This is an optimization exercise on Yosys and OpenROAD, whose aim is small area, not a production implementation.
At most, simulation tests tie the RTL to the original design; equivalence was not proved.
Some runs may be left out. An edit can pass the tests and still lose a function that they never use.
No functional check of the RTL was part of runs 7 and 8.
Power and IR drop assume default switching activity.

===== flow/design.v =====
module adc128s022(
    input               clk,
    input               rstn,
    input       [2:0]   channel,
    output  reg [11:0]  data,    
    input               wr,
    output  reg         rdy,
    input       [7:0]   clk_div,
    output reg          adc_sclk,
    output reg          adc_css,
    input               adc_dout,
    output reg          adc_din
);
reg [2:0]chnl_rg;
reg [11:0]r_data;
reg [7:0]div_cnt;
reg sclk2x;
reg [5:0]sclk_cnt;    
reg en;    
always@(posedge clk)
    if(!rstn)     chnl_rg <= 3'd0;
    else if(wr) chnl_rg <= channel;
always@(posedge clk)
    if(!rstn)     en <= 1'b0;
    else if(wr) en <= 1'b1;
    else if(rdy)en <= 1'b0;
wire div_cmp = (div_cnt == (clk_div - 1'b1));
always@(posedge clk)
    if(en)  div_cnt  <= (div_cmp)?'h0:(div_cnt + 1'b1);
    else    div_cnt  <= 'h0;
always@(posedge clk)
    if(!rstn)                 sclk2x  <= 1'b0;
    else if(en && div_cmp)  sclk2x  <= 1'b1;
    else                    sclk2x  <= 1'b0;
wire sclk_cmp = (sclk_cnt == 6'd33);
always@(posedge clk)
    if(!en)         sclk_cnt  <= 'h0;
    else if(sclk2x) sclk_cnt  <= (sclk_cmp)?'h0:(sclk_cnt + 1'b1);
always@(posedge clk)
if(!rstn)begin
    adc_sclk    <= 1'b1;
    adc_css     <= 1'b1;
    adc_din     <= 1'b1;
end else if(en) begin
    if(sclk2x)begin
        case(sclk_cnt)
            6'd0:begin adc_css <= 1'b0; end
            6'd1:begin adc_sclk <= 1'b0; adc_din  <= 1'b0; end
            6'd2:begin adc_sclk <= 1'b1; end
            6'd3:begin adc_sclk <= 1'b0; end
            6'd4:begin adc_sclk <= 1'b1; end
            6'd5:begin adc_sclk <= 1'b0; adc_din  <= chnl_rg[2];end     
            6'd6:begin adc_sclk <= 1'b1; end
            6'd7:begin adc_sclk <= 1'b0; adc_din  <= chnl_rg[1];end     
            6'd8:begin adc_sclk <= 1'b1; end
            6'd9:begin adc_sclk <= 1'b0; adc_din  <= chnl_rg[0];end     
            6'd10,6'd12,6'd14,6'd16,6'd18,6'd20,6'd22,6'd24,6'd26,6'd28,6'd30,6'd32:
                begin adc_sclk <= 1'b1; r_data <= {r_data[10:0], adc_dout};  adc_din<=adc_din; end     
            6'd11,6'd13,6'd15,6'd17,6'd19,6'd21,6'd23,6'd25,6'd27,6'd29,6'd31:
                begin adc_sclk <= 1'b0; adc_din<=1'b0; end
            6'd33:begin adc_css <= 1'b1; end
            default:begin adc_css <= 1'b1; end
        endcase
    end
    else ;
end else begin
    adc_css <= 1'b1;
end
always@(posedge clk)
    if(!rstn)
        rdy     <= 1'b0;
    else if(en && sclk2x && sclk_cmp && !rdy)begin
        data    <= r_data; 
        rdy     <= 1'b1;
    end 
    else
        rdy     <= 1'b0;
endmodule
module slpf (
    input                       clk,
    input                       rstn,
    input           [2:0]       chnl,
    input                       we,
    input           [11:0]      di,
    output  logic   [17:0]      fres0,
    output  logic   [17:0]      fres1,
    output  logic               fres_val
);
localparam ADC_N = 2;
localparam ADC_W = 12;
localparam ADC_MAX = 1 << ADC_W;
localparam ADC_H = (ADC_MAX>>1);
localparam EXP_FLT_W = 18;
localparam EXP_FLT_A = 18'h07ca8;
localparam EXP_FLT_B = 18'h18358;
logic [2:0]chnl_rg;
logic [ADC_W-1:0]di_rg;
logic [EXP_FLT_W-1:0]acc_hi0, acc_hi1;
logic [EXP_FLT_W-1:0]acc_lo0, acc_lo1;
logic [EXP_FLT_W-1:0]a, b;
logic [3:0]est;
wire [EXP_FLT_W-1:0]acc_hi_c = (chnl_rg == 3'd0) ? acc_hi0 : acc_hi1;
wire [EXP_FLT_W-1:0]acc_lo_c = (chnl_rg == 3'd0) ? acc_lo0 : acc_lo1;
wire [2*EXP_FLT_W-1:0]prod_mul = a * b;
logic [2*EXP_FLT_W-1:0]acc;
always_comb begin
    if(est == 4'h0) begin
        a = EXP_FLT_B;
        b = acc_lo_c;
    end
    else if(est == 4'h1) begin
        a = EXP_FLT_B;
        b = acc_hi_c;
    end
    else begin
        a = EXP_FLT_A;
        b = {{(EXP_FLT_W-ADC_W){1'b0}}, di_rg};
    end
end
always_ff @(posedge clk)
    if(!rstn)   est <= 'h0;
    else        est <= {est[2:0], we};
always_ff @(posedge clk)
    if(est == 'h0)
        acc <= {{{(EXP_FLT_W-1)}{1'b0}}, prod_mul>>(EXP_FLT_W-1)};
    else if((est == 4'b0001) || (est == 4'b0010))
        acc <= acc + prod_mul;
always_ff @(posedge clk) begin
    if(!rstn) begin
        acc_hi0 <= (ADC_MAX>>1);
        acc_lo0 <= 'h0;
        acc_hi1 <= (ADC_MAX>>1);
        acc_lo1 <= 'h0;
    end
    else if((est == 4'b0100) && (chnl_rg == 3'd0))begin
        acc_hi0 <= acc >> (EXP_FLT_W-1);
        acc_lo0[EXP_FLT_W-1] <= 1'b0;
        acc_lo0[(EXP_FLT_W-2):0] <= acc[(EXP_FLT_W-2):0];
    end
    else if((est == 4'b0100) && (chnl_rg == 3'd1))begin
        acc_hi1 <= acc >> (EXP_FLT_W-1);
        acc_lo1[EXP_FLT_W-1] <= 1'b0;
        acc_lo1[(EXP_FLT_W-2):0] <= acc[(EXP_FLT_W-2):0];
    end
end
always_ff @(posedge clk)
    if(est == 4'b1000) begin
        if(chnl_rg == 3'd0)
            fres0 <= $signed(ADC_H - (acc_hi0[(EXP_FLT_W-3):0] + acc_lo0[(EXP_FLT_W-2)]));
        else if(chnl_rg == 3'd1)
            fres1 <= $signed(ADC_H - (acc_hi1[(EXP_FLT_W-3):0] + acc_lo1[(EXP_FLT_W-2)]));
    end
always_ff @(posedge clk)
    if(!rstn) begin
        chnl_rg <= 'h0;
        di_rg   <= 'h0;
    end
    else if(we) begin
        chnl_rg <= chnl;
        di_rg   <= di;
    end
always_ff @(posedge clk)
    if((est[3] == 1'b1) && (chnl_rg == (ADC_N-1)))
        fres_val <= 1'b1;
    else
        fres_val <= 1'b0;
endmodule
module adc_ctrl (
    input                   clk,
    input                   rstn,
    input                   adc_ce,
    output  logic   [11:0]  adc_data0,
    output  logic   [11:0]  adc_data1,
    output  logic           adc_val,
    output          [17:0]  flt_data0,
    output          [17:0]  flt_data1,
    output                  flt_val,
    output                  adc_sclk,
    output                  adc_css,
    output                  adc_dout,
    input                   adc_din
);
localparam ADC_N = 2;
localparam ADC_W = 12;
localparam [7:0] ADC_CLK_DIV = 8'h8;    
wire adc_rdy;
logic [2:0]adc_channel;
wire chnl_done = (adc_channel == (ADC_N-1));
localparam [1:0] IDLE = 2'd0, ADC_START = 2'd1, ADC_WAIT = 2'd2, ADC_FRDY = 2'd3;
logic [1:0] fsm, nfsm;
always_ff @(posedge clk)
    if(!rstn)   fsm <= IDLE;
    else        fsm <= nfsm;
always_comb
case (fsm)
    IDLE        :
        if(adc_ce)      nfsm = ADC_START;
        else            nfsm = IDLE;
    ADC_START   :       nfsm = ADC_WAIT;
    ADC_WAIT    :
        if(adc_rdy)     nfsm = ADC_FRDY;
        else            nfsm = ADC_WAIT;
    ADC_FRDY     :
        if(chnl_done & !adc_ce)
                        nfsm = IDLE;
        else            nfsm = ADC_START;
    default     :       nfsm = IDLE;
endcase
wire [ADC_W-1:0]adc_res;
adc128s022
adc128s022_u(
    .clk            ( clk                           ),
    .rstn           ( rstn                          ),
    .channel        ( adc_channel                   ),
    .data           ( adc_res                       ),
    .wr             ( (fsm == ADC_START)            ),
    .rdy            ( adc_rdy                       ),
    .clk_div        ( ADC_CLK_DIV                   ),
    .adc_sclk       ( adc_sclk                      ),
    .adc_css        ( adc_css                       ),
    .adc_dout       ( adc_din                       ),
    .adc_din        ( adc_dout                      )
);
always_ff @(posedge clk)
    if(adc_rdy) begin
        if(adc_channel == 3'd0)         adc_data0 <= adc_res;
        else if(adc_channel == 3'd1)    adc_data1 <= adc_res;
    end
always_ff @(posedge clk)
    if(adc_rdy && chnl_done)    adc_val <= 1'b1;
    else                        adc_val <= 1'b0;
always_ff @(posedge clk)
    if(fsm == IDLE)
        adc_channel <= '0;
    else if(fsm == ADC_FRDY)
        adc_channel <= (chnl_done)? '0: (adc_channel + 1'b1);
slpf
slpf_u (
    .clk            ( clk                           ),
    .rstn           ( rstn                          ),
    .chnl           ( adc_channel                   ),
    .we             ( adc_rdy                       ),
    .di             ( adc_res                       ),
    .fres0          ( flt_data0                     ),
    .fres1          ( flt_data1                     ),
    .fres_val       ( flt_val                       )
);
endmodule

===== flow/config.mk =====
export PLATFORM = sky130hd
export DESIGN_NAME = adc_ctrl
export DESIGN_NICKNAME = adc_ctrl
export VERILOG_FILES = /design/flow/design.v
export SDC_FILE = /design/flow/constraint.sdc
export NUM_CORES = 4
export LEC_CHECK = 0
export CAP_MARGIN = 20
export CORE_MARGIN = 2
export CORE_UTILIZATION = 40
export SLEW_MARGIN = 20

===== flow/run.sh =====
#!/bin/bash
# synth_recipe.tcl (not shown) runs the flow's synth.tcl, then flattens the netlist and writes it again
# the make line also repeats each setting of config.mk as NAME=value (left out here)
make -C /OpenROAD-flow-scripts/flow DESIGN_CONFIG=/design/flow/config.mk WORK_HOME=/design/flow/orfs CLKGATE_MAP_FILE= SYNTH_SCRIPT=/design/flow/synth_recipe.tcl finish

===== flow/constraint.sdc =====
create_clock -name core_clock -period 20.0 [get_ports {clk}]
set_input_delay 4.0000 -clock core_clock [delete_from_list [all_inputs] [get_ports {clk}]]
set_output_delay 4.0000 -clock core_clock [all_outputs]
set_load 0.01 [all_outputs]

==> metrics.md, run 1 <==
| Metric | Value |
|---|---|
| Status | `timing/DRC/antenna clean` |
| Seq cells | `between 200 and 250` |
| Max VDD drop | `between 0.06 and 0.07 mV` |
| Per-cell routed wire length | `roughly 18 um` |
| Initial DRT Pass Iterations | `7` |
| Layout cells sized above 1 | `4.81%` |
| Cts repair resizes | `0` |
| Ant diodes | `2` |
| Final setup fails | `0` |
| Setup slack after layout | `10.01 ns` |
| Count of non-CTS buffers in the layout | `80` |
| CTS tree | `yes` |
| Layout Cell Area excl Fill | `21400 sq um` |
| Initial antenna violation count | `1` |
| WP depth | `36` |
| Buffers & Inverters on Critical Path | `5` |
| Nets | `2428` |
| Crit path largest cell delay | `0.75 ns` |
| Clock tree cell share of total cell area | `3.98%` |
| Sequential cell area share | `27.1%` |
| GRT Util Overall | `19.6%` |
| Initial core utilization | `40.5%` |
| CTS sink count | `around 240` |
| Clock latency on the worst-skew pair | `0.57 ns` |
| Worst EP arrival | `between 10 and 15 ns` |
| Clock Path Buffers | `3` |
| Setup TNS | `0 ns` |
| Async SR Flop Fraction | `0%` |
| Slowest cell on the critical path | `nor3_4` |
==> run 1: registers in the layout, indices dropped and copies added, names as in the netlist, 2 cells and up <==
name                   count
slpf_u.acc                35
slpf_u.acc_hi0            18
slpf_u.acc_hi1            18
slpf_u.fres0              18
slpf_u.fres1              18
slpf_u.acc_lo0            17
slpf_u.acc_lo1            17
adc128s022_u.data         12
adc128s022_u.r_data       12
adc_data0                 12
adc_data1                 12
slpf_u.di_rg              12
adc128s022_u.div_cnt       8
adc128s022_u.sclk_cnt      6
slpf_u.est                 4
adc128s022_u.chnl_rg       3
adc_channel                3
slpf_u.chnl_rg             3
fsm                        2
==> run 1: cell families (layout without fill, tap and decap cells) <==
family	after synthesis	after routing	share of synthesized area [%]
multiplexers	60	60	3.13
other	2	24	0.0389
adder cells (fa/ha/maj)	325	325	26.8
AO/OA/AOI/OAI	374	374	12.7
buffers and inverters	355	392	7.16
flip-flops	238	238	30.0
XOR/XNOR	121	121	5.68
AND/OR/NAND/NOR	588	588	14.5
==> run 1: path summary, 6_finish.rpt <==
check | startpoint | end | slack [ns]
setup / recovery | slpf_u.est[1]$_SDFF_PN0_ | slpf_u.acc[34]$_SDFFE_PP0P_ | 10.01
hold / removal | adc128s022_u.r_data[11]$_DFFE_PP_ | adc128s022_u.data[11]$_DFFE_PP_ | 0.42
setup reg to reg | slpf_u.est[1]$_SDFF_PN0_ | slpf_u.acc[34]$_SDFFE_PP0P_ | 10.01
hold reg to reg | adc128s022_u.r_data[11]$_DFFE_PP_ | adc128s022_u.data[11]$_DFFE_PP_ | 0.42
==> run 1: worst reg2reg max path, delay by kind of cell (launching register included) <==
kind / cells / cell delay [ns]
flip-flops: 1 / 0.39
adder cells (fa/ha/maj): 8 / 3.85
AND/OR/NAND/NOR: 8 / 1.87
AO/OA/AOI/OAI: 15 / 3.15
buffers and inverters: 5 / 0.56
==> run 1: where the power goes <==
part | total, W | internal [W] | switching, W
logic | 0.000323 | 0.000126 | 0.000197
registers | 0.000535 | 0.000522 | 0.0000135
clock network | 0.000470 | 0.000267 | 0.000203
total | 0.00133 | 0.000915 | 0.000414
==> run 1: metal layers <==
metal	GRT usage (%)	part of all wire [%]	up-vias
met2	32.3	46	385
met4	6.47	3.2	0
li1	-	-	6973
met3	2.82	5.6	86
met1	26.4	45	6946
met5	0	0	-
==> run_1/io_fan.png <==
Scale: 1.5 px per um.
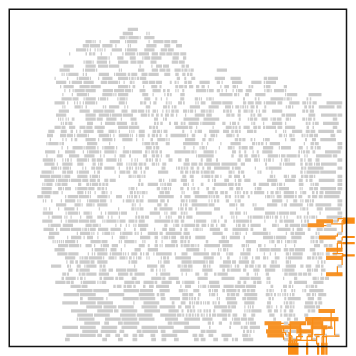
Key: flt_data1 = orange [bits 18, direction output, end cells 18, buffers 18, wire 314 um]
Top-Level Pins: 69
IO Port Bufs: 68

==> run_1/layer_met2.png <==
Scale: 2 px per um. Cells faint in the background.
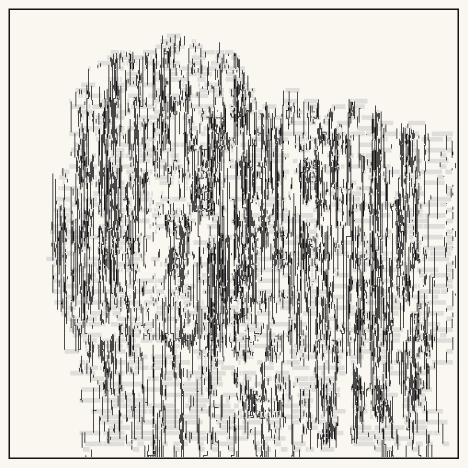
The layer holds 46% of the routed length. The wires run mostly vertical.
Vias: 14390
grt met2 use: 32.3%
drt total wl: 48.7 mm

==> run_1/by_instance.png <==
Scale: 2 px per um. Other sequential cells in the stronger gray, the rest of the logic in the fainter gray.
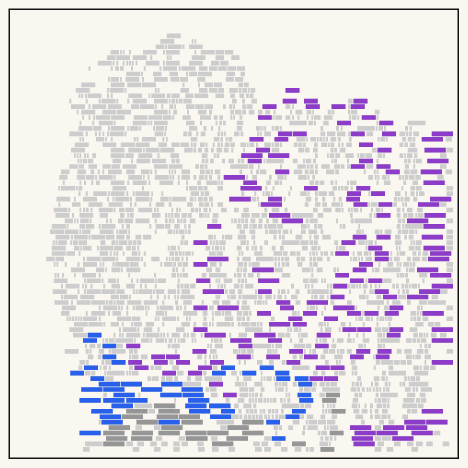
Key: slpf_u = purple [flops 161]; adc128s022_u = blue [flops 47]
Another 30 sequential cells are not colored.
Core Util, Final: 44.9%
non-filler cells in the finished layout: 2737
DIE AREA: 50100 sq um

==> run 2: a larger rewrite; changed files in full <==
removed: flow/run.sh
==> flow/design.v <==
module adc128s022 (
    input               clk,
    input               rstn,
    input               ce,
    input               miso,
    output reg  [8:0]   cnt,
    output reg          ch,
    output reg  [11:0]  sdata,
    output              sclk,
    output              css,
    output              mosi
);
localparam [8:0] C_IDLE  = 9'd0,
                 C_START = 9'd14,
                 C_T0    = 9'd15,
                 C_FRDY  = 9'd289,
                 C_GO    = 9'd290,
                 C_STOP  = 9'd291;
reg dflag;
always @(posedge clk)
    if (!rstn) cnt <= C_IDLE;
    else case (cnt)
        C_IDLE, C_STOP: cnt <= ce ? C_START : C_IDLE;
        C_FRDY:         cnt <= (ch & ~ce) ? C_STOP : C_GO;
        C_GO:           cnt <= C_T0;
        default:        cnt <= cnt + 1'b1;
    endcase
always @(posedge clk)
    if (cnt == C_IDLE)                      ch <= 1'b0;
    else if (cnt == C_GO || cnt == C_STOP)  ch <= ~ch;
always @(posedge clk)
    if (!rstn)              dflag <= 1'b1;
    else if (cnt == 9'd31)  dflag <= 1'b0;
wire samp = (cnt[3:0] == 4'd7) && (cnt >= 9'd103) && (cnt <= 9'd279);
always @(posedge clk)
    if (samp) sdata <= {sdata[10:0], miso};
assign css  = ~((cnt >= 9'd24) && (cnt <= 9'd287));
assign sclk = ~((cnt >= 9'd32) && (cnt <= 9'd279) && ~cnt[3]);
assign mosi = dflag | (ch && (cnt >= 9'd96) && (cnt <= 9'd111));
endmodule
module slpf (
    input               clk,
    input               rstn,
    input       [8:0]   cnt,
    input               ch,
    input       [11:0]  sdata,
    input               miso,
    output reg  [12:0]  f0,
    output reg  [12:0]  f1
);
localparam [17:0] B = 18'h18358;
localparam [17:0] A = 18'h07ca8;
reg [33:0] R;
reg r0, r1, fl0, fl1, k;
wire win  = (cnt >= 9'd64) && (cnt <= 9'd85);
wire p2   = (cnt >= 9'd279) && (cnt <= 9'd291);
wire last = (cnt == 9'd290) || (cnt == 9'd291);
reg xj, fj;
always @* begin
    case (cnt[3:0])
        4'd7:    begin xj = miso;      fj = ch ? f1[0]  : f0[0];  end
        4'd8:    begin xj = sdata[1];  fj = ch ? f1[1]  : f0[1];  end
        4'd9:    begin xj = sdata[2];  fj = ch ? f1[2]  : f0[2];  end
        4'd10:   begin xj = sdata[3];  fj = ch ? f1[3]  : f0[3];  end
        4'd11:   begin xj = sdata[4];  fj = ch ? f1[4]  : f0[4];  end
        4'd12:   begin xj = sdata[5];  fj = ch ? f1[5]  : f0[5];  end
        4'd13:   begin xj = sdata[6];  fj = ch ? f1[6]  : f0[6];  end
        4'd14:   begin xj = sdata[7];  fj = ch ? f1[7]  : f0[7];  end
        4'd15:   begin xj = sdata[8];  fj = ch ? f1[8]  : f0[8];  end
        4'd0:    begin xj = sdata[9];  fj = ch ? f1[9]  : f0[9];  end
        4'd1:    begin xj = sdata[10]; fj = ch ? f1[10] : f0[10]; end
        default: begin xj = sdata[11]; fj = ch ? f1[11] : f0[11]; end
    endcase
end
wire j0  = (cnt[3:0] == 4'd7);
wire j11 = (cnt[3:1] == 3'd1);
wire rsel = ch ? r1 : r0;
wire fsel = ch ? fl1 : fl0;
wire kin  = j0 ? ~rsel : k;
wire hj   = fsel ? j11 : (~fj ^ kin ^ j11);
always @(posedge clk)
    if (p2) k <= ~fj & kin;
wire mb = win ? (R[0] & ~fl0) : hj;
wire xb = p2 & xj;
reg [17:0] c;
always @* begin
    case ({mb, xb})
        2'b10:   c = B;
        2'b01:   c = A;
        2'b11:   c = 18'h20000;
        default: c = 18'h0;
    endcase
end
wire [17:0] s  = {1'b0, R[33:17]} + c;
wire [33:0] Rn = {s, R[16:1]};
wire [11:0] hi   = s[17:6];
wire        rr   = s[5];
wire [12:0] fnew = 13'd2048 - {1'b0, hi} - {12'b0, rr};
always @(posedge clk)
    if (win || p2) R <= last ? {12'b0, Rn[21:5], 5'b0} : Rn;
always @(posedge clk) begin
    if (last && !ch) begin f0 <= fnew; r0 <= rr; end
    if (last &&  ch) begin f1 <= fnew; r1 <= rr; end
end
always @(posedge clk)
    if (!rstn) begin
        fl0 <= 1'b1;
        fl1 <= 1'b1;
    end else if (last) begin
        if (ch) fl1 <= 1'b0;
        else    fl0 <= 1'b0;
    end
endmodule
module adc_ctrl (
    input                   clk,
    input                   rstn,
    input                   adc_ce,
    output  logic   [11:0]  adc_data0,
    output  logic   [11:0]  adc_data1,
    output  logic           adc_val,
    output          [17:0]  flt_data0,
    output          [17:0]  flt_data1,
    output  logic           flt_val,
    output                  adc_sclk,
    output                  adc_css,
    output                  adc_dout,
    input                   adc_din
);
wire [8:0]  cnt;
wire        ch;
wire [11:0] sdata;
wire [12:0] f0, f1;
adc128s022 adc128s022_u (
    .clk    ( clk       ),
    .rstn   ( rstn      ),
    .ce     ( adc_ce    ),
    .miso   ( adc_din   ),
    .cnt    ( cnt       ),
    .ch     ( ch        ),
    .sdata  ( sdata     ),
    .sclk   ( adc_sclk  ),
    .css    ( adc_css   ),
    .mosi   ( adc_dout  )
);
slpf slpf_u (
    .clk    ( clk       ),
    .rstn   ( rstn      ),
    .cnt    ( cnt       ),
    .ch     ( ch        ),
    .sdata  ( sdata     ),
    .miso   ( adc_din   ),
    .f0     ( f0        ),
    .f1     ( f1        )
);
always_ff @(posedge clk) begin
    adc_val <= (cnt == 9'd288) & ch;
    if (cnt == 9'd288 && !ch) adc_data0 <= sdata;
end
assign adc_data1 = sdata;
logic fa, fb;
always_ff @(posedge clk) begin
    fa      <= rstn & ch & ((cnt == 9'd290) || (cnt == 9'd291));
    fb      <= rstn & fa;
    flt_val <= fb;
end
assign flt_data0 = {{5{f0[12]}}, f0};
assign flt_data1 = {{5{f1[12]}}, f1};
endmodule
==> flow/flow/run.sh <==
#!/bin/bash
# Standard layout, but with the smallest buffer on the ports.
set -euo pipefail
cd "$(dirname "$0")/.."
bash standard.sh BUFFER_PORTS_ARGS="-buffer_cell sky130_fd_sc_hd__buf_1" finish > flow_make.log 2>&1
==> flow/standard.sh <==
#!/bin/bash
# synth_recipe.tcl (not shown) runs the flow's synth.tcl, then flattens the netlist and writes it again
# the make line also repeats each setting of config.mk as NAME=value (left out here)
make -C /OpenROAD-flow-scripts/flow DESIGN_CONFIG=/design/flow/config.mk WORK_HOME=/design/flow/orfs CLKGATE_MAP_FILE= SYNTH_SCRIPT=/design/flow/synth_recipe.tcl "${@:-finish}"
==> run 2 against run 1 <==
Compared with the run above:
- still clean
- design area down 72%
- sequential share of layout area grew 22 points
- sequential power down 49%
- synthesized area shrank 72%
- power down 52%
- final cell count shrank 75%
- first-iteration DRC count shrank 65%
- worst setup slack improved by 1.4 ns
- largest power group unchanged
==> metrics.md, run 2 <==
| Metric | Value |
|---|---|
| Slowest cell on the critical path | `mux4_2 (was nor3_4)` |
| Status | `timing/DRC/antenna clean (unchanged)` |
| CTS tree | `yes (unchanged)` |
| Post-synthesis mux area share | `3.12% (was 3.13%)` |
| Clock latency on the worst-skew pair | `0.35 ns (was 0.57 ns)` |
| Worst EP arrival | `8.64 ns (was 10.40 ns)` |
| Initial DRT Pass Iterations | `4 (was 7)` |
| Clk pwr share | `26.1% (was 35.4%)` |
| Max reg flops | `34 (was 35)` |
| Int Power | `0.000430 W (was 0.000915 W)` |
| Ant diodes | `0 (was 2)` |
| Commonest non-fill, non-tap cell in the layout | `edfxtp_1 (was nand2_1)` |
| Sw frac | `32.9% (was 31.2%)` |
| Simple-gate area share of the yosys netlist | `11.4% (was 14.5%)` |
| Sw Pwr | `0.000211 W (was 0.000414 W)` |
| Initial antenna violation count | `0 (was 1)` |
| Cts repair resizes | `0 (unchanged)` |
| Buffers & Inverters on Critical Path | `3 (was 5)` |
| Max VDD drop | `0.0516 mV (was 0.0615 mV)` |
| Nets | `538 (was 2428)` |
| Clock Path Buffers | `2 (was 3)` |
| IO Port Bufs | `68 (unchanged)` |
| Register share of total power | `42.3% (was 40.3%)` |
| Per-cell routed wire length | `16.5 um (was 17.8 um)` |
| Core Util, Final | `45.4% (was 44.9%)` |
| Setup Buffers After CTS | `0 (unchanged)` |
| Compound-Gate Fraction of Synth Area | `11.9% (was 12.7%)` |
| CTS sink count | `104 (was 238)` |
| Crit-path cells | `buf_1 -> nand2_1 -> mux4_2 -> a21oi_1 -> and3_1 -> inv_1 -> ha_1 -> ha_1 -> a21o_1 -> a21oi_2 -> nand2_1 -> a21o_1 -> a21oi_1 -> xor2_1 -> inv_1 -> ha_1 -> a21oi_1 -> o21bai_1 -> a21oi_1 -> a31oi_1 -> a221oi_1 -> nand3_1` |
| Top-Level Pins | `69 (unchanged)` |
| Main combinational cell family by area after synthesis | `compound AO/OA/AOI/OAI gates (was adder cells)` |
| Setup TNS | `0 ns (unchanged)` |
| Async SR Flop Fraction | `0% (unchanged)` |
| Synth Area in Adders | `8.36% (was 26.8%)` |
| GRT Util Overall | `16.3% (was 19.6%)` |
| Crit path largest cell delay | `0.46 ns (was 0.75 ns)` |
| Initial core utilization | `40.5% (about the same)` |
| Post-synthesis xor/xnor area fraction | `5.36% (was 5.68%)` |
| Most flops, register | `slpf_u.R (was slpf_u.acc)` |
## run 2: cell types whose count changed after synthesis, sizes merged, moves of 35 or more
cell	previous run	this run
ha	178	34
o21ai	61	14
a21oi	103	25
a21boi	73	2
clkbuf	66	12
nand2	268	30
nor2	109	37
dfxtp	135	17
fa	147	1
inv	261	25
xor2	49	14
xnor2	72	16
mux2i	56	2
## run 2: worst paths after layout
check | slack [ns] | depth (start not counted) | from | endpoint
hold reg to reg | 0.33 | 0 | fb$_DFF_P_ | flt_val$_DFF_P_
setup reg to reg | 13.21 | 26 | adc128s022_u.ch$_SDFFE_PN0N_ | slpf_u.f1[11]$_DFFE_PP_
setup / recovery | 11.44 | 22 | adc_din | slpf_u.f1[11]$_DFFE_PP_
hold / removal | 0.33 | 0 | fb$_DFF_P_ | flt_val$_DFF_P_
## run 2: stage by stage
step | cells | setup slack (ns) | hold WS, ns | power, W | instance area [sq um]
after floorplan | 444 | 11.78 | 0.310 | 0.000427 | 5330
after global placement | 664 | 11.28 | 0.312 | 0.000468 | 5680
after detailed placement | 664 | 11.11 | 0.317 | 0.000477 | 5680
after CTS | 680 | 11.48 | 0.333 | 0.000645 | 5960
after global routing | 680 | 11.07 | 0.348 | 0.000678 | 5960
final | 680 | 11.44 | 0.329 | 0.000641 | 5960
## run 2: metal layers
layer  GRT usage [%]  routed length (um)  up-vias  part of all wire [%]
li1                -                   -     1728                     -
met1            21.2                5050     1745                    45
met2            26.6                5530       91                    49
met3            4.07                 526        9                   4.7
met4            5.74                 144        0                   1.3
met5               0                   0        -                     0
## run 2: power by group through the flow
stage | logic [W] | registers [W] | clock network (W)
5_1_grt | 0.000225 | 0.000272 | 0.000181
6_report | 0.000202 | 0.000271 | 0.000167
2_1_floorplan | 0.000162 | 0.000265 | 0
3_5_place_dp | 0.000201 | 0.000276 | 0
4_1_cts | 0.000202 | 0.000271 | 0.000172
3_3_place_gp | 0.000193 | 0.000275 | 0
## run 2: area by class of cell
cell class / instances / area share (%)
clock inverters: 5 / 0.525
repair buffers: 70 / 4.53
well taps: 176 / 3.69
clock buffers: 11 / 4.26
multi-input cells: 289 / 35.9
flip-flops and latches: 104 / 49.5
inverters: 25 / 1.57
==> run_2/layer_met2.png <==
Scale: 4 px per um. Cells faint in the background.
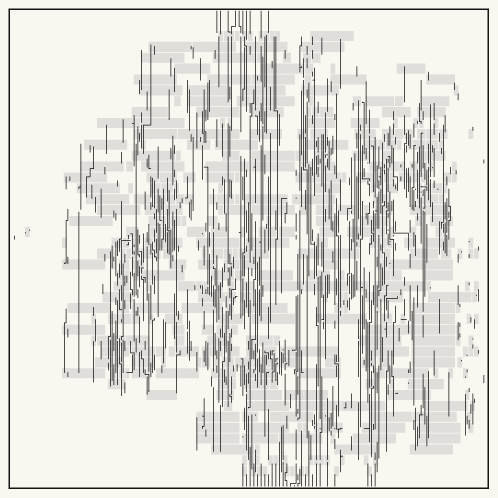
The layer holds 49% of the routed length. The longest straight run is 53.9 um. The layer carries 5530 um of wire. The wires run mostly vertical. 462 nets have wire on it.
Vias: 3573
drt total wl: 11.2 mm
grt met2 use: 26.6%

==> run_2/flops_by_reg.png <==
Scale: 6 px per um. Other sequential cells in the stronger gray, the rest of the logic in the fainter gray.
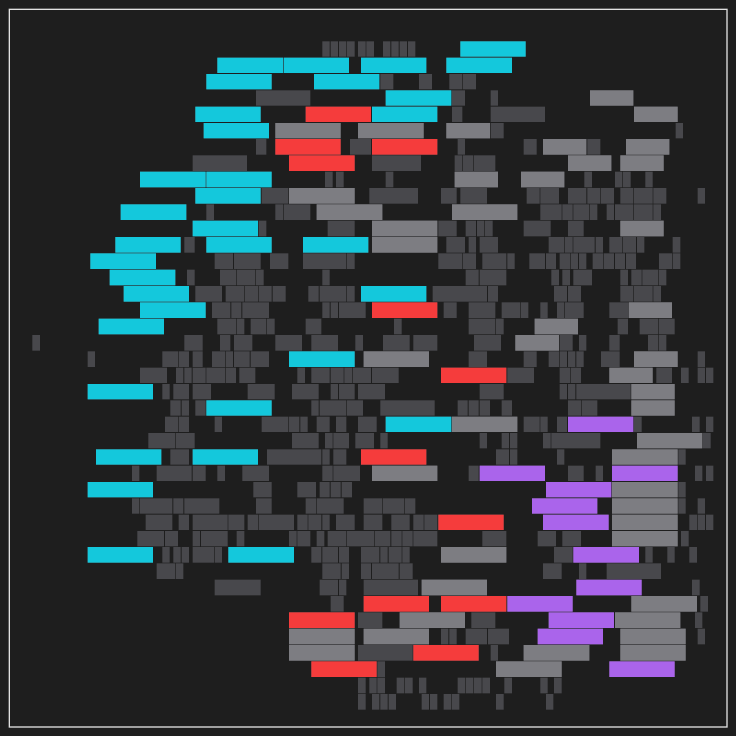
Key: slpf_u.f0 = red [flops 13]; adc128s022_u.sdata = purple [flops 12, where bottom right]; slpf_u.R = cyan [flops 34]
Another 45 sequential cells are not colored.
FF+latch area: 2950 sq um
flip-flop and latch power: 0.000271 W

==> run_2/io_fan.png <==
Scale: 3 px per um.
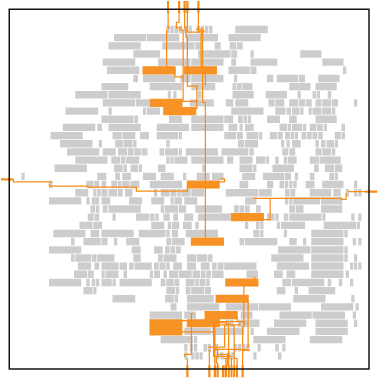

==> run 2 -> run 3 <==
==> flow/run.sh (new file) <==
#!/bin/bash
# synth_recipe.tcl (not shown) runs the flow's synth.tcl, then flattens the netlist and writes it again
# the make line also repeats each setting of config.mk as NAME=value (left out here)
make -C /OpenROAD-flow-scripts/flow DESIGN_CONFIG=/design/flow/config.mk WORK_HOME=/design/flow/orfs CLKGATE_MAP_FILE= SYNTH_SCRIPT=/design/flow/synth_recipe.tcl finish
removed: flow/flow/run.sh
removed: flow/standard.sh
==> run_3/io_fan.png <==
Scale: 3 px per um.
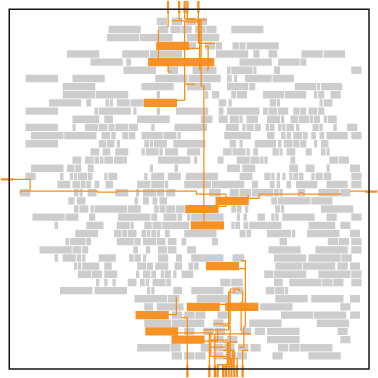

==> run_3/flops_by_reg.png <==
Scale: 6 px per um. Other sequential cells in the stronger gray, the rest of the logic in the fainter gray.
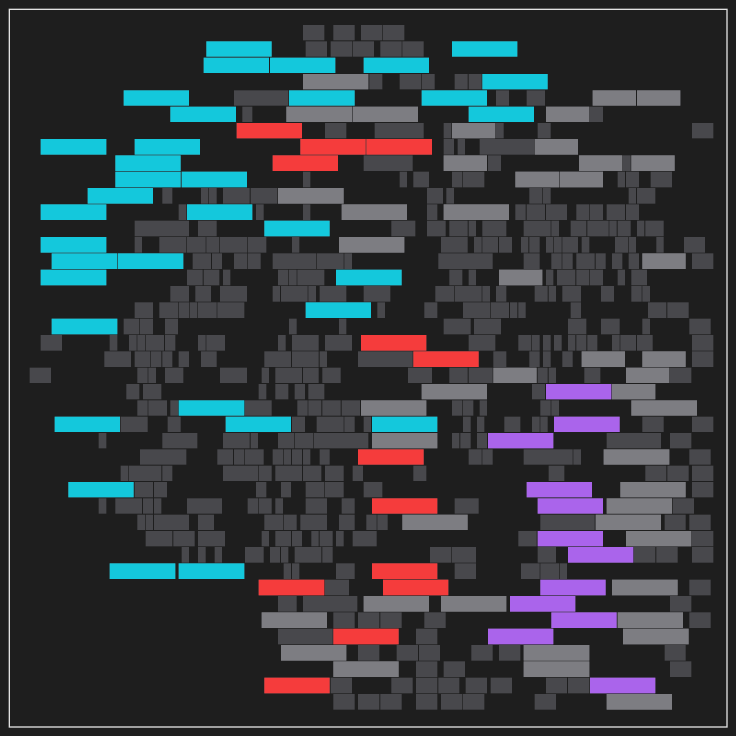
Key: adc128s022_u.sdata = purple [flops 12, where bottom right]; slpf_u.f0 = red [flops 13]; slpf_u.R = cyan [flops 34]
flip-flop and latch power: 0.000270 W
Core Util, Final: 48.6%

==> run 3 against run 2 <==
Compared with the run above:
- combinational power hardly changed
- core utilization is 3.2 points higher
- design area is 7.1% higher
- die area stayed put
- hold slack hardly changed
==> metrics.md, run 3 <==
| Metric | Value |
|---|---|
| Status | `timing/DRC/antenna clean (unchanged)` |
| Top-Level Pins | `69 (unchanged)` |
| Via density | `5.22 (was 5.25)` |
| Max VDD drop | `0.0470 mV (was 0.0516 mV)` |
| Setup Buffers After CTS | `0 (unchanged)` |
| Initial core utilization | `40.5% (unchanged)` |
| Drt total wl | `11.3 mm (was 11.2 mm)` |
| Commonest non-fill, non-tap cell in the layout | `edfxtp_1 (unchanged)` |
| Max reg flops | `34 (unchanged)` |
| Crit-path cells | `clkdlybuf4s50_1 -> nand2_1 -> mux4_2 -> a21oi_1 -> and3_1 -> inv_1 -> ha_1 -> ha_1 -> a21o_1 -> a21oi_2 -> nand2_1 -> a21o_1 -> a21oi_1 -> xor2_1 -> inv_1 -> ha_1 -> a21oi_1 -> o21bai_1 -> a21oi_1 -> a31oi_1 -> a221oi_1 -> nand3_1 (was buf_1 -> nand2_1 -> mux4_2 -> a21oi_1 -> and3_1 -> inv_1 -> ha_1 -> ha_1 -> a21o_1 -> a21oi_2 -> nand2_1 -> a21o_1 -> a21oi_1 -> xor2_1 -> inv_1 -> ha_1 -> a21oi_1 -> o21bai_1 -> a21oi_1 -> a31oi_1 -> a221oi_1 -> nand3_1)` |
| Nets | `538 (unchanged)` |
| Initial antenna violation count | `0 (unchanged)` |
| Compound-Gate Fraction of Synth Area | `11.9% (unchanged)` |
| Most flops, register | `slpf_u.R (unchanged)` |
| Final setup fails | `0 (unchanged)` |
| Layout cells sized above 1 | `8.93% (unchanged)` |
| Async SR Flop Fraction | `0% (unchanged)` |
| GRT Util Overall | `16.7% (was 16.3%)` |
| Clock latency on the worst-skew pair | `0.35 ns (about the same)` |
| Largest regs | `slpf_u.R x34, slpf_u.f0 x13, slpf_u.f1 x13 (unchanged)` |
| CTS tree | `yes (unchanged)` |
| Post-synthesis xor/xnor area fraction | `5.36% (unchanged)` |
| Worst reg-to-reg path cell count | `26 (unchanged)` |
| Crit path largest cell delay | `0.50 ns (was 0.46 ns)` |
| Initial DRT Pass Iterations | `4 (unchanged)` |
| WP depth | `22 (unchanged)` |
| Post-synthesis mux area share | `3.12% (unchanged)` |
| DIE AREA | `14300 sq um (unchanged)` |
| Skew final | `0.00951 ns (was 0.00939 ns)` |
| Slowest cell on the critical path | `clkdlybuf4s50_1 (was mux4_2)` |
| Ant diodes | `0 (unchanged)` |
| Simple-gate area share of the yosys netlist | `11.4% (unchanged)` |
| Hold path cells | `0 (unchanged)` |
| Worst EP arrival | `9.02 ns (was 8.64 ns)` |
| IO Port Bufs | `68 (unchanged)` |
run 3: cell counts after synthesis:
No cell type changed its count.
run 3: cells by family (layout without fill, tap and decap cells):
group	count (synthesis)	count (layout)
multiplexers	12	12
adder cells (fa/ha/maj)	35	35
XOR/XNOR	30	30
buffers and inverters	51	111
AND/OR/NAND/NOR	124	124
flip-flops	104	104
AO/OA/AOI/OAI	88	88
run 3: worst paths after layout:
check | start | slack [ns] | end
worst max register to register | adc128s022_u.ch$_SDFFE_PN0N_ | 13.23 | slpf_u.f1[11]$_DFFE_PP_
worst max-delay path | adc_din | 11.07 | slpf_u.f1[11]$_DFFE_PP_
worst min register to register | fb$_DFF_P_ | 0.33 | flt_val$_DFF_P_
worst min-delay path | fb$_DFF_P_ | 0.33 | flt_val$_DFF_P_
run 3: final cells by class:
type,count,area (sq um),area share (%)
flip-flops and latches,104,2950,46.2
well taps,176,220,3.45
clock inverters,4,27.5,0.431
repair buffers,70,696,10.9
inverters,25,93.8,1.47
multi-input cells,289,2140,33.5
clock buffers,12,258,4.03
run 3: metal layers:
metal / part of all wire, % / GRT usage, %
met5: 0 / 0
met4: 1.5 / 5.66
met3: 3.9 / 3.74
met2: 48 / 27.3
met1: 46 / 21.9
run 3: where the power goes:
group	switching, W	total [W]	internal, W	leakage [nW]
Sequential	0.0000134	0.000270	0.000257	0.920
Clock	0.0000763	0.000168	0.0000921	0.142
Combinational	0.000119	0.000200	0.0000815	1.26
Total	0.000208	0.000639	0.000430	2.33
run 3: stage by stage:
step	setup WS (ns)	instance area [sq um]	hold WS (ns)	power, W	cells
after floorplan	11.78	5330	0.310	0.000427	444
after global placement	10.86	6100	0.310	0.000469	664
after detailed placement	10.66	6100	0.312	0.000475	664
after CTS	11.02	6390	0.328	0.000644	680
after global routing	10.59	6390	0.341	0.000680	680
final	11.07	6390	0.328	0.000639	680
==> run 3 -> run 4 <==
--- a/flow/design.v
+++ b/flow/design.v
@@ -18,4 +18,27 @@
                  C_STOP  = 9'd291;
 reg dflag;
+function automatic ge9(input [8:0] x, input [8:0] k);
+    integer b;
+    reg r;
+    begin
+        r = 1'b1;
+        for (b = 0; b < 9; b = b + 1)
+            r = k[b] ? (x[b] & r) : (x[b] | r);
+        ge9 = r;
+    end
+endfunction
+function automatic in9(input [8:0] x, input [8:0] lo, input [8:0] hi);
+    in9 = ge9(x, lo) & ~ge9(x, hi + 9'd1);
+endfunction
+wire [8:0] inc;
+wire [8:0] icy;
+assign icy[0] = 1'b1;
+genvar i;
+generate for (i = 0; i < 9; i = i + 1) begin : g_inc
+    assign inc[i] = cnt[i] ^ icy[i];
+    if (i < 8) begin : g_c
+        assign icy[i+1] = cnt[i] & icy[i];
+    end
+end endgenerate
 always @(posedge clk)
     if (!rstn) cnt <= C_IDLE;
@@ -24,5 +47,5 @@
         C_FRDY:         cnt <= (ch & ~ce) ? C_STOP : C_GO;
         C_GO:           cnt <= C_T0;
-        default:        cnt <= cnt + 1'b1;
+        default:        cnt <= inc;
     endcase
 always @(posedge clk)
@@ -32,10 +55,10 @@
     if (!rstn)              dflag <= 1'b1;
     else if (cnt == 9'd31)  dflag <= 1'b0;
-wire samp = (cnt[3:0] == 4'd7) && (cnt >= 9'd103) && (cnt <= 9'd279);
+wire samp = (cnt[3:0] == 4'd7) && in9(cnt, 9'd103, 9'd279);
 always @(posedge clk)
     if (samp) sdata <= {sdata[10:0], miso};
-assign css  = ~((cnt >= 9'd24) && (cnt <= 9'd287));
-assign sclk = ~((cnt >= 9'd32) && (cnt <= 9'd279) && ~cnt[3]);
-assign mosi = dflag | (ch && (cnt >= 9'd96) && (cnt <= 9'd111));
+assign css  = ~in9(cnt, 9'd24, 9'd287);
+assign sclk = ~(in9(cnt, 9'd32, 9'd279) && ~cnt[3]);
+assign mosi = dflag | (ch && in9(cnt, 9'd96, 9'd111));
 endmodule
 module slpf (
@@ -53,6 +76,19 @@
 reg [33:0] R;
 reg r0, r1, fl0, fl1, k;
-wire win  = (cnt >= 9'd64) && (cnt <= 9'd85);
-wire p2   = (cnt >= 9'd279) && (cnt <= 9'd291);
+function automatic ge9(input [8:0] x, input [8:0] k);
+    integer b;
+    reg r;
+    begin
+        r = 1'b1;
+        for (b = 0; b < 9; b = b + 1)
+            r = k[b] ? (x[b] & r) : (x[b] | r);
+        ge9 = r;
+    end
+endfunction
+function automatic in9(input [8:0] x, input [8:0] lo, input [8:0] hi);
+    in9 = ge9(x, lo) & ~ge9(x, hi + 9'd1);
+endfunction
+wire win  = in9(cnt, 9'd64, 9'd85);
+wire p2   = in9(cnt, 9'd279, 9'd291);
 wire last = (cnt == 9'd290) || (cnt == 9'd291);
 reg xj, fj;
@@ -92,9 +128,26 @@
     endcase
 end
-wire [17:0] s  = {1'b0, R[33:17]} + c;
+wire [17:0] s;
+wire [18:0] cy;
+assign cy[0] = 1'b0;
+genvar i;
+generate for (i = 0; i < 18; i = i + 1) begin : g_add
+    wire a = (i < 17) ? R[17 + i] : 1'b0;
+    assign s[i]     = a ^ c[i] ^ cy[i];
+    assign cy[i+1]  = (a & c[i]) | (cy[i] & (a ^ c[i]));
+end endgenerate
 wire [33:0] Rn = {s, R[16:1]};
 wire [11:0] hi   = s[17:6];
 wire        rr   = s[5];
-wire [12:0] fnew = 13'd2048 - {1'b0, hi} - {12'b0, rr};
+wire [12:0] fnew;
+wire [11:0] ic;
+assign ic[0] = ~rr;
+generate for (i = 0; i < 12; i = i + 1) begin : g_f
+    assign fnew[i] = ~hi[i] ^ ic[i] ^ (i == 11);
+    if (i < 11) begin : g_c
+        assign ic[i+1] = ~hi[i] & ic[i];
+    end
+end endgenerate
+assign fnew[12] = hi[11] & ~ic[11];
 always @(posedge clk)
     if (win || p2) R <= last ? {12'b0, Rn[21:5], 5'b0} : Rn;
==> flow/flow/run.sh (new file) <==
#!/bin/bash
# Standard layout, but with the smallest buffer on the ports.
set -euo pipefail
cd "$(dirname "$0")/.."
bash standard.sh BUFFER_PORTS_ARGS="-buffer_cell sky130_fd_sc_hd__buf_1" finish > flow_make.log 2>&1
==> flow/standard.sh (new file) <==
#!/bin/bash
# synth_recipe.tcl (not shown) runs the flow's synth.tcl, then flattens the netlist and writes it again
# the make line also repeats each setting of config.mk as NAME=value (left out here)
make -C /OpenROAD-flow-scripts/flow DESIGN_CONFIG=/design/flow/config.mk WORK_HOME=/design/flow/orfs CLKGATE_MAP_FILE= SYNTH_SCRIPT=/design/flow/synth_recipe.tcl "${@:-finish}"
--- a/flow/config.mk
+++ b/flow/config.mk
@@ -9,3 +9,6 @@
 export CORE_MARGIN = 2
 export CORE_UTILIZATION = 40
+export CTS_BUF_LIST = sky130_fd_sc_hd__clkbuf_8
+export CTS_CLUSTER_DIAMETER = 100
+export CTS_CLUSTER_SIZE = 30
 export SLEW_MARGIN = 20
removed: flow/run.sh
==> run_4/congestion.png <==
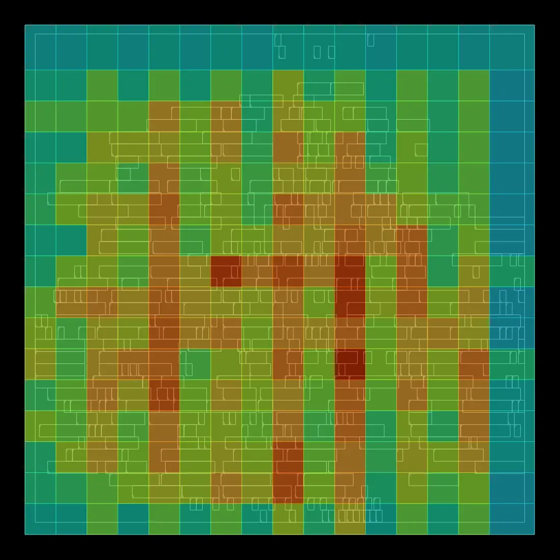
met3 Use GR: 4.09%
per-cell routed wire length: 16.9 um

==> run 4 against run 3 <==
Compared with the run above:
- still clean
- final cell count shrank 18%
- sequential power down 6%
- core utilization fell by 3.5 points
- worst setup slack got worse by 1.7 ns
- count of clock-buffer cells in the layout is 2 lower
- flip-flop and latch count unchanged
- fmax down 16%
- critical path type unchanged
- critical endpoint is now slpf_u.f0[11]$_DFFE_PP_
- largest cell class unchanged
==> metrics.md, run 4 <==
| Metric | Value |
|---|---|
| Status | `timing/DRC/antenna clean (unchanged)` |
| Cts repair resizes | `0 (unchanged)` |
| Number of cell rows | `40 (was 42)` |
| Sw Pwr | `0.000153 W (was 0.000208 W)` |
| Vias | `2826 (was 3552)` |
| Dpl cells | `539 (was 664)` |
| Commonest non-fill, non-tap cell in the layout | `edfxtp_1 (unchanged)` |
| CTS sink count | `104 (unchanged)` |
| Nets | `448 (was 538)` |
| CTS tree | `yes (unchanged)` |
| Most frequent cells in the layout | `edfxtp_1 (87), buf_1 (68), inv_1 (35) (was edfxtp_1 (87), clkdlybuf4s50_1 (68), nor2_1 (36))` |
| Max reg flops | `34 (unchanged)` |
| Initial DRT Pass Iterations | `6 (was 4)` |
| Setup TNS | `0 ns (unchanged)` |
| Synth Area in Adders | `12.7% (was 8.36%)` |
| Final setup fails | `0 (unchanged)` |
| Int Power | `0.000354 W (was 0.000430 W)` |
| Initial antenna violation count | `0 (unchanged)` |
| Register share of total power | `50.0% (was 42.3%)` |
| Crit path largest cell delay | `0.46 ns (was 0.50 ns)` |
| Ant diodes | `0 (unchanged)` |
| Clock Path Buffers | `2 (unchanged)` |
| Seq cells post-synth | `104 (unchanged)` |
| Via density | `5.09 (was 5.22)` |
| H-Tree Depth | `3 (unchanged)` |
| Final hold slack | `0.338 ns (was 0.328 ns)` |
| Skew final | `0.0130 ns (was 0.00951 ns)` |
| Slowest cell on the critical path | `fa_1 (was clkdlybuf4s50_1)` |
| Buffers & Inverters on Critical Path | `8 (was 3)` |
| Post-synthesis xor/xnor area fraction | `0.730% (was 5.36%)` |
| Simple-gate area share of the yosys netlist | `9.07% (was 11.4%)` |
| Post-synthesis mux area share | `3.55% (was 3.12%)` |
| Clock latency on the worst-skew pair | `0.37 ns (was 0.35 ns)` |
| Max VDD drop | `0.0595 mV (was 0.0470 mV)` |
| Largest regs | `slpf_u.R x34, slpf_u.f0 x13, slpf_u.f1 x13 (unchanged)` |
| Main synth FF type | `edfxtp_1 (unchanged)` |
| Main combinational cell family by area after synthesis | `adder cells (was compound AO/OA/AOI/OAI gates)` |
| GRT Util Overall | `15.1% (was 16.7%)` |
| IO Port Bufs | `68 (unchanged)` |
| Async SR Flop Fraction | `0% (unchanged)` |
| Final hold violations | `0 (unchanged)` |
| Top-Level Pins | `69 (unchanged)` |
| Layout cells sized above 1 | `9.07% (was 8.93%)` |
==> run_4/by_instance.png <==
Scale: 4 px per um. Other sequential cells in the stronger gray, the rest of the logic in the fainter gray.
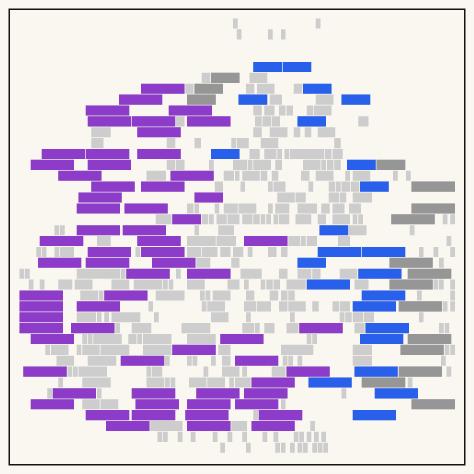
Key: adc128s022_u = blue [flops 23]; slpf_u = purple [flops 65]
Core Util, Final: 45.1%
DIE AREA: 12900 sq um
non-filler cells in the finished layout: 555

-- run 4: cell types whose count changed after synthesis, sizes merged, moves of 11 or more --
cell and delta:
nor2 -20, xor2 -11, nand2 -13, clkbuf -12, xnor2 -15, fa +12
a21oi -16
-- run 4: area by class of cell --
class	count	area (sq um)	area share [%]
sequential	104	2950	55.2
multi-input combinational	180	1580	29.5
timing repair buffer	73	293	5.47
tap	147	184	3.44
clock buffer	10	138	2.57
inverter	35	131	2.46
clock inverter	6	73.8	1.38
-- run 4: metrics by stage --
| stage | total power (W) | area [sq um] | setup WS [ns] |
|---|---|---|---|
| 2_1_floorplan | 0.000343 | 4800 | 9.44 |
| 3_3_place_gp | 0.000370 | 5140 | 9.04 |
| 3_5_place_dp | 0.000373 | 5140 | 8.87 |
| 4_1_cts | 0.000512 | 5350 | 9.27 |
| 5_1_grt | 0.000534 | 5350 | 8.83 |
| 6_report | 0.000507 | 5350 | 9.33 |
-- run 4: cell families (layout without fill, tap and decap cells) --
| group | after synthesis | count (layout) |
|---|---|---|
| mux | 14 | 14 |
| fa+ha+maj | 41 | 41 |
| compound gates | 43 | 43 |
| simple gates | 78 | 78 |
| flops | 104 | 104 |
| xor+xnor | 4 | 4 |
| buf+inv | 56 | 124 |
-- run 4: power by group through the flow --
stage          Sequential, W  Combinational [W]  Clock (W)
4_1_cts             0.000254           0.000116   0.000142
3_3_place_gp        0.000258           0.000112          0
2_1_floorplan       0.000253          0.0000900          0
3_5_place_dp        0.000258           0.000114          0
6_report            0.000254           0.000115   0.000138
5_1_grt             0.000254           0.000131   0.000149
-- run 4: worst paths after layout --
check                                                    start  slack [ns]  depth (start not counted)                 endpoint
worst min register to register                      fb$_DFF_P_        0.34                          0          flt_val$_DFF_P_
worst min-delay path                                fb$_DFF_P_        0.34                          0          flt_val$_DFF_P_
worst max register to register  adc128s022_u.cnt[2]$_SDFF_PN0_       11.03                         32  slpf_u.f0[11]$_DFFE_PP_
worst max-delay path                                   adc_din        9.33                         29  slpf_u.f0[11]$_DFFE_PP_
-- run 4: routing by layer --
metal	track usage, %	vias up	share of wire (%)
met5	0	-	0
met4	4.39	0	0.43
met3	4.09	5	5.0
met2	23.0	69	47
met1	21.3	1418	48
li1	-	1334	-
==> run_4/flops_by_reg.png <==
Scale: 6 px per um. Other sequential cells in the stronger gray, the rest of the logic in the fainter gray.
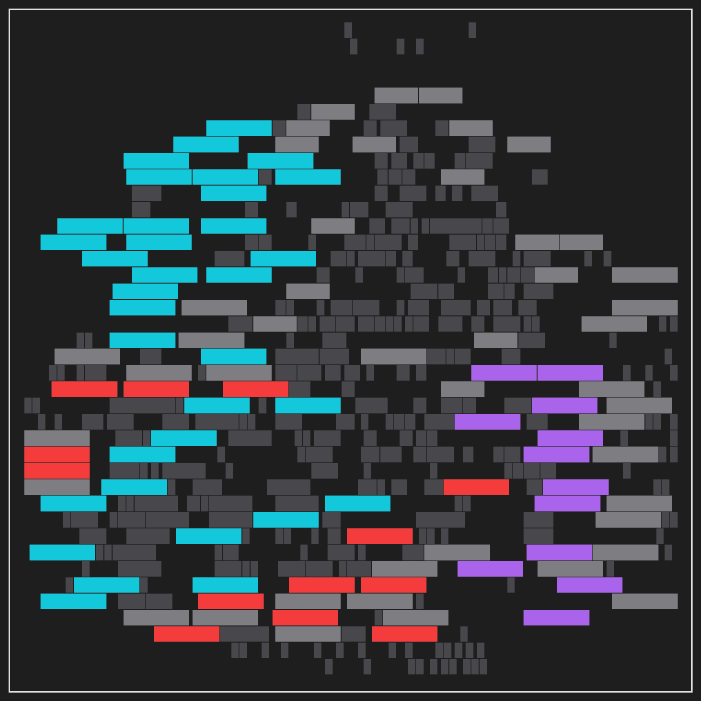

==> run 4 -> run 5 <==
--- a/flow/config.mk
+++ b/flow/config.mk
@@ -9,6 +9,3 @@
 export CORE_MARGIN = 2
 export CORE_UTILIZATION = 40
-export CTS_BUF_LIST = sky130_fd_sc_hd__clkbuf_8
-export CTS_CLUSTER_DIAMETER = 100
-export CTS_CLUSTER_SIZE = 30
 export SLEW_MARGIN = 20
==> run_5/flops_by_reg.png <==
Scale: 6 px per um. Other sequential cells in the stronger gray, the rest of the logic in the fainter gray.
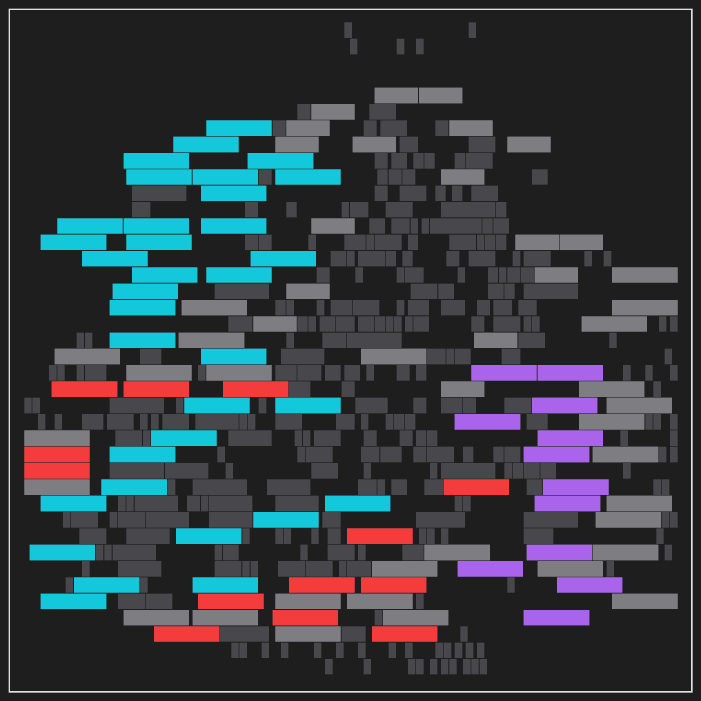
Key: adc128s022_u.sdata = purple [flops 12]; slpf_u.R = cyan [flops 34]; slpf_u.f0 = red [flops 13]
Another 45 sequential cells are not colored.
flip-flop and latch power: 0.000254 W
sequential cell area share: 54.2%
Core Util, Final: 45.9%

==> run_5/io_fan.png <==
Scale: 3 px per um.
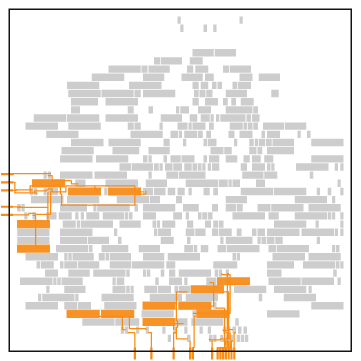
Key: flt_data1 = orange [bits 18, direction output, end cells 13, buffers 18, wire 444 um]

==> run 5 against run 4 <==
Compared with the run above:
- still clean
- clock power increased by 28%
- fmax decreased by 0.20%
- critical path depth unchanged
- largest power group unchanged
- highest routed layer unchanged
==> metrics.md, run 5 <==
| Metric | Value |
|---|---|
| CTS tree | `yes (unchanged)` |
| Final setup fails | `0 (unchanged)` |
| Worst EP arrival | `10.80 ns (was 10.81 ns)` |
| Initial core utilization | `40.5% (unchanged)` |
| Buffers & Inverters on Critical Path | `8 (unchanged)` |
| Ant diodes | `0 (unchanged)` |
| Max VDD drop | `0.0562 mV (was 0.0595 mV)` |
| Status | `timing/DRC/antenna clean (unchanged)` |
| Number of cell rows | `40 (unchanged)` |
| Max reg flops | `34 (unchanged)` |
| Setup Buffers After CTS | `0 (unchanged)` |
| IO Port Bufs | `68 (unchanged)` |
| Skew final | `0.00656 ns (was 0.0130 ns)` |
| Worst reg2reg startpoint | `adc128s022_u.cnt[2]$_SDFF_PN0_ (unchanged)` |
| Vias | `2845 (was 2826)` |
| Async SR Flop Fraction | `0% (unchanged)` |
| Worst hold start | `fb$_DFF_P_ (unchanged)` |
| CTS sink count | `104 (unchanged)` |
| Slowest cell on the critical path | `fa_1 (unchanged)` |
| Final hold violations | `0 (unchanged)` |
| Initial antenna violation count | `0 (unchanged)` |
| Initial DRT Pass Iterations | `5 (was 6)` |
| Drt total wl | `9.42 mm (was 9.40 mm)` |
| Clock latency on the worst-skew pair | `0.35 ns (was 0.37 ns)` |
| Largest regs | `slpf_u.R x34, slpf_u.f0 x13, slpf_u.f1 x13 (unchanged)` |
| Cts repair resizes | `0 (unchanged)` |
## run 5: cell count changes in the layout (fill, tap and decap cells not counted), sizes merged
cell,change
bufinv,-1
clkbuf,+1
## run 5: layout make-up
type                       count  share of cell area, %
timing repair buffer          73                   5.38
clock inverter                 5                  0.804
tap                          147                   3.38
multi-input combinational    180                   29.0
sequential                   104                   54.2
clock buffer                  11                   4.85
inverter                      35                   2.41
## run 5: logic make-up after synthesis
group	count (synthesis)	synth area share (%)
AOI/OAI and AO/OA	43	6.68
adders and majority gates	41	12.7
buffers and inverters	56	5.71
muxes	14	3.55
and+or+nand+nor	78	9.07
DFF	104	61.5
xor gates and xnor gates	4	0.730
## run 5: stage by stage
step	hold WS, ns	instances	setup slack [ns]	total power [W]
floorplan	0.310	340	9.44	0.000343
global placement	0.315	539	9.04	0.000370
detailed placement	0.315	539	8.87	0.000373
CTS	0.333	555	9.23	0.000553
global route	0.337	555	8.79	0.000574
finish	0.330	555	9.31	0.000547
## run 5: power by group
part	switching [W]	internal [W]
Sequential	0.00000881	0.000245
Clock	0.0000800	0.0000973
Combinational	0.0000704	0.0000460
Total	0.000159	0.000388
## run 5: how the worst max path moves through the flow
| stage | startpoint | end | slack (ns) | depth (start not counted) |
|---|---|---|---|---|
| finish | adc_din | slpf_u.f0[11]$_DFFE_PP_ | 9.31 | 29 |
| global route | adc_din | slpf_u.f0[11]$_DFFE_PP_ | 8.79 | 29 |
| CTS | adc_din | slpf_u.f1[11]$_DFFE_PP_ | 9.23 | 29 |
| detailed placement | adc_din | slpf_u.f1[11]$_DFFE_PP_ | 8.87 | 29 |
| global placement | adc_din | slpf_u.f0[11]$_DFFE_PP_ | 9.04 | 29 |
| floorplan | adc_din | slpf_u.f0[11]$_DFFE_PP_ | 9.44 | 28 |
## run 5: worst register-to-register path: cells and delay by family, from the launching register on
family          cells  cell delay [ns]
compound gates      4             0.75
xor+xnor            1             0.21
fa+ha+maj          18             5.73
buf+inv             7             0.45
flops               1             0.92
mux                 1             0.29
simple gates        1             0.38
## run 5: per-layer routing
| metal | routed length, um | track usage [%] | vias to the layer above |
|---|---|---|---|
| li1 | - | - | 1339 |
| met1 | 4430 | 21.5 | 1427 |
| met2 | 4390 | 23.0 | 67 |
| met3 | 473 | 4.25 | 12 |
| met4 | 135 | 5.12 | 0 |
| met5 | 0 | 0 | - |
==> run_5/congestion.png <==
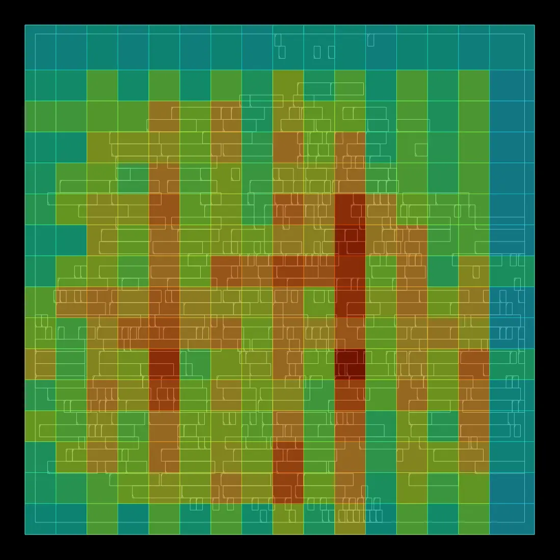

==> run 6: a larger rewrite; changed files in full <==
==> flow/design.v <==
module adc128s022 (
    input               clk,
    input               rstn,
    input               ce,
    input               miso,
    input               fl0,         
    input               ld,          
    input       [4:0]   ldv,
    input               xsh,         
    output reg  [8:0]   cnt,
    output reg          ch,
    output reg  [11:0]  sdata,
    output              sclk,
    output              css,
    output              mosi
);
localparam [8:0] C_IDLE  = 9'd0,
                 C_START = 9'd14,
                 C_T0    = 9'd15,
                 C_FRDY  = 9'd289,
                 C_GO    = 9'd290,
                 C_STOP  = 9'd291;
function automatic ge9(input [8:0] x, input [8:0] k);
    integer b;
    reg r;
    begin
        r = 1'b1;
        for (b = 0; b < 9; b = b + 1)
            r = k[b] ? (x[b] & r) : (x[b] | r);
        ge9 = r;
    end
endfunction
function automatic in9(input [8:0] x, input [8:0] lo, input [8:0] hi);
    in9 = ge9(x, lo) & ~ge9(x, hi + 9'd1);
endfunction
wire [8:0] inc;
wire [8:0] icy;
assign icy[0] = 1'b1;
genvar i;
generate for (i = 0; i < 9; i = i + 1) begin : g_inc
    assign inc[i] = cnt[i] ^ icy[i];
    if (i < 8) begin : g_c
        assign icy[i+1] = cnt[i] & icy[i];
    end
end endgenerate
always @(posedge clk)
    if (!rstn) cnt <= C_IDLE;
    else case (cnt)
        C_IDLE, C_STOP: cnt <= ce ? C_START : C_IDLE;
        C_FRDY:         cnt <= (ch & ~ce) ? C_STOP : C_GO;
        C_GO:           cnt <= C_T0;
        default:        cnt <= inc;
    endcase
always @(posedge clk)
    if (cnt == C_IDLE)                      ch <= 1'b0;
    else if (cnt == C_GO || cnt == C_STOP)  ch <= ~ch;
wire samp = (cnt[3:0] == 4'd7) && in9(cnt, 9'd103, 9'd279);
always @(posedge clk)
    if (ld)
        sdata <= {ldv, sdata[6:0]};
    else if (samp || xsh)
        sdata <= {sdata[10:0], miso};
assign css  = ~in9(cnt, 9'd24, 9'd287);
assign sclk = ~(in9(cnt, 9'd32, 9'd279) && ~cnt[3]);
assign mosi = (fl0 & ~in9(cnt, 9'd32, 9'd291)) | (ch & in9(cnt, 9'd96, 9'd111));
endmodule
module slpf (
    input               clk,
    input               rstn,
    input       [8:0]   cnt,
    input               ch,
    input       [11:0]  sdata,
    input               miso,
    output reg  [12:0]  f0,
    output reg  [12:0]  f1,
    output reg          fl0,
    output              last,
    output      [4:0]   ldv,
    output              xsh,
    output              fa
);
localparam [17:0] B = 18'h18358;
localparam [17:0] A = 18'h07ca8;
reg [28:0] R;
reg r0, r1, fl1, k;
function automatic ge9(input [8:0] x, input [8:0] k);
    integer b;
    reg r;
    begin
        r = 1'b1;
        for (b = 0; b < 9; b = b + 1)
            r = k[b] ? (x[b] & r) : (x[b] | r);
        ge9 = r;
    end
endfunction
function automatic in9(input [8:0] x, input [8:0] lo, input [8:0] hi);
    in9 = ge9(x, lo) & ~ge9(x, hi + 9'd1);
endfunction
wire win  = in9(cnt, 9'd64, 9'd80);      
assign xsh = in9(cnt, 9'd76, 9'd80);     
wire p2   = in9(cnt, 9'd279, 9'd291);    
assign last = (cnt == 9'd290) || (cnt == 9'd291);
reg xj, fj;
always @* begin
    case (cnt[3:0])
        4'd7:    begin xj = miso;      fj = ch ? f1[0]  : f0[0];  end
        4'd8:    begin xj = sdata[1];  fj = ch ? f1[1]  : f0[1];  end
        4'd9:    begin xj = sdata[2];  fj = ch ? f1[2]  : f0[2];  end
        4'd10:   begin xj = sdata[3];  fj = ch ? f1[3]  : f0[3];  end
        4'd11:   begin xj = sdata[4];  fj = ch ? f1[4]  : f0[4];  end
        4'd12:   begin xj = sdata[5];  fj = ch ? f1[5]  : f0[5];  end
        4'd13:   begin xj = sdata[6];  fj = ch ? f1[6]  : f0[6];  end
        4'd14:   begin xj = sdata[7];  fj = ch ? f1[7]  : f0[7];  end
        4'd15:   begin xj = sdata[8];  fj = ch ? f1[8]  : f0[8];  end
        4'd0:    begin xj = sdata[9];  fj = ch ? f1[9]  : f0[9];  end
        4'd1:    begin xj = sdata[10]; fj = ch ? f1[10] : f0[10]; end
        default: begin xj = sdata[11]; fj = ch ? f1[11] : f0[11]; end
    endcase
end
wire j0  = (cnt[3:0] == 4'd7);
wire j11 = (cnt[3:1] == 3'd1);
wire rsel = ch ? r1 : r0;
wire fsel = ch ? fl1 : fl0;
wire kin  = j0 ? ~rsel : k;
wire hj   = fsel ? j11 : (~fj ^ kin ^ j11);
always @(posedge clk)
    k <= p2 & (last ? (rstn & ch) : (~fj & kin));
assign fa = k & ~p2;
wire lb = xsh ? sdata[11] : R[0];
wire mb = win ? (lb & ~fl0) : hj;
wire xb = p2 & xj;
reg [17:0] c;
always @* begin
    case ({mb, xb})
        2'b10:   c = B;
        2'b01:   c = A;
        2'b11:   c = 18'h20000;
        default: c = 18'h0;
    endcase
end
wire [17:0] s;
wire [18:0] cy;
assign cy[0] = 1'b0;
genvar i;
generate for (i = 0; i < 18; i = i + 1) begin : g_add
    wire a = (i < 17) ? R[12 + i] : 1'b0;
    assign s[i]     = a ^ c[i] ^ cy[i];
    assign cy[i+1]  = (a & c[i]) | (cy[i] & (a ^ c[i]));
end endgenerate
wire [11:0] hi   = s[17:6];
wire        rr   = s[5];
assign      ldv  = {s[1], s[2], s[3], s[4], s[5]};
wire [12:0] fnew;
wire [11:0] ic;
assign ic[0] = rr;
generate for (i = 0; i < 11; i = i + 1) begin : g_f
    assign fnew[i]  = hi[i] ^ ic[i];
    assign ic[i+1]  = hi[i] | ic[i];
end endgenerate
assign fnew[11] = ~(hi[11] ^ ic[11]);
assign fnew[12] = hi[11] & ic[11];
always @(posedge clk)
    if (win || p2) R <= last ? {17'b0, s[0], R[11:1]} : {s, R[11:1]};
always @(posedge clk) begin
    if (last && !ch) begin f0 <= fnew; r0 <= rr; end
    if (last &&  ch) begin f1 <= fnew; r1 <= rr; end
end
always @(posedge clk)
    if (!rstn) begin
        fl0 <= 1'b1;
        fl1 <= 1'b1;
    end else if (last) begin
        if (ch) fl1 <= 1'b0;
        else    fl0 <= 1'b0;
    end
endmodule
module adc_ctrl (
    input                   clk,
    input                   rstn,
    input                   adc_ce,
    output  logic   [11:0]  adc_data0,
    output  logic   [11:0]  adc_data1,
    output  logic           adc_val,
    output          [17:0]  flt_data0,
    output          [17:0]  flt_data1,
    output  logic           flt_val,
    output                  adc_sclk,
    output                  adc_css,
    output                  adc_dout,
    input                   adc_din
);
wire [8:0]  cnt;
wire        ch;
wire [11:0] sdata;
wire [12:0] f0, f1;
wire        fl0, last, xsh, fa;
wire [4:0]  ldv;
adc128s022 adc128s022_u (
    .clk    ( clk       ),
    .rstn   ( rstn      ),
    .ce     ( adc_ce    ),
    .miso   ( adc_din   ),
    .fl0    ( fl0       ),
    .ld     ( last      ),
    .ldv    ( ldv       ),
    .xsh    ( xsh       ),
    .cnt    ( cnt       ),
    .ch     ( ch        ),
    .sdata  ( sdata     ),
    .sclk   ( adc_sclk  ),
    .css    ( adc_css   ),
    .mosi   ( adc_dout  )
);
slpf slpf_u (
    .clk    ( clk       ),
    .rstn   ( rstn      ),
    .cnt    ( cnt       ),
    .ch     ( ch        ),
    .sdata  ( sdata     ),
    .miso   ( adc_din   ),
    .f0     ( f0        ),
    .f1     ( f1        ),
    .fl0    ( fl0       ),
    .last   ( last      ),
    .ldv    ( ldv       ),
    .xsh    ( xsh       ),
    .fa     ( fa        )
);
always_ff @(posedge clk) begin
    adc_val <= (cnt == 9'd288) & ch;
    if (cnt == 9'd288 && !ch) adc_data0 <= sdata;
end
assign adc_data1 = sdata;
logic fb;
always_ff @(posedge clk) begin
    fb      <= rstn & fa;
    flt_val <= fb;
end
assign flt_data0 = {{5{f0[12]}}, f0};
assign flt_data1 = {{5{f1[12]}}, f1};
endmodule
==> flow/flow/run.sh <==
#!/bin/bash
# The standard layout (standard.sh) with these changes:
#  - synthesis: ABC maps for area (flow/synth.tcl); no full/half-adder cells
#  - the smallest buffer on the ports
#  - clock tree from clkbuf_8, larger sink clusters, no dummy loads
set -euo pipefail
cd "$(dirname "$0")/.."
bash standard.sh \
  SYNTH_SCRIPT="$PWD/flow/synth.tcl" \
  ADDER_MAP_FILE= \
  BUFFER_PORTS_ARGS="-buffer_cell sky130_fd_sc_hd__buf_1" \
  CTS_ARGS="-sink_clustering_enable -repair_clock_nets -buf_list sky130_fd_sc_hd__clkbuf_8 -sink_clustering_size 30 -sink_clustering_max_diameter 100 -dont_use_dummy_load" \
  finish > flow_make.log 2>&1
==> flow/flow/synth.tcl <==
# The standard flow's synthesis script (synth_recipe.tcl), with one change: ABC maps the
# logic with an area-oriented script instead of ORFS's delay-driven one (the
# delay target ORFS derives here is 20 ps, far below the 20 ns clock).
# Registers are left as they are, so they match the standard synthesis.
proc synth {args} { yosys synth -nofsm -noshare {*}$args }
proc abc {args} {
  set keep {}
  set i 0
  while { $i < [llength $args] } {
    set a [lindex $args $i]
    if { $a in {-script -constr -D} } {
      incr i 2
      continue
    }
    lappend keep $a
    incr i
  }
  lappend keep -script "+strash;&get -n;&deepsyn -J 100;&put;dch -f;amap"
  yosys abc {*}$keep
}
source $::env(SCRIPTS_DIR)/synth.tcl
# left out here: clear keep_hierarchy, flatten, clean up, hide names made inside functions, write 1_2_yosys.v
==> run_6/congestion.png <==
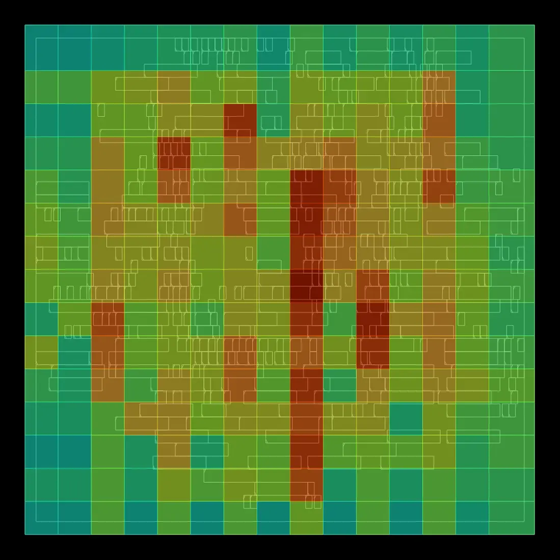
Core Util, Final: 45.8%
met1 Usage GRT: 22.5%

==> run_6/flops_by_reg.png <==
Scale: 6 px per um. Other sequential cells in the stronger gray, the rest of the logic in the fainter gray.
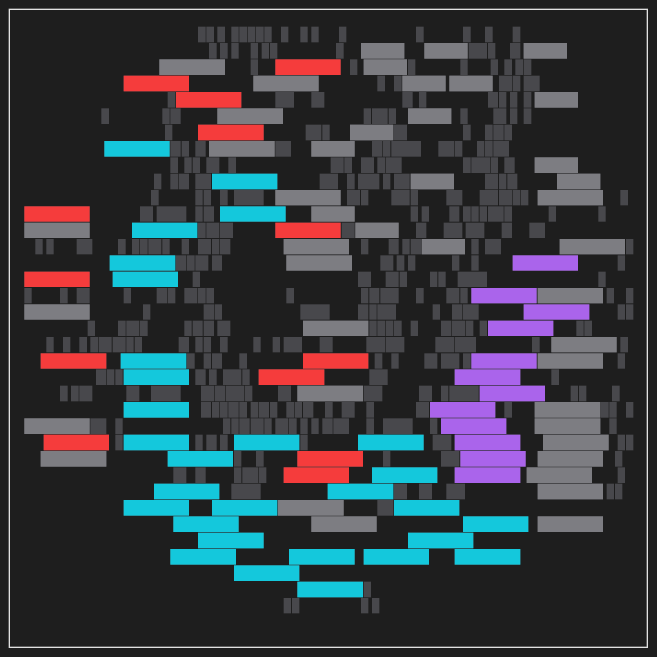
Key: slpf_u.f0 = red [flops 13]; slpf_u.R = cyan [flops 29]; adc128s022_u.sdata = purple [flops 12, where right middle]
FF+latch area: 2750 sq um
sequential cell area share: 58.7%

==> run 6 against run 5 <==
Compared with the run above:
- core utilization down 0.094 points
- worst setup slack improved by 2.4 ns
- clock power decreased by 45%
- highest routed layer unchanged
- wire length is 2.1% lower
- largest power group unchanged
==> metrics.md, run 6 <==
| Metric | Value |
|---|---|
| Clock Path Buffers | `2 (unchanged)` |
| Initial core utilization | `40.7% (was 40.5%)` |
| Setup slack after layout | `11.75 ns (was 9.31 ns)` |
| Non-filler cells in the finished layout | `586 (was 555)` |
| Max VDD drop | `0.0429 mV (was 0.0562 mV)` |
| Commonest non-fill, non-tap cell in the layout | `edfxtp_1 (unchanged)` |
| Final hold violations | `0 (unchanged)` |
| CTS tree | `yes (unchanged)` |
| Compound-Gate Fraction of Synth Area | `14.4% (was 6.68%)` |
| Clock latency on the worst-skew pair | `0.37 ns (was 0.35 ns)` |
| Layout cells sized above 1 | `3.33% (was 9.07%)` |
| IO Port Bufs | `68 (unchanged)` |
| Final hold slack | `0.339 ns (was 0.330 ns)` |
| CTS sink count | `97 (was 104)` |
| Num CTS Buffers | `9 (unchanged)` |
| Clk pwr share | `22.9% (was 32.4%)` |
| Slowest cell on the critical path | `nor2_1 (was fa_1)` |
| Ant diodes | `0 (unchanged)` |
| Per-cell routed wire length | `15.7 um (was 17.0 um)` |
| Worst EP arrival | `8.34 ns (was 10.80 ns)` |
| Initial DRT Pass Iterations | `5 (unchanged)` |
| Final setup fails | `0 (unchanged)` |
| Drt total wl | `9.23 mm (was 9.42 mm)` |
| Main combinational cell family by area after synthesis | `compound AO/OA/AOI/OAI gates (was adder cells)` |
| Synth Area in Adders | `0% (was 12.7%)` |
| Most flops, register | `slpf_u.R (unchanged)` |
| Initial antenna violation count | `0 (unchanged)` |
| Cts repair resizes | `0 (unchanged)` |
| Simple-gate area share of the yosys netlist | `13.7% (was 9.07%)` |
| CP max FO | `8 (was 2)` |
| Crit path largest cell delay | `0.45 ns (was 0.46 ns)` |
| Logic gate share of total power | `22.1% (was 21.3%)` |
| Via density | `5.26 (was 5.13)` |
| Buffers & Inverters on Critical Path | `4 (was 8)` |
| Post-synthesis xor/xnor area fraction | `0% (was 0.730%)` |
| Layout Cell Area excl Fill | `4690 sq um (was 5450 sq um)` |
| Vias | `3085 (was 2845)` |
| Skew final | `0.0241 ns (was 0.00656 ns)` |
| Async SR Flop Fraction | `0% (unchanged)` |
| Sw Pwr | `0.000127 W (was 0.000159 W)` |
| Sw frac | `29.6% (was 29.1%)` |
| Register share of total power | `55.0% (was 46.4%)` |
| Largest regs | `slpf_u.R x29, slpf_u.f0 x13, slpf_u.f1 x13 (was slpf_u.R x34, slpf_u.f0 x13, slpf_u.f1 x13)` |
| Max reg flops | `29 (was 34)` |
| Worst reg-to-reg path cell count | `31 (was 32)` |
| Seq cells post-synth | `97 (was 104)` |
| Status | `timing/DRC/antenna clean (unchanged)` |
| Top-Level Pins | `69 (unchanged)` |
| Dpl cells | `577 (was 539)` |
| Pre-CTS setup slack | `11.42 ns (was 8.87 ns)` |
## run 6: cell type report
type                       instances  area [sq um]  share of cell area (%)
timing repair buffer              74           300                    6.41
tap                              136           170                    3.63
multi-input combinational        225          1170                    25.0
inverter                          45           169                    3.60
sequential                        97          2750                    58.7
clock buffer                       9           124                    2.64
## run 6: worst paths after layout
| path | slack (ns) | start | endpoint |
|---|---|---|---|
| worst max-delay path | 11.75 | adc_din | slpf_u.f1[11]$_DFFE_PP_ |
| worst min-delay path | 0.34 | fb$_DFF_P_ | flt_val$_DFF_P_ |
| worst max register to register | 12.77 | adc128s022_u.ch$_SDFFE_PN0P_ | slpf_u.f1[11]$_DFFE_PP_ |
| worst min register to register | 0.34 | fb$_DFF_P_ | flt_val$_DFF_P_ |
## run 6: routing by layer
metal | GRT usage (%) | up-vias | part of all wire, %
met1 | 22.5 | 1453 | 45
met4 | 6.67 | 0 | 2.1
met2 | 26.6 | 99 | 46
met3 | 4.54 | 19 | 6.6
met5 | 0 | - | 0
li1 | - | 1514 | -
## run 6: metrics by stage
step           util [%]  power [W]
3_3_place_gp       44.6   0.000332
3_5_place_dp       44.6   0.000333
2_1_floorplan         -   0.000310
4_1_cts            45.8   0.000431
6_report           45.8   0.000428
5_1_grt            45.8   0.000452
## run 6: power by group through the flow
stage / registers [W] / logic (W) / clock network, W
after floorplan: 0.000237 / 0.0000728 / 0
after global placement: 0.000240 / 0.0000920 / 0
after detailed placement: 0.000240 / 0.0000933 / 0
after CTS: 0.000235 / 0.0000940 / 0.000102
after global routing: 0.000236 / 0.000108 / 0.000108
final: 0.000235 / 0.0000946 / 0.0000978
## run 6: cells by family after synthesis
logic type,Yosys count
AOI/OAI and AO/OA,89
DFF,97
buffers and inverters,55
and+or+nand+nor,136
## run 6: worst register-to-register path: cells and delay by family (launching register included)
kind            cells  cell delay (ns)
simple gates       11             1.63
buf+inv             4             1.17
compound gates     16             3.40
flops               1             0.77
==> run_6/layer_met2.png <==
Scale: 4 px per um. Cells faint in the background.
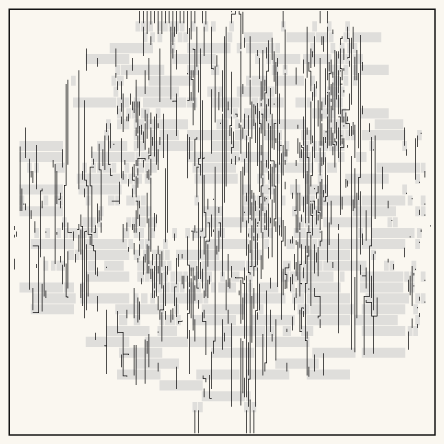

==> run 6 -> run 7 <==
--- a/flow/design.v
+++ b/flow/design.v
@@ -82,5 +82,5 @@
 localparam [17:0] B = 18'h18358;
 localparam [17:0] A = 18'h07ca8;
-reg [28:0] R;
+reg [29:0] R;
 reg r0, r1, fl1, k;
 function automatic ge9(input [8:0] x, input [8:0] k);
@@ -127,39 +127,35 @@
     k <= p2 & (last ? (rstn & ch) : (~fj & kin));
 assign fa = k & ~p2;
-wire lb = xsh ? sdata[11] : R[0];
+wire lb = xsh ? sdata[11] : ~R[0];
 wire mb = win ? (lb & ~fl0) : hj;
 wire xb = p2 & xj;
-reg [17:0] c;
+wire e  = (cnt == 9'd80) | last;
+reg [18:0] c;
 always @* begin
-    case ({mb, xb})
-        2'b10:   c = B;
-        2'b01:   c = A;
-        2'b11:   c = 18'h20000;
-        default: c = 18'h0;
+    case ({e, mb, xb})
+        3'b000:  c = 19'h0;
+        3'b010:  c = -{1'b0, B};
+        3'b001:  c = -{1'b0, A};
+        3'b011:  c = 19'h60000;     
+        3'b100:  c = 19'h20000;     
+        3'b110:  c = {1'b0, A};
+        3'b101:  c = {1'b0, B};
+        default: c = 19'h0;
     endcase
 end
-wire [17:0] s;
-wire [18:0] cy;
+wire [18:0] s;
+wire [19:0] cy;
 assign cy[0] = 1'b0;
 genvar i;
-generate for (i = 0; i < 18; i = i + 1) begin : g_add
-    wire a = (i < 17) ? R[12 + i] : 1'b0;
+generate for (i = 0; i < 19; i = i + 1) begin : g_add
+    wire a = (i < 18) ? R[12 + i] : R[29];
     assign s[i]     = a ^ c[i] ^ cy[i];
     assign cy[i+1]  = (a & c[i]) | (cy[i] & (a ^ c[i]));
 end endgenerate
-wire [11:0] hi   = s[17:6];
+wire [12:0] fnew = s[18:6];
 wire        rr   = s[5];
-assign      ldv  = {s[1], s[2], s[3], s[4], s[5]};
-wire [12:0] fnew;
-wire [11:0] ic;
-assign ic[0] = rr;
-generate for (i = 0; i < 11; i = i + 1) begin : g_f
-    assign fnew[i]  = hi[i] ^ ic[i];
-    assign ic[i+1]  = hi[i] | ic[i];
-end endgenerate
-assign fnew[11] = ~(hi[11] ^ ic[11]);
-assign fnew[12] = hi[11] & ic[11];
-always @(posedge clk)
-    if (win || p2) R <= last ? {17'b0, s[0], R[11:1]} : {s, R[11:1]};
+assign      ldv  = {~s[1], ~s[2], ~s[3], ~s[4], s[5]};
+always @(posedge clk)
+    if (win || p2 || !rstn) R <= (last || !rstn) ? {18'h3ffff, s[0], R[11:1]} : {s, R[11:1]};
 always @(posedge clk) begin
     if (last && !ch) begin f0 <= fnew; r0 <= rr; end
==> run_7/layer_met2.png <==
Scale: 4 px per um. Cells faint in the background.
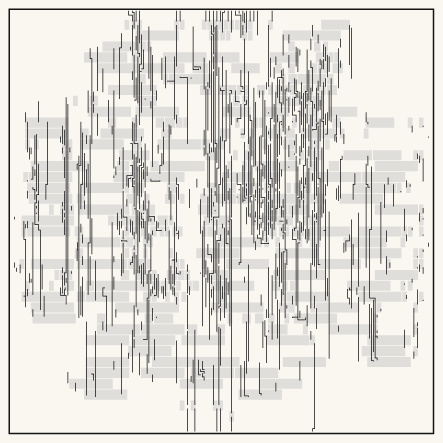
drt total wl: 9.31 mm
grt met2 use: 26.3%
Vias: 2987

==> run_7/io_fan.png <==
Scale: 4 px per um.
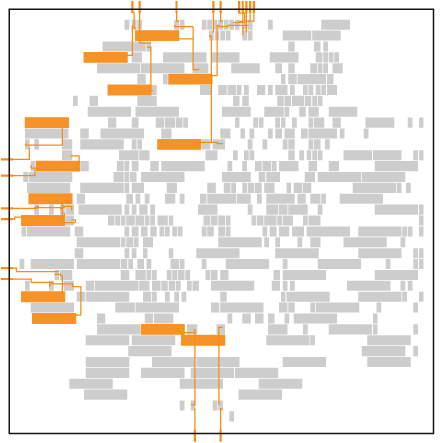
Key: flt_data1 = orange [bits 18, direction output, end cells 13, buffers 18, wire 349 um]

==> run 7 against run 6 <==
Compared with the run above:
- design area is 1.0% lower
- hold slack worse by 0.010 ns
- clock power rose by 2%
- critical path depth is 1 higher
- synthesized cell count is 5.0% lower
- register-to-register slack got worse by 0.64 ns
- sequential share of layout area grew 1.3 points
- critical path type unchanged
- critical endpoint is now slpf_u.R[28]$_SDFFCE_PP1P_
==> metrics.md, run 7 <==
| Metric | Value |
|---|---|
| CTS sink count | `98 (was 97)` |
| Main combinational cell family by area after synthesis | `simple AND/OR/NAND/NOR gates (was compound AO/OA/AOI/OAI gates)` |
| Most flops, register | `slpf_u.R (unchanged)` |
| Initial antenna violation count | `0 (unchanged)` |
| Top-Level Pins | `69 (unchanged)` |
| Clk pwr share | `22.6% (was 22.9%)` |
| Area of the multi-input gates | `1160 sq um (was 1170 sq um)` |
| Nets | `435 (was 456)` |
| Clock latency on the worst-skew pair | `0.36 ns (was 0.37 ns)` |
| Setup Buffers After CTS | `0 (unchanged)` |
| Per-cell routed wire length | `16.5 um (was 15.7 um)` |
| Pre-CTS setup slack | `11.40 ns (was 11.42 ns)` |
| CTS tree | `yes (unchanged)` |
| Layout cells sized above 1 | `3.03% (was 3.33%)` |
| Cts repair resizes | `0 (unchanged)` |
| Num CTS Buffers | `9 (unchanged)` |
| Ant diodes | `0 (unchanged)` |
| Max VDD drop | `0.0410 mV (was 0.0429 mV)` |
| DIE AREA | `11200 sq um (was 11300 sq um)` |
| Seq cells post-synth | `98 (was 97)` |
| Worst EP arrival | `8.40 ns (was 8.34 ns)` |
| Largest regs | `slpf_u.R x30, slpf_u.f0 x13, slpf_u.f1 x13 (was slpf_u.R x29, slpf_u.f0 x13, slpf_u.f1 x13)` |
| Simple-gate area share of the yosys netlist | `14.4% (was 13.7%)` |
| Initial core utilization | `40.6% (was 40.7%)` |
| Skew final | `0.0152 ns (was 0.0241 ns)` |
| H-Tree Depth | `3 (unchanged)` |
| Post-synthesis mux area share | `0% (unchanged)` |
| Async SR Flop Fraction | `0% (unchanged)` |
| Sw Pwr | `0.000132 W (was 0.000127 W)` |
| CP max FO | `10 (was 8)` |
| Int Power | `0.000309 W (was 0.000301 W)` |
| Synth Area in Adders | `0% (unchanged)` |
| Status | `timing/DRC/antenna clean (unchanged)` |
| Slowest cell on the critical path | `nor2_1 (unchanged)` |
| Commonest non-fill, non-tap cell in the layout | `edfxtp_1 (unchanged)` |
| Crit path largest cell delay | `0.49 ns (was 0.45 ns)` |
| Sw frac | `29.9% (was 29.6%)` |
| Most frequent cells in the layout | `edfxtp_1 (82), buf_1 (68), nor2_1 (53) (was edfxtp_1 (81), nor2_1 (71), buf_1 (68))` |
| Max reg flops | `30 (was 29)` |
| Initial DRT Pass Iterations | `5 (unchanged)` |
-- run 7: cell count changes after synthesis, moves of 7 or more --
cell	before	now
or2_0	2	22
o22ai_1	21	10
nor3_1	9	16
nor2_1	71	53
o21ai_0	17	24
clkinv_1	45	32
-- run 7: cell type report --
| cell class | instances | area share [%] |
|---|---|---|
| Sequential cell | 98 | 60.0 |
| Multi-Input combinational cell | 218 | 24.9 |
| Timing Repair Buffer | 72 | 6.15 |
| Tap cell | 136 | 3.67 |
| Clock buffer | 9 | 2.67 |
| Inverter | 32 | 2.59 |
-- run 7: power groups by stage --
stage,Clock [W],Sequential [W],Combinational (W)
2_1_floorplan,0,0.000247,0.0000707
3_3_place_gp,0,0.000249,0.0000933
3_5_place_dp,0,0.000249,0.0000940
4_1_cts,0.000103,0.000245,0.0000947
5_1_grt,0.000111,0.000246,0.000108
6_report,0.0000998,0.000245,0.0000966
-- run 7: path summary, 6_finish.rpt --
kind                                                    from                    endpoint  slack [ns]  cells after the start
worst max-delay path                                 adc_din  slpf_u.R[28]$_SDFFCE_PP1P_       11.71                     26
worst min-delay path                              fb$_DFF_P_             flt_val$_DFF_P_        0.33                      0
worst max register to register  adc128s022_u.ch$_SDFFE_PN0N_  slpf_u.R[28]$_SDFFCE_PP1P_       12.13                     33
worst min register to register                    fb$_DFF_P_             flt_val$_DFF_P_        0.33                      0
-- run 7: per-stage QoR --
step | hold WS (ns) | std cells | power [W] | utilization, % | instance area, sq um
after global routing | 0.344 | 565 | 0.000464 | 45.6 | 4640
after floorplan | 0.310 | 358 | 0.000318 | - | 4140
after CTS | 0.328 | 565 | 0.000443 | 45.6 | 4640
final | 0.329 | 565 | 0.000441 | 45.6 | 4640
after global placement | 0.313 | 556 | 0.000342 | 44.3 | 4520
after detailed placement | 0.312 | 556 | 0.000343 | 44.3 | 4520
-- run 7: worst max-delay path: cells and delay by family --
kind,cells,cell delay [ns]
AND/OR/NAND/NOR,14,2.53
buffers and inverters,2,0.29
AO/OA/AOI/OAI,10,1.58
-- run 7: logic make-up (layout without fill, tap and decap cells) --
| logic type | Yosys count | after routing |
|---|---|---|
| flops | 98 | 98 |
| buf+inv | 42 | 113 |
| compound gates | 86 | 86 |
| simple gates | 132 | 132 |
-- run 7: routing by layer --
layer	up-vias	wire, um	global-route usage (%)
met4	0	123	5.55
li1	1441	-	-
met3	12	604	4.08
met2	105	4340	26.3
met5	-	0	0
met1	1429	4240	24.0
==> run 7 -> run 8 <==
--- a/flow/flow/run.sh
+++ b/flow/flow/run.sh
@@ -10,4 +10,4 @@
   ADDER_MAP_FILE= \
   BUFFER_PORTS_ARGS="-buffer_cell sky130_fd_sc_hd__buf_1" \
-  CTS_ARGS="-sink_clustering_enable -repair_clock_nets -buf_list sky130_fd_sc_hd__clkbuf_8 -sink_clustering_size 30 -sink_clustering_max_diameter 100 -dont_use_dummy_load" \
+  CTS_ARGS="-sink_clustering_enable -repair_clock_nets -buf_list sky130_fd_sc_hd__clkbuf_8 -sink_clustering_size 50 -sink_clustering_max_diameter 200 -dont_use_dummy_load" \
   finish > flow_make.log 2>&1
==> run_8/flops_by_reg.png <==
Scale: 6 px per um. Other sequential cells in the stronger gray, the rest of the logic in the fainter gray.
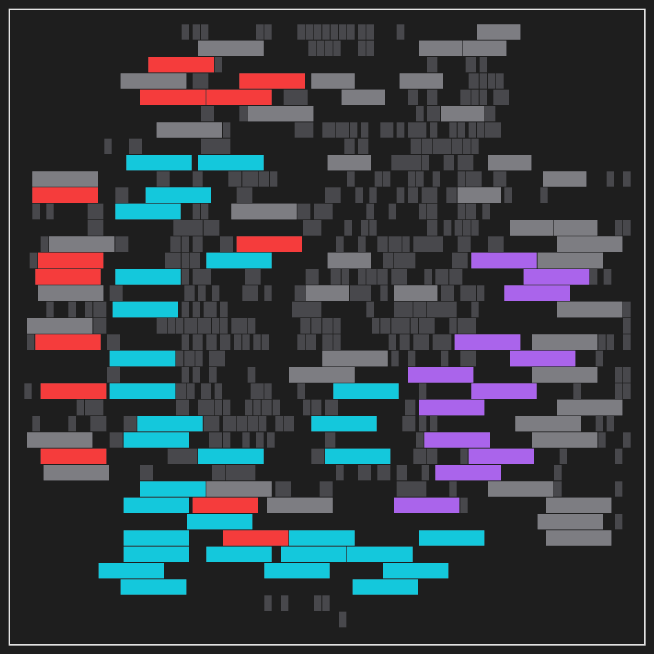
FF+latch area: 2780 sq um
flip-flop and latch power: 0.000245 W
Core Util, Final: 45.6%
sequential cell area share: 60.0%

==> run_8/by_instance.png <==
Scale: 4 px per um. Other sequential cells in the stronger gray, the rest of the logic in the fainter gray.
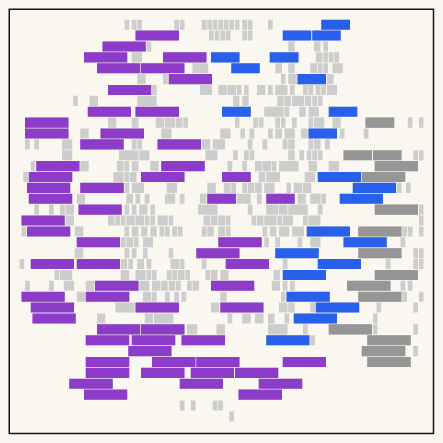
DIE AREA: 11200 sq um
non-filler cells in the finished layout: 565

==> run 8 against run 7 <==
Compared with the run above:
- power is the same
- clock skew is the same
- register-to-register slack is essentially flat
- final cell count is the same
- combinational power is essentially flat
- wire length is the same
- core utilization is the same
- clock power is essentially flat
- critical path depth is the same
- largest cell class unchanged
- highest routed layer unchanged
==> metrics.md, run 8 <==
| Metric | Value |
|---|---|
| Status | `timing/DRC/antenna clean (unchanged)` |
| Setup Buffers After CTS | `0 (unchanged)` |
| RSZ-0062 raised after global routing | `no (unchanged)` |
| Cts repair resizes | `0 (unchanged)` |
| Post-synthesis xor/xnor area fraction | `0% (unchanged)` |
| Compound-Gate Fraction of Synth Area | `13.6% (unchanged)` |
| Nets | `435 (unchanged)` |
| Per-cell routed wire length | `16.5 um (unchanged)` |
| CTS sink count | `98 (unchanged)` |
| Total chip power | `0.000441 W (unchanged)` |
| Max_slew headroom | `32.6% (unchanged)` |
| Crit path largest cell delay | `0.49 ns (about the same)` |
| Buffers & Inverters on Critical Path | `2 (unchanged)` |
| Setup TNS | `0 ns (unchanged)` |
| Initial core utilization | `40.6% (unchanged)` |
| Most flops, register | `slpf_u.R (unchanged)` |
| Largest regs | `slpf_u.R x30, slpf_u.f0 x13, slpf_u.f1 x13 (unchanged)` |
| Main combinational cell family by area after synthesis | `simple AND/OR/NAND/NOR gates (unchanged)` |
| Via density | `5.29 (unchanged)` |
| Initial antenna violation count | `0 (unchanged)` |
| Worst reg-to-reg path cell count | `33 (unchanged)` |
| Main synth FF type | `edfxtp_1 (unchanged)` |
| Final hold violations | `0 (unchanged)` |
| IO Port Bufs | `68 (unchanged)` |
| Vias | `2987 (unchanged)` |
| Drt total wl | `9.31 mm (unchanged)` |
| Async SR Flop Fraction | `0% (unchanged)` |
| Initial DRT Pass Iterations | `5 (unchanged)` |
| GRT Util Overall | `17.1% (unchanged)` |
| CP top delay family | `simple AND/OR/NAND/NOR gates (unchanged)` |
| WP depth | `26 (unchanged)` |
| Worst EP arrival | `8.40 ns (about the same)` |
| Simple-gate area share of the yosys netlist | `14.4% (unchanged)` |
| Max reg flops | `30 (unchanged)` |
| Seq cells post-synth | `98 (unchanged)` |
| Slowest cell on the critical path | `nor2_1 (unchanged)` |
| Synth Area in Adders | `0% (unchanged)` |
| Clock Path Buffers | `2 (unchanged)` |
| Worst hold start | `fb$_DFF_P_ (unchanged)` |
| Worst reg2reg startpoint | `adc128s022_u.ch$_SDFFE_PN0N_ (unchanged)` |
| Top cell by count, worst path | `nor2_1 (unchanged)` |
| H-Tree Depth | `3 (unchanged)` |
| Setup crit start | `adc_din (unchanged)` |
| CP endpoint | `slpf_u.R[28]$_SDFFCE_PP1P_ (unchanged)` |
| Top-Level Pins | `69 (unchanged)` |
| Final setup fails | `0 (unchanged)` |
| Post-DRT Antenna Nets | `0 (unchanged)` |
| Clock latency on the worst-skew pair | `0.36 ns (about the same)` |
| CTS tree | `yes (unchanged)` |
| Max VDD drop | `0.0410 mV (unchanged)` |
| Critical R2R Capture | `slpf_u.R[28]$_SDFFCE_PP1P_ (unchanged)` |
-- run 8: cell counts after synthesis --
No cell type changed its count.
-- run 8: worst min path at each step --
stage / to / slack, ns / cells after the start
6_report: flt_val$_DFF_P_ / 0.33 / 0
5_1_grt: flt_val$_DFF_P_ / 0.34 / 0
4_1_cts: flt_val$_DFF_P_ / 0.33 / 0
3_5_place_dp: flt_val$_DFF_P_ / 0.31 / 0
3_3_place_gp: flt_val$_DFF_P_ / 0.31 / 0
2_1_floorplan: flt_val$_DFF_P_ / 0.31 / 0
-- run 8: metrics by stage --
stage	hold WS (ns)	cell area [sq um]	worst slack (ns)	cells
after floorplan	0.310	4140	12.07	358
after detailed placement	0.312	4520	11.40	556
after CTS	0.328	4640	11.77	565
after global placement	0.313	4520	11.51	556
final	0.329	4640	11.71	565
after global routing	0.344	4640	11.14	565
-- run 8: worst register-to-register path: cells and delay by family, from the launching register on --
kind / cells / cell delay (ns)
buf+inv: 2 / 0.96
flops: 1 / 0.87
simple gates: 17 / 3.08
compound gates: 14 / 2.71
-- run 8: layout make-up --
type	instances	area [sq um]
clock buffers	9	124
fillers	1005	5550
inverters	32	120
multi-input cells	218	1160
flip-flops and latches	98	2780
well taps	136	170
repair buffers	72	285
-- run 8: kinds of logic after synthesis --
kind of cell,after synthesis
and+or+nand+nor,132
AOI/OAI and AO/OA,86
DFF,98
buffers and inverters,42
-- run 8: where the power goes --
group,internal [W],total [W],switching [W]
combinational,0.0000315,0.0000966,0.0000651
clock,0.0000405,0.0000998,0.0000594
sequential,0.000237,0.000245,0.00000757
-- run 8: metal layers --
layer,vias to the layer above,share of wire (%),global-route usage (%)
met5,-,0,0
met4,0,1.3,5.55
li1,1441,-,-
met3,12,6.5,4.08
met1,1429,46,24.0
met2,105,47,26.3
==> run_8/congestion.png <==
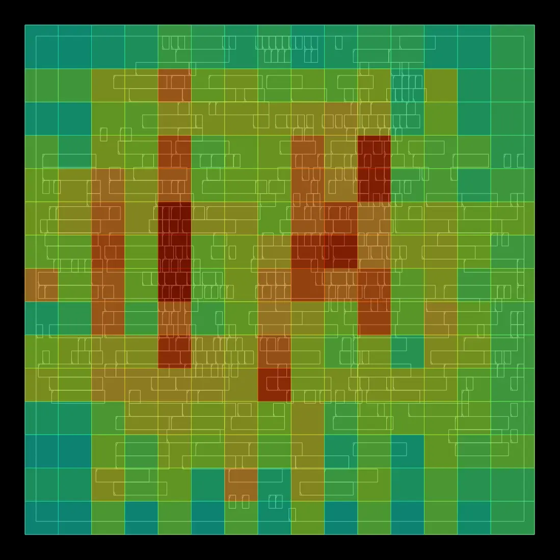

==> run 8 -> run 9 <==
--- a/flow/design.v
+++ b/flow/design.v
@@ -16,4 +16,5 @@
 );
 localparam [8:0] C_IDLE  = 9'd0,
+                 C_IDLV  = 9'd1,
                  C_START = 9'd14,
                  C_T0    = 9'd15,
@@ -45,7 +46,7 @@
 end endgenerate
 always @(posedge clk)
-    if (!rstn) cnt <= C_IDLE;
+    if (!rstn) cnt <= (cnt == 9'd288) ? C_IDLV : C_IDLE;
     else case (cnt)
-        C_IDLE, C_STOP: cnt <= ce ? C_START : C_IDLE;
+        C_IDLE, C_IDLV, C_STOP: cnt <= ce ? C_START : C_IDLE;
         C_FRDY:         cnt <= (ch & ~ce) ? C_STOP : C_GO;
         C_GO:           cnt <= C_T0;
@@ -53,5 +54,5 @@
     endcase
 always @(posedge clk)
-    if (cnt == C_IDLE)                      ch <= 1'b0;
+    if (cnt[8:1] == 8'd0)                   ch <= 1'b0;
     else if (cnt == C_GO || cnt == C_STOP)  ch <= ~ch;
 wire samp = (cnt[3:0] == 4'd7) && in9(cnt, 9'd103, 9'd279);
@@ -223,8 +224,7 @@
     .fa     ( fa        )
 );
-always_ff @(posedge clk) begin
-    adc_val <= (cnt == 9'd288) & ch;
+always_ff @(posedge clk)
     if (cnt == 9'd288 && !ch) adc_data0 <= sdata;
-end
+assign adc_val = ((cnt == 9'd289) || (cnt == 9'd1)) & ch;
 assign adc_data1 = sdata;
 logic fb;
--- a/flow/flow/run.sh
+++ b/flow/flow/run.sh
@@ -10,4 +10,4 @@
   ADDER_MAP_FILE= \
   BUFFER_PORTS_ARGS="-buffer_cell sky130_fd_sc_hd__buf_1" \
-  CTS_ARGS="-sink_clustering_enable -repair_clock_nets -buf_list sky130_fd_sc_hd__clkbuf_8 -sink_clustering_size 50 -sink_clustering_max_diameter 200 -dont_use_dummy_load" \
+  CTS_ARGS="-sink_clustering_enable -repair_clock_nets -buf_list sky130_fd_sc_hd__clkbuf_8 -sink_clustering_size 30 -sink_clustering_max_diameter 100 -dont_use_dummy_load" \
   finish > flow_make.log 2>&1
--- a/flow/flow/synth.tcl
+++ b/flow/flow/synth.tcl
@@ -16,5 +16,5 @@
     incr i
   }
-  lappend keep -script "+strash;&get -n;&deepsyn -J 100;&put;dch -f;amap"
+  lappend keep -script "+strash;&get -n;&deepsyn -J 100;&put;dch -f;amap;strash;dch -f;amap"
   yosys abc {*}$keep
 }
--- a/flow/config.mk
+++ b/flow/config.mk
@@ -8,4 +8,4 @@
 export CAP_MARGIN = 20
 export CORE_MARGIN = 2
-export CORE_UTILIZATION = 40
+export CORE_UTILIZATION = 75
 export SLEW_MARGIN = 20
==> run_9/congestion.png <==
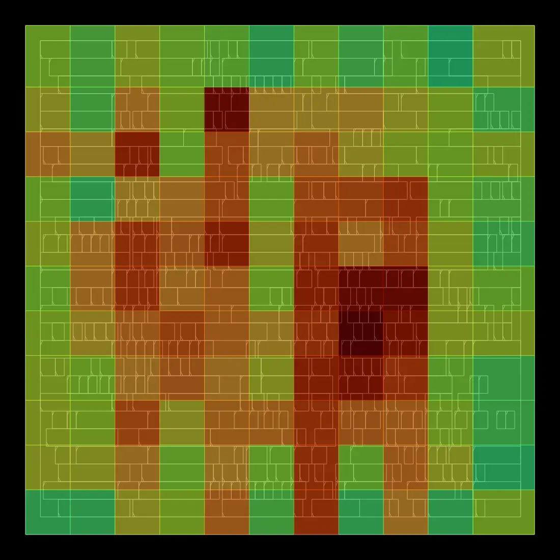
met1 Usage GRT: 42.0%
Core Util, Final: 84.1%
GRT Util Overall: 30.8%
GR peak layer: met2
met3 Use GR: 5.06%

==> run 9 against run 8 <==
Compared with the run above:
- via count increased by 6.0%
- final cell count decreased by 11%
- non-clock buffer count decreased by 2
- hold slack about the same
- combinational power increased by 2%
- sequential power about the same
- critical path type unchanged
- critical endpoint is now slpf_u.R[26]$_SDFFCE_PP1P_
- largest cell class unchanged
- highest routed layer unchanged
==> metrics.md, run 9 <==
| Metric | Value |
|---|---|
| Number of cell rows | `27 (was 37)` |
| Final hold violations | `0 (unchanged)` |
| Ant diodes | `0 (unchanged)` |
| Setup Buffers After CTS | `0 (unchanged)` |
| Async SR Flop Fraction | `0% (unchanged)` |
| Met3 WL | `633 um (was 604 um)` |
| Clock Path Buffers | `2 (unchanged)` |
| Nets | `437 (was 435)` |
| H-Tree Depth | `3 (unchanged)` |
| Cts repair resizes | `0 (unchanged)` |
| Worst EP arrival | `8.44 ns (was 8.40 ns)` |
| Post-DRT Antenna Nets | `0 (unchanged)` |
| Clock latency on the worst-skew pair | `0.36 ns (about the same)` |
| CTS tree | `yes (unchanged)` |
| Crit path largest cell delay | `0.35 ns (was 0.49 ns)` |
| Worst hold start | `fb$_DFF_P_ (unchanged)` |
| Initial core utilization | `76.5% (was 40.6%)` |
| Slowest cell on the critical path | `a222oi_1 (was nor2_1)` |
| Highest routed layer | `met4 (unchanged)` |
| Final hold slack | `0.329 ns (about the same)` |
| Num CTS Buffers | `9 (unchanged)` |
| Total chip power | `0.000441 W (about the same)` |
| Largest regs | `slpf_u.R x30, slpf_u.f0 x13, slpf_u.f1 x13 (unchanged)` |
| CP max FO | `5 (was 10)` |
| Most frequent cells in the layout | `edfxtp_1 (82), buf_1 (68), clkinv_1 (38) (was edfxtp_1 (82), buf_1 (68), nor2_1 (53))` |
| Per-cell routed wire length | `18.1 um (was 16.5 um)` |
| Status | `timing/DRC/antenna clean (unchanged)` |
| Met1 wire length | `3.78 mm (was 4.24 mm)` |
==> run_9/by_instance.png <==
Scale: 6 px per um. Other sequential cells in the stronger gray, the rest of the logic in the fainter gray.
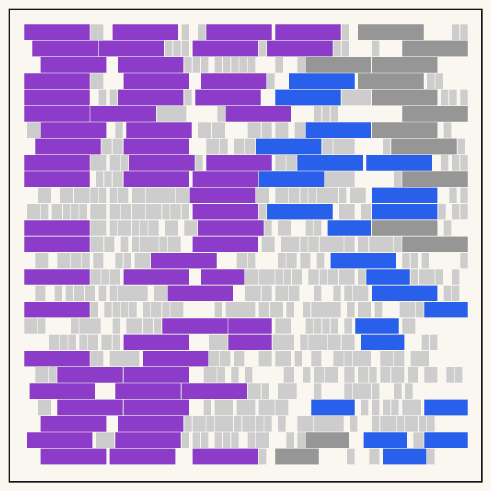
Key: slpf_u = purple [flops 61]; adc128s022_u = blue [flops 22]
Another 14 sequential cells are not colored.
non-filler cells in the finished layout: 503
DIE AREA: 6160 sq um

## run 9: cell count changes after synthesis, sizes merged, moves of 3 or more
cell,before,now
o32ai,5,1
nand3,3,8
clkinv,32,38
o21ai,24,33
o21a,6,3
nor3,16,8
or3,1,4
a22oi,8,4
nand2,31,36
nor2,53,37
## run 9: cell families after synthesis
| group | count (synthesis) | share of synthesized area, % |
|---|---|---|
| flip-flops | 97 | 66.4 |
| buffers and inverters | 48 | 5.23 |
| AO/OA/AOI/OAI | 92 | 14.4 |
| XOR/XNOR | 1 | 0.210 |
| AND/OR/NAND/NOR | 124 | 13.8 |
## run 9: worst max path at each step
stage,to,depth (start not counted)
after global placement,slpf_u.R[27]$_SDFFCE_PP1P_,29
final,slpf_u.R[26]$_SDFFCE_PP1P_,29
after floorplan,slpf_u.R[27]$_SDFFCE_PP1P_,27
after global routing,slpf_u.R[26]$_SDFFCE_PP1P_,29
after CTS,slpf_u.R[26]$_SDFFCE_PP1P_,29
after detailed placement,slpf_u.R[27]$_SDFFCE_PP1P_,29
## run 9: layout make-up
class                      instances  area [sq um]
clock buffer                       9           124
tap                               72          90.1
fill                             287           865
sequential                        97          2760
inverter                          38           143
timing repair buffer              70           270
multi-input combinational        217          1180
## run 9: critical path: cells and delay by family
family / cells / cell delay, ns
simple gates: 14 / 2.13
buf+inv: 3 / 0.37
compound gates: 12 / 1.91
## run 9: through the flow
stage / std cells / cell area, sq um / utilization (%)
global placement: 494 / 4450 / 81.8
CTS: 503 / 4570 / 84.1
detailed placement: 494 / 4450 / 81.8
global route: 503 / 4570 / 84.1
finish: 503 / 4570 / 84.1
floorplan: 362 / 4160 / -
## run 9: power breakdown
group          switching [W]  internal (W)
sequential         0.0000118      0.000234
combinational      0.0000654     0.0000328
clock              0.0000567     0.0000404
## run 9: routing by layer
layer | vias to the layer above | GRT usage [%]
li1 | 1454 | -
met1 | 1510 | 42.0
met2 | 170 | 48.5
met3 | 31 | 5.06
met4 | 0 | 15.4
met5 | - | 0
==> run 9 -> run 10 <==
--- a/flow/config.mk
+++ b/flow/config.mk
@@ -8,4 +8,4 @@
 export CAP_MARGIN = 20
 export CORE_MARGIN = 2
-export CORE_UTILIZATION = 75
+export CORE_UTILIZATION = 60
 export SLEW_MARGIN = 20
==> run_10/layer_met2.png <==
Scale: 6 px per um. Cells faint in the background.
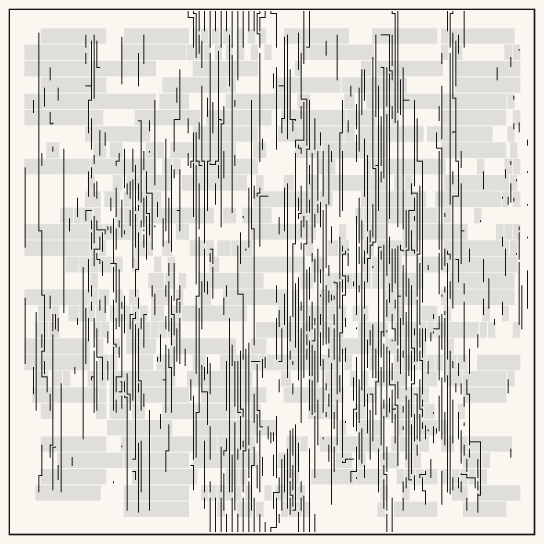
grt met2 use: 39.0%
Vias: 2994
drt total wl: 8.74 mm

==> run_10/by_instance.png <==
Scale: 6 px per um. Other sequential cells in the stronger gray, the rest of the logic in the fainter gray.
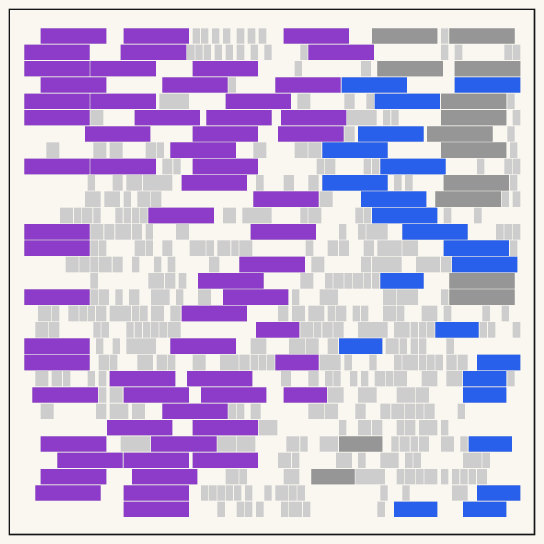
Key: adc128s022_u = blue [flops 22]; slpf_u = purple [flops 61]
Another 14 sequential cells are not colored.
DIE AREA: 7620 sq um
non-filler cells in the finished layout: 512
Core Util, Final: 67.9%

==> run 10 against run 9 <==
Compared with the run above:
- still clean
- final cell count rose by 1.8%
- via count decreased by 5.4%
- synthesized area is the same
- synthesized cell count did not move
- count of clock-buffer cells in the layout unchanged
- wire length is 4.3% lower
- non-clock buffer count increased by 1
- highest routed layer unchanged
- flip-flop and latch count unchanged
- worst setup slack better by 0.34 ns
==> metrics.md, run 10 <==
| Metric | Value |
|---|---|
| Most flops, register | `slpf_u.R (unchanged)` |
| CTS sink count | `97 (unchanged)` |
| DRC viols | `0 (unchanged)` |
| Clock latency on the worst-skew pair | `0.36 ns (about the same)` |
| Top-Level Pins | `69 (unchanged)` |
| CTS tree | `yes (unchanged)` |
| Most frequent cells in the layout | `edfxtp_1 (82), buf_1 (68), clkinv_1 (38) (unchanged)` |
| Placed inst area | `4470 sq um (was 4450 sq um)` |
| Cts repair resizes | `0 (unchanged)` |
| Layout Cell Area excl Fill | `4590 sq um (was 4570 sq um)` |
| CP max FO | `5 (unchanged)` |
| Distinct cells, synth | `37 (unchanged)` |
| DP HPWL | `6.31 mm (was 6.62 mm)` |
| Ant diodes | `0 (unchanged)` |
| Dpl cells | `503 (was 494)` |
| Max reg flops | `30 (unchanged)` |
| Nets | `438 (was 437)` |
| Hold_buf cts | `0 (unchanged)` |
| IO Port Bufs | `68 (unchanged)` |
| Final hold violations | `0 (unchanged)` |
| Avg Inst Size Synth | `11.5 sq um (unchanged)` |
| Area of the mapped netlist | `4160 sq um (unchanged)` |
| Commonest non-fill, non-tap cell in the layout | `edfxtp_1 (unchanged)` |
| Clock Path Buffers | `2 (unchanged)` |
| Crit path largest cell delay | `0.33 ns (was 0.35 ns)` |
| Main synth FF type | `edfxtp_1 (unchanged)` |
| H-Tree Depth | `3 (unchanged)` |
| Status | `timing/DRC/antenna clean (unchanged)` |
| Largest net degree at the start of global routing | `31 (unchanged)` |
| Final Max Slew Viols | `0 (unchanged)` |
| Commonest cells post-synth | `edfxtp_1 (82), clkinv_1 (38), nor2_1 (37) (unchanged)` |
| Setup Buffers After CTS | `0 (unchanged)` |
| Per-cell routed wire length | `17.1 um (was 18.1 um)` |
| RSZ-0062 raised after global routing | `no (unchanged)` |
| Num CTS Buffers | `9 (unchanged)` |
| Initial core utilization | `61.6% (was 76.5%)` |
| Vias in the first global route | `2730 (was 2824)` |
| Initial DRT Pass Iterations | `5 (was 6)` |
| Async SR Flop Fraction | `0% (unchanged)` |
| Via density | `5.85 (was 6.29)` |
| Syn Inst Count | `362 (unchanged)` |
| GRT Util Overall | `24.5% (was 30.8%)` |
| Max_slew headroom | `38.0% (was 39.3%)` |
| Slowest cell on the critical path | `a222oi_1 (unchanged)` |
| Final setup fails | `0 (unchanged)` |
| Layout cells sized above 1 | `2.78% (about the same)` |
| Largest regs | `slpf_u.R x30, slpf_u.f0 x13, slpf_u.f1 x13 (unchanged)` |
| Max VDD drop | `0.0527 mV (was 0.0626 mV)` |
| Worst EP arrival | `8.12 ns (was 8.44 ns)` |
| Initial antenna violation count | `0 (unchanged)` |
| Setup TNS | `0 ns (unchanged)` |
| Post-DRT Antenna Nets | `0 (unchanged)` |
| Skew final | `0.0227 ns (was 0.0277 ns)` |
| Seq cells post-synth | `97 (unchanged)` |
## run 10: power by group
group           total, W  switching (W)  internal, W
clock          0.0000974      0.0000570    0.0000404
sequential      0.000245      0.0000113     0.000234
combinational  0.0000940      0.0000612    0.0000328
## run 10: layout make-up
class	instances	area (sq um)
timing repair buffer	71	278
multi-input combinational	217	1180
tap	80	100
fill	532	2170
clock buffer	9	124
sequential	97	2760
inverter	38	143
## run 10: critical path, delay by kind of cell
kind,cells,cell delay (ns)
AOI/OAI and AO/OA,13,1.92
and+or+nand+nor,13,1.86
buffers and inverters,3,0.35
## run 10: final timing paths
check,from,end,slack (ns),depth (start not counted)
worst max-delay path,adc_din,slpf_u.R[27]$_SDFFCE_PP1P_,11.99,29
worst max register to register,adc128s022_u.cnt[2]$_SDFF_PN0_,slpf_u.R[27]$_SDFFCE_PP1P_,13.24,32
worst min-delay path,fb$_DFF_P_,flt_val$_DFF_P_,0.34,0
worst min register to register,fb$_DFF_P_,flt_val$_DFF_P_,0.34,0
## run 10: routing by layer
metal  global-route usage (%)  routed length (um)  vias up
met1                     33.8                3880     1414
met3                     3.79                 522       20
met4                     9.93                 206        0
met5                        0                   0        -
met2                     39.0                4130       99
li1                         -                   -     1461
## run 10: cell families (layout without fill, tap and decap cells)
group,Yosys count,count (layout),synth area share (%)
AOI/OAI and AO/OA,92,92,14.4
xor gates and xnor gates,1,1,0.210
buffers and inverters,48,118,5.23
DFF,97,97,66.4
and+or+nand+nor,124,124,13.8
## run 10: per-stage QoR
step / hold slack, ns / util (%) / setup slack (ns) / total power, W
finish: 0.339 / 67.9 / 11.99 / 0.000436
global route: 0.350 / 67.9 / 11.42 / 0.000459
CTS: 0.337 / 67.9 / 12.04 / 0.000437
detailed placement: 0.319 / 66.1 / 11.70 / 0.000341
global placement: 0.310 / 66.1 / 11.90 / 0.000339
floorplan: 0.310 / - / 12.34 / 0.000316
==> run_10/flops_by_reg.png <==
Scale: 8 px per um. Other sequential cells in the stronger gray, the rest of the logic in the fainter gray.
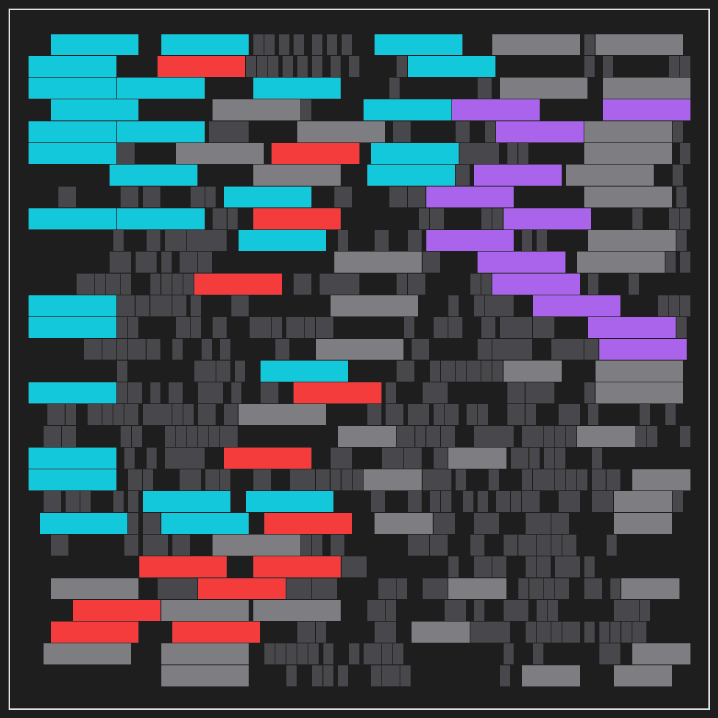

==> run 10 -> run 11 <==
--- a/flow/config.mk
+++ b/flow/config.mk
@@ -8,4 +8,4 @@
 export CAP_MARGIN = 20
 export CORE_MARGIN = 2
-export CORE_UTILIZATION = 60
+export CORE_UTILIZATION = 40
 export SLEW_MARGIN = 20
==> run_11/flops_by_reg.png <==
Scale: 6 px per um. Other sequential cells in the stronger gray, the rest of the logic in the fainter gray.
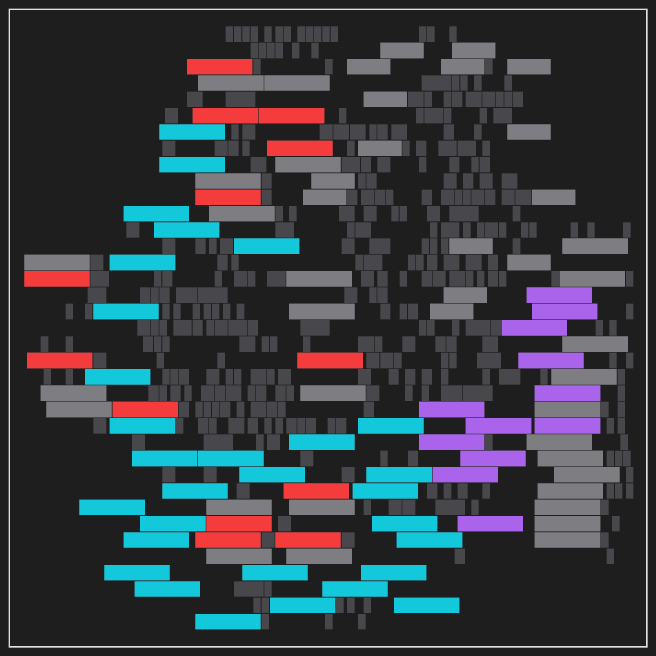
Key: adc128s022_u.sdata = purple [flops 12]; slpf_u.R = cyan [flops 30]; slpf_u.f0 = red [flops 13]
Core Util, Final: 45.5%
sequential cell area share: 59.3%
FF+latch area: 2760 sq um

==> run 11 against run 10 <==
Compared with the run above:
- first-iteration DRC count fell by 19%
- global-route usage shrank 7.2 points
- combinational power up 1%
- sequential share of layout area fell by 0.91 points
- count of clock-buffer cells in the layout stayed put
- final cell count up 11%
- critical path depth is the same
- non-clock buffer count is the same
- critical path type unchanged
- critical endpoint is now slpf_u.R[26]$_SDFFCE_PP1P_
- highest routed layer unchanged
==> metrics.md, run 11 <==
| Metric | Value |
|---|---|
| Final Max Slew Viols | `0 (unchanged)` |
| Commonest non-fill, non-tap cell in the layout | `edfxtp_1 (unchanged)` |
| Initial antenna violation count | `0 (unchanged)` |
| Largest net degree at the start of global routing | `31 (unchanged)` |
| Worst EP arrival | `8.09 ns (was 8.12 ns)` |
| Distinct cells, synth | `37 (unchanged)` |
| Commonest cells post-synth | `edfxtp_1 (82), clkinv_1 (38), nor2_1 (37) (unchanged)` |
| CP top delay family | `simple AND/OR/NAND/NOR gates (was compound AO/OA/AOI/OAI gates)` |
| CTS tree | `yes (unchanged)` |
| Crit path largest cell delay | `0.33 ns (about the same)` |
| Nets | `438 (unchanged)` |
| Hold_buf cts | `0 (unchanged)` |
| Slowest cell on the critical path | `nor3_1 (was a222oi_1)` |
| Drt total wl | `9.34 mm (was 8.74 mm)` |
| Max VDD drop | `0.0298 mV (was 0.0527 mV)` |
| Num CTS Buffers | `9 (unchanged)` |
| DP HPWL | `6.81 mm (was 6.31 mm)` |
| Clock Path Buffers | `2 (unchanged)` |
| Largest regs | `slpf_u.R x30, slpf_u.f0 x13, slpf_u.f1 x13 (unchanged)` |
| Final setup fails | `0 (unchanged)` |
| Vias | `3019 (was 2994)` |
| Area of the mapped netlist | `4160 sq um (unchanged)` |
| Setup slack after layout | `12.03 ns (was 11.99 ns)` |
| Avg Inst Size Synth | `11.5 sq um (unchanged)` |
| Status | `timing/DRC/antenna clean (unchanged)` |
| Ant diodes | `0 (unchanged)` |
| H-Tree Depth | `3 (unchanged)` |
| Final hold violations | `0 (unchanged)` |
| DIE AREA | `11200 sq um (was 7620 sq um)` |
| Final hold slack | `0.325 ns (was 0.339 ns)` |
| Max reg flops | `30 (unchanged)` |
| Via density | `5.32 (was 5.85)` |
==> run_11/congestion.png <==
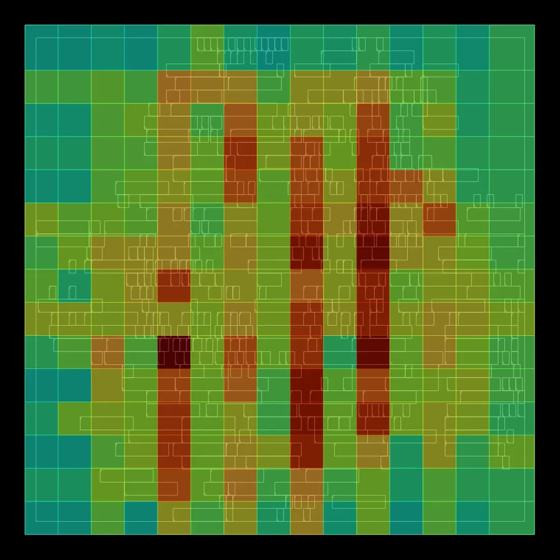
met1 Usage GRT: 22.4%
GRT Util Overall: 17.2%
met3 Use GR: 3.80%
grt met2 use: 27.5%
per-cell routed wire length: 16.4 um

run 11: cell type report:
class / count / area (sq um) / area share (%)
multi-input cells: 217 / 1180 / 25.4
well taps: 136 / 170 / 3.65
clock buffers: 9 / 124 / 2.66
inverters: 38 / 143 / 3.06
repair buffers: 71 / 278 / 5.96
flip-flops and latches: 97 / 2760 / 59.3
run 11: per-layer routing:
layer | GRT usage [%] | wire length, um | up-vias
met2 | 27.5 | 4360 | 102
met3 | 3.80 | 559 | 18
met5 | 0 | 0 | -
li1 | - | - | 1465
met4 | 8.27 | 238 | 0
met1 | 22.4 | 4180 | 1434
run 11: worst reg2reg max path, delay by kind of cell (launching register included):
family / cells / cell delay [ns]
buffers and inverters: 2 / 0.74
AND/OR/NAND/NOR: 14 / 2.18
flip-flops: 1 / 0.77
AO/OA/AOI/OAI: 14 / 2.76
run 11: cells by family after synthesis:
family	Yosys count	synth area share (%)
xor gates and xnor gates	1	0.210
and+or+nand+nor	124	13.8
DFF	97	66.4
AOI/OAI and AO/OA	92	14.4
buffers and inverters	48	5.23
run 11: per-stage QoR:
step	total power, W	cells	area, sq um
CTS	0.000441	568	4660
finish	0.000439	568	4660
global route	0.000461	568	4660
global placement	0.000342	559	4540
floorplan	0.000316	362	4160
detailed placement	0.000343	559	4540
run 11: path summary, 6_finish.rpt:
| check | slack, ns | startpoint | to |
|---|---|---|---|
| worst max-delay path | 12.03 | adc_din | slpf_u.R[26]$_SDFFCE_PP1P_ |
| worst min-delay path | 0.33 | fb$_DFF_P_ | flt_val$_DFF_P_ |
| worst max register to register | 13.32 | adc128s022_u.ch$_SDFFE_PN0N_ | slpf_u.R[26]$_SDFFCE_PP1P_ |
| worst min register to register | 0.33 | fb$_DFF_P_ | flt_val$_DFF_P_ |
run 11: where the power goes:
| part | internal, W | switching, W |
|---|---|---|
| clock network | 0.0000404 | 0.0000581 |
| logic | 0.0000328 | 0.0000623 |
| registers | 0.000234 | 0.0000116 |

==> notes/layouts.md <==
Pictures saved along the way, in no particular order.

I/O nets highlighted.
panel A
Scale: 4 px per um.
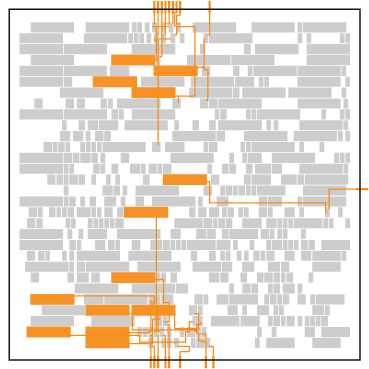
panel B
Scale: 3 px per um.
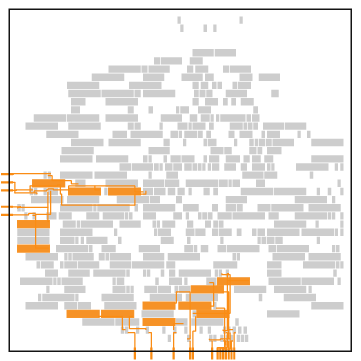
panel C
Scale: 4 px per um.
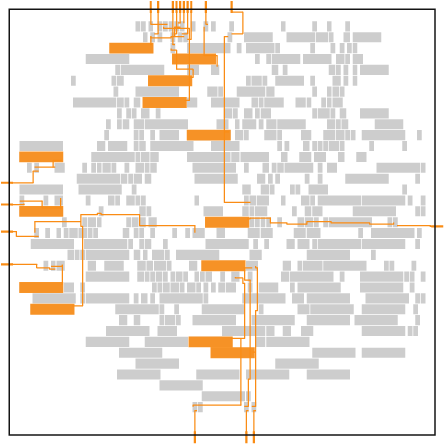
| picture | from |
|---|---|
| panel C | run 6 |
| panel B | run 4 |
| panel A | run 10 |


==> notes/layouts.md <==
Pictures saved along the way, in no particular order.

Hierarchy map of the flops.
Scale: 4 px per um. Other sequential cells in the stronger gray, the rest of the logic in the fainter gray.
(a)
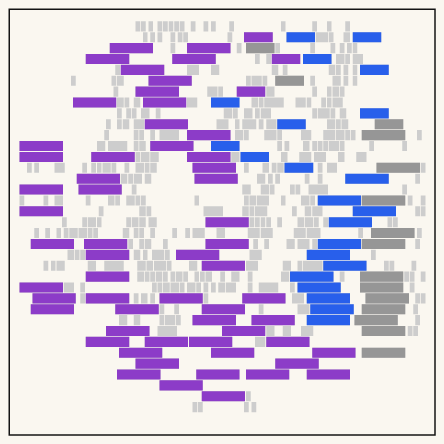
(b)
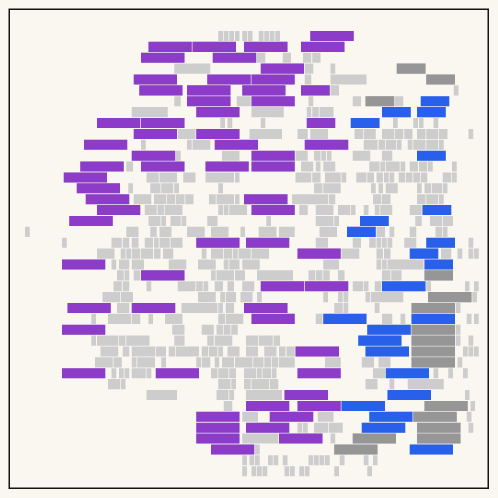
(c)
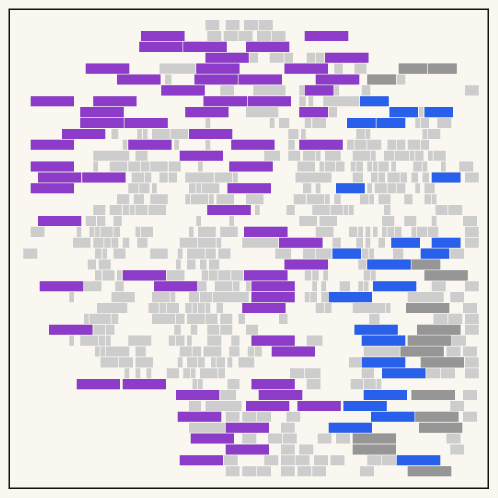
(d)
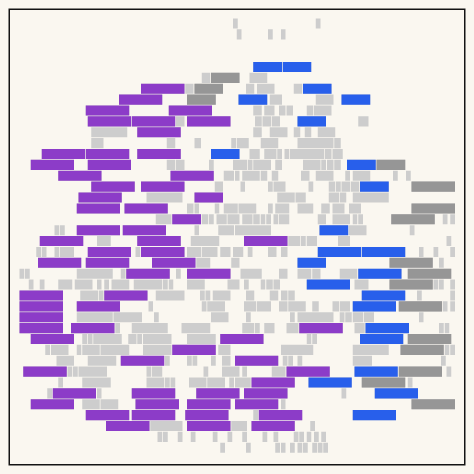
(e)
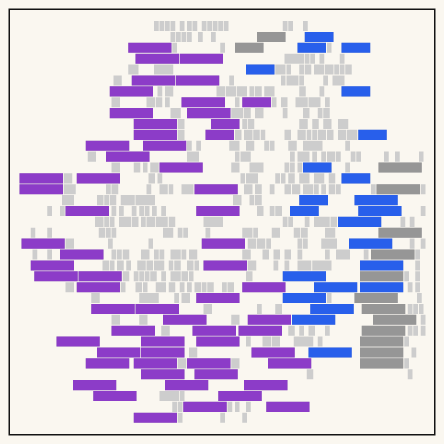
run 2 -> (b)
run 6 -> (a)
run 5 -> (d)
run 3 -> (c)
run 11 -> (e)

what the ideal ports hide:
The results above use ideal ports. As a check the final layouts listed here were re-extracted and re-timed, cells and wires unchanged. Step 1 sets driving cells, clkbuf_16 on the clock port and buf_2 on the other inputs (assumed; they add their load-dependent delay and slew). Step 2 moves the port delays by t, midway between the first and last clock arrival at a register: inputs arrive t later, outputs are due t later. That takes back most of the time a late clock gives input paths. Slacks: no drivers / after step 1 / after step 2; pairs: no drivers / after step 1.
| run | shift t [ns] | setup slack, ns | worst setup path at the end | slew at the worst register clock pin (ns) |
|---|---|---|---|---|
| run 1 | 0.597 | 10.014 / 10.014 / 10.014 | register to register | 0.06 / 0.06 |
| run 2 | 0.388 | 11.439 / 11.457 / 11.070 | input to register | 0.07 / 0.07 |
| run 3 | 0.384 | 11.065 / 11.076 / 10.692 | input to register | 0.07 / 0.07 |
| run 4 | 0.394 | 9.330 / 9.335 / 8.941 | input to register | 0.10 / 0.10 |
| run 5 | 0.383 | 9.309 / 9.319 / 8.937 | input to register | 0.07 / 0.07 |
| run 6 | 0.391 | 11.751 / 11.747 / 11.356 | input to register | 0.10 / 0.10 |
| run 7 | 0.385 | 11.707 / 11.713 / 11.328 | input to register | 0.09 / 0.09 |
| run 8 | 0.385 | 11.707 / 11.713 / 11.328 | input to register | 0.09 / 0.09 |
| run 9 | 0.377 | 11.646 / 11.658 / 11.281 | input to register | 0.09 / 0.09 |
| run 10 | 0.379 | 11.986 / 11.986 / 11.607 | input to register | 0.09 / 0.09 |
| run 11 | 0.396 | 12.030 / 12.032 / 11.635 | input to register | 0.10 / 0.10 |
After both steps every run listed still meets setup and hold.
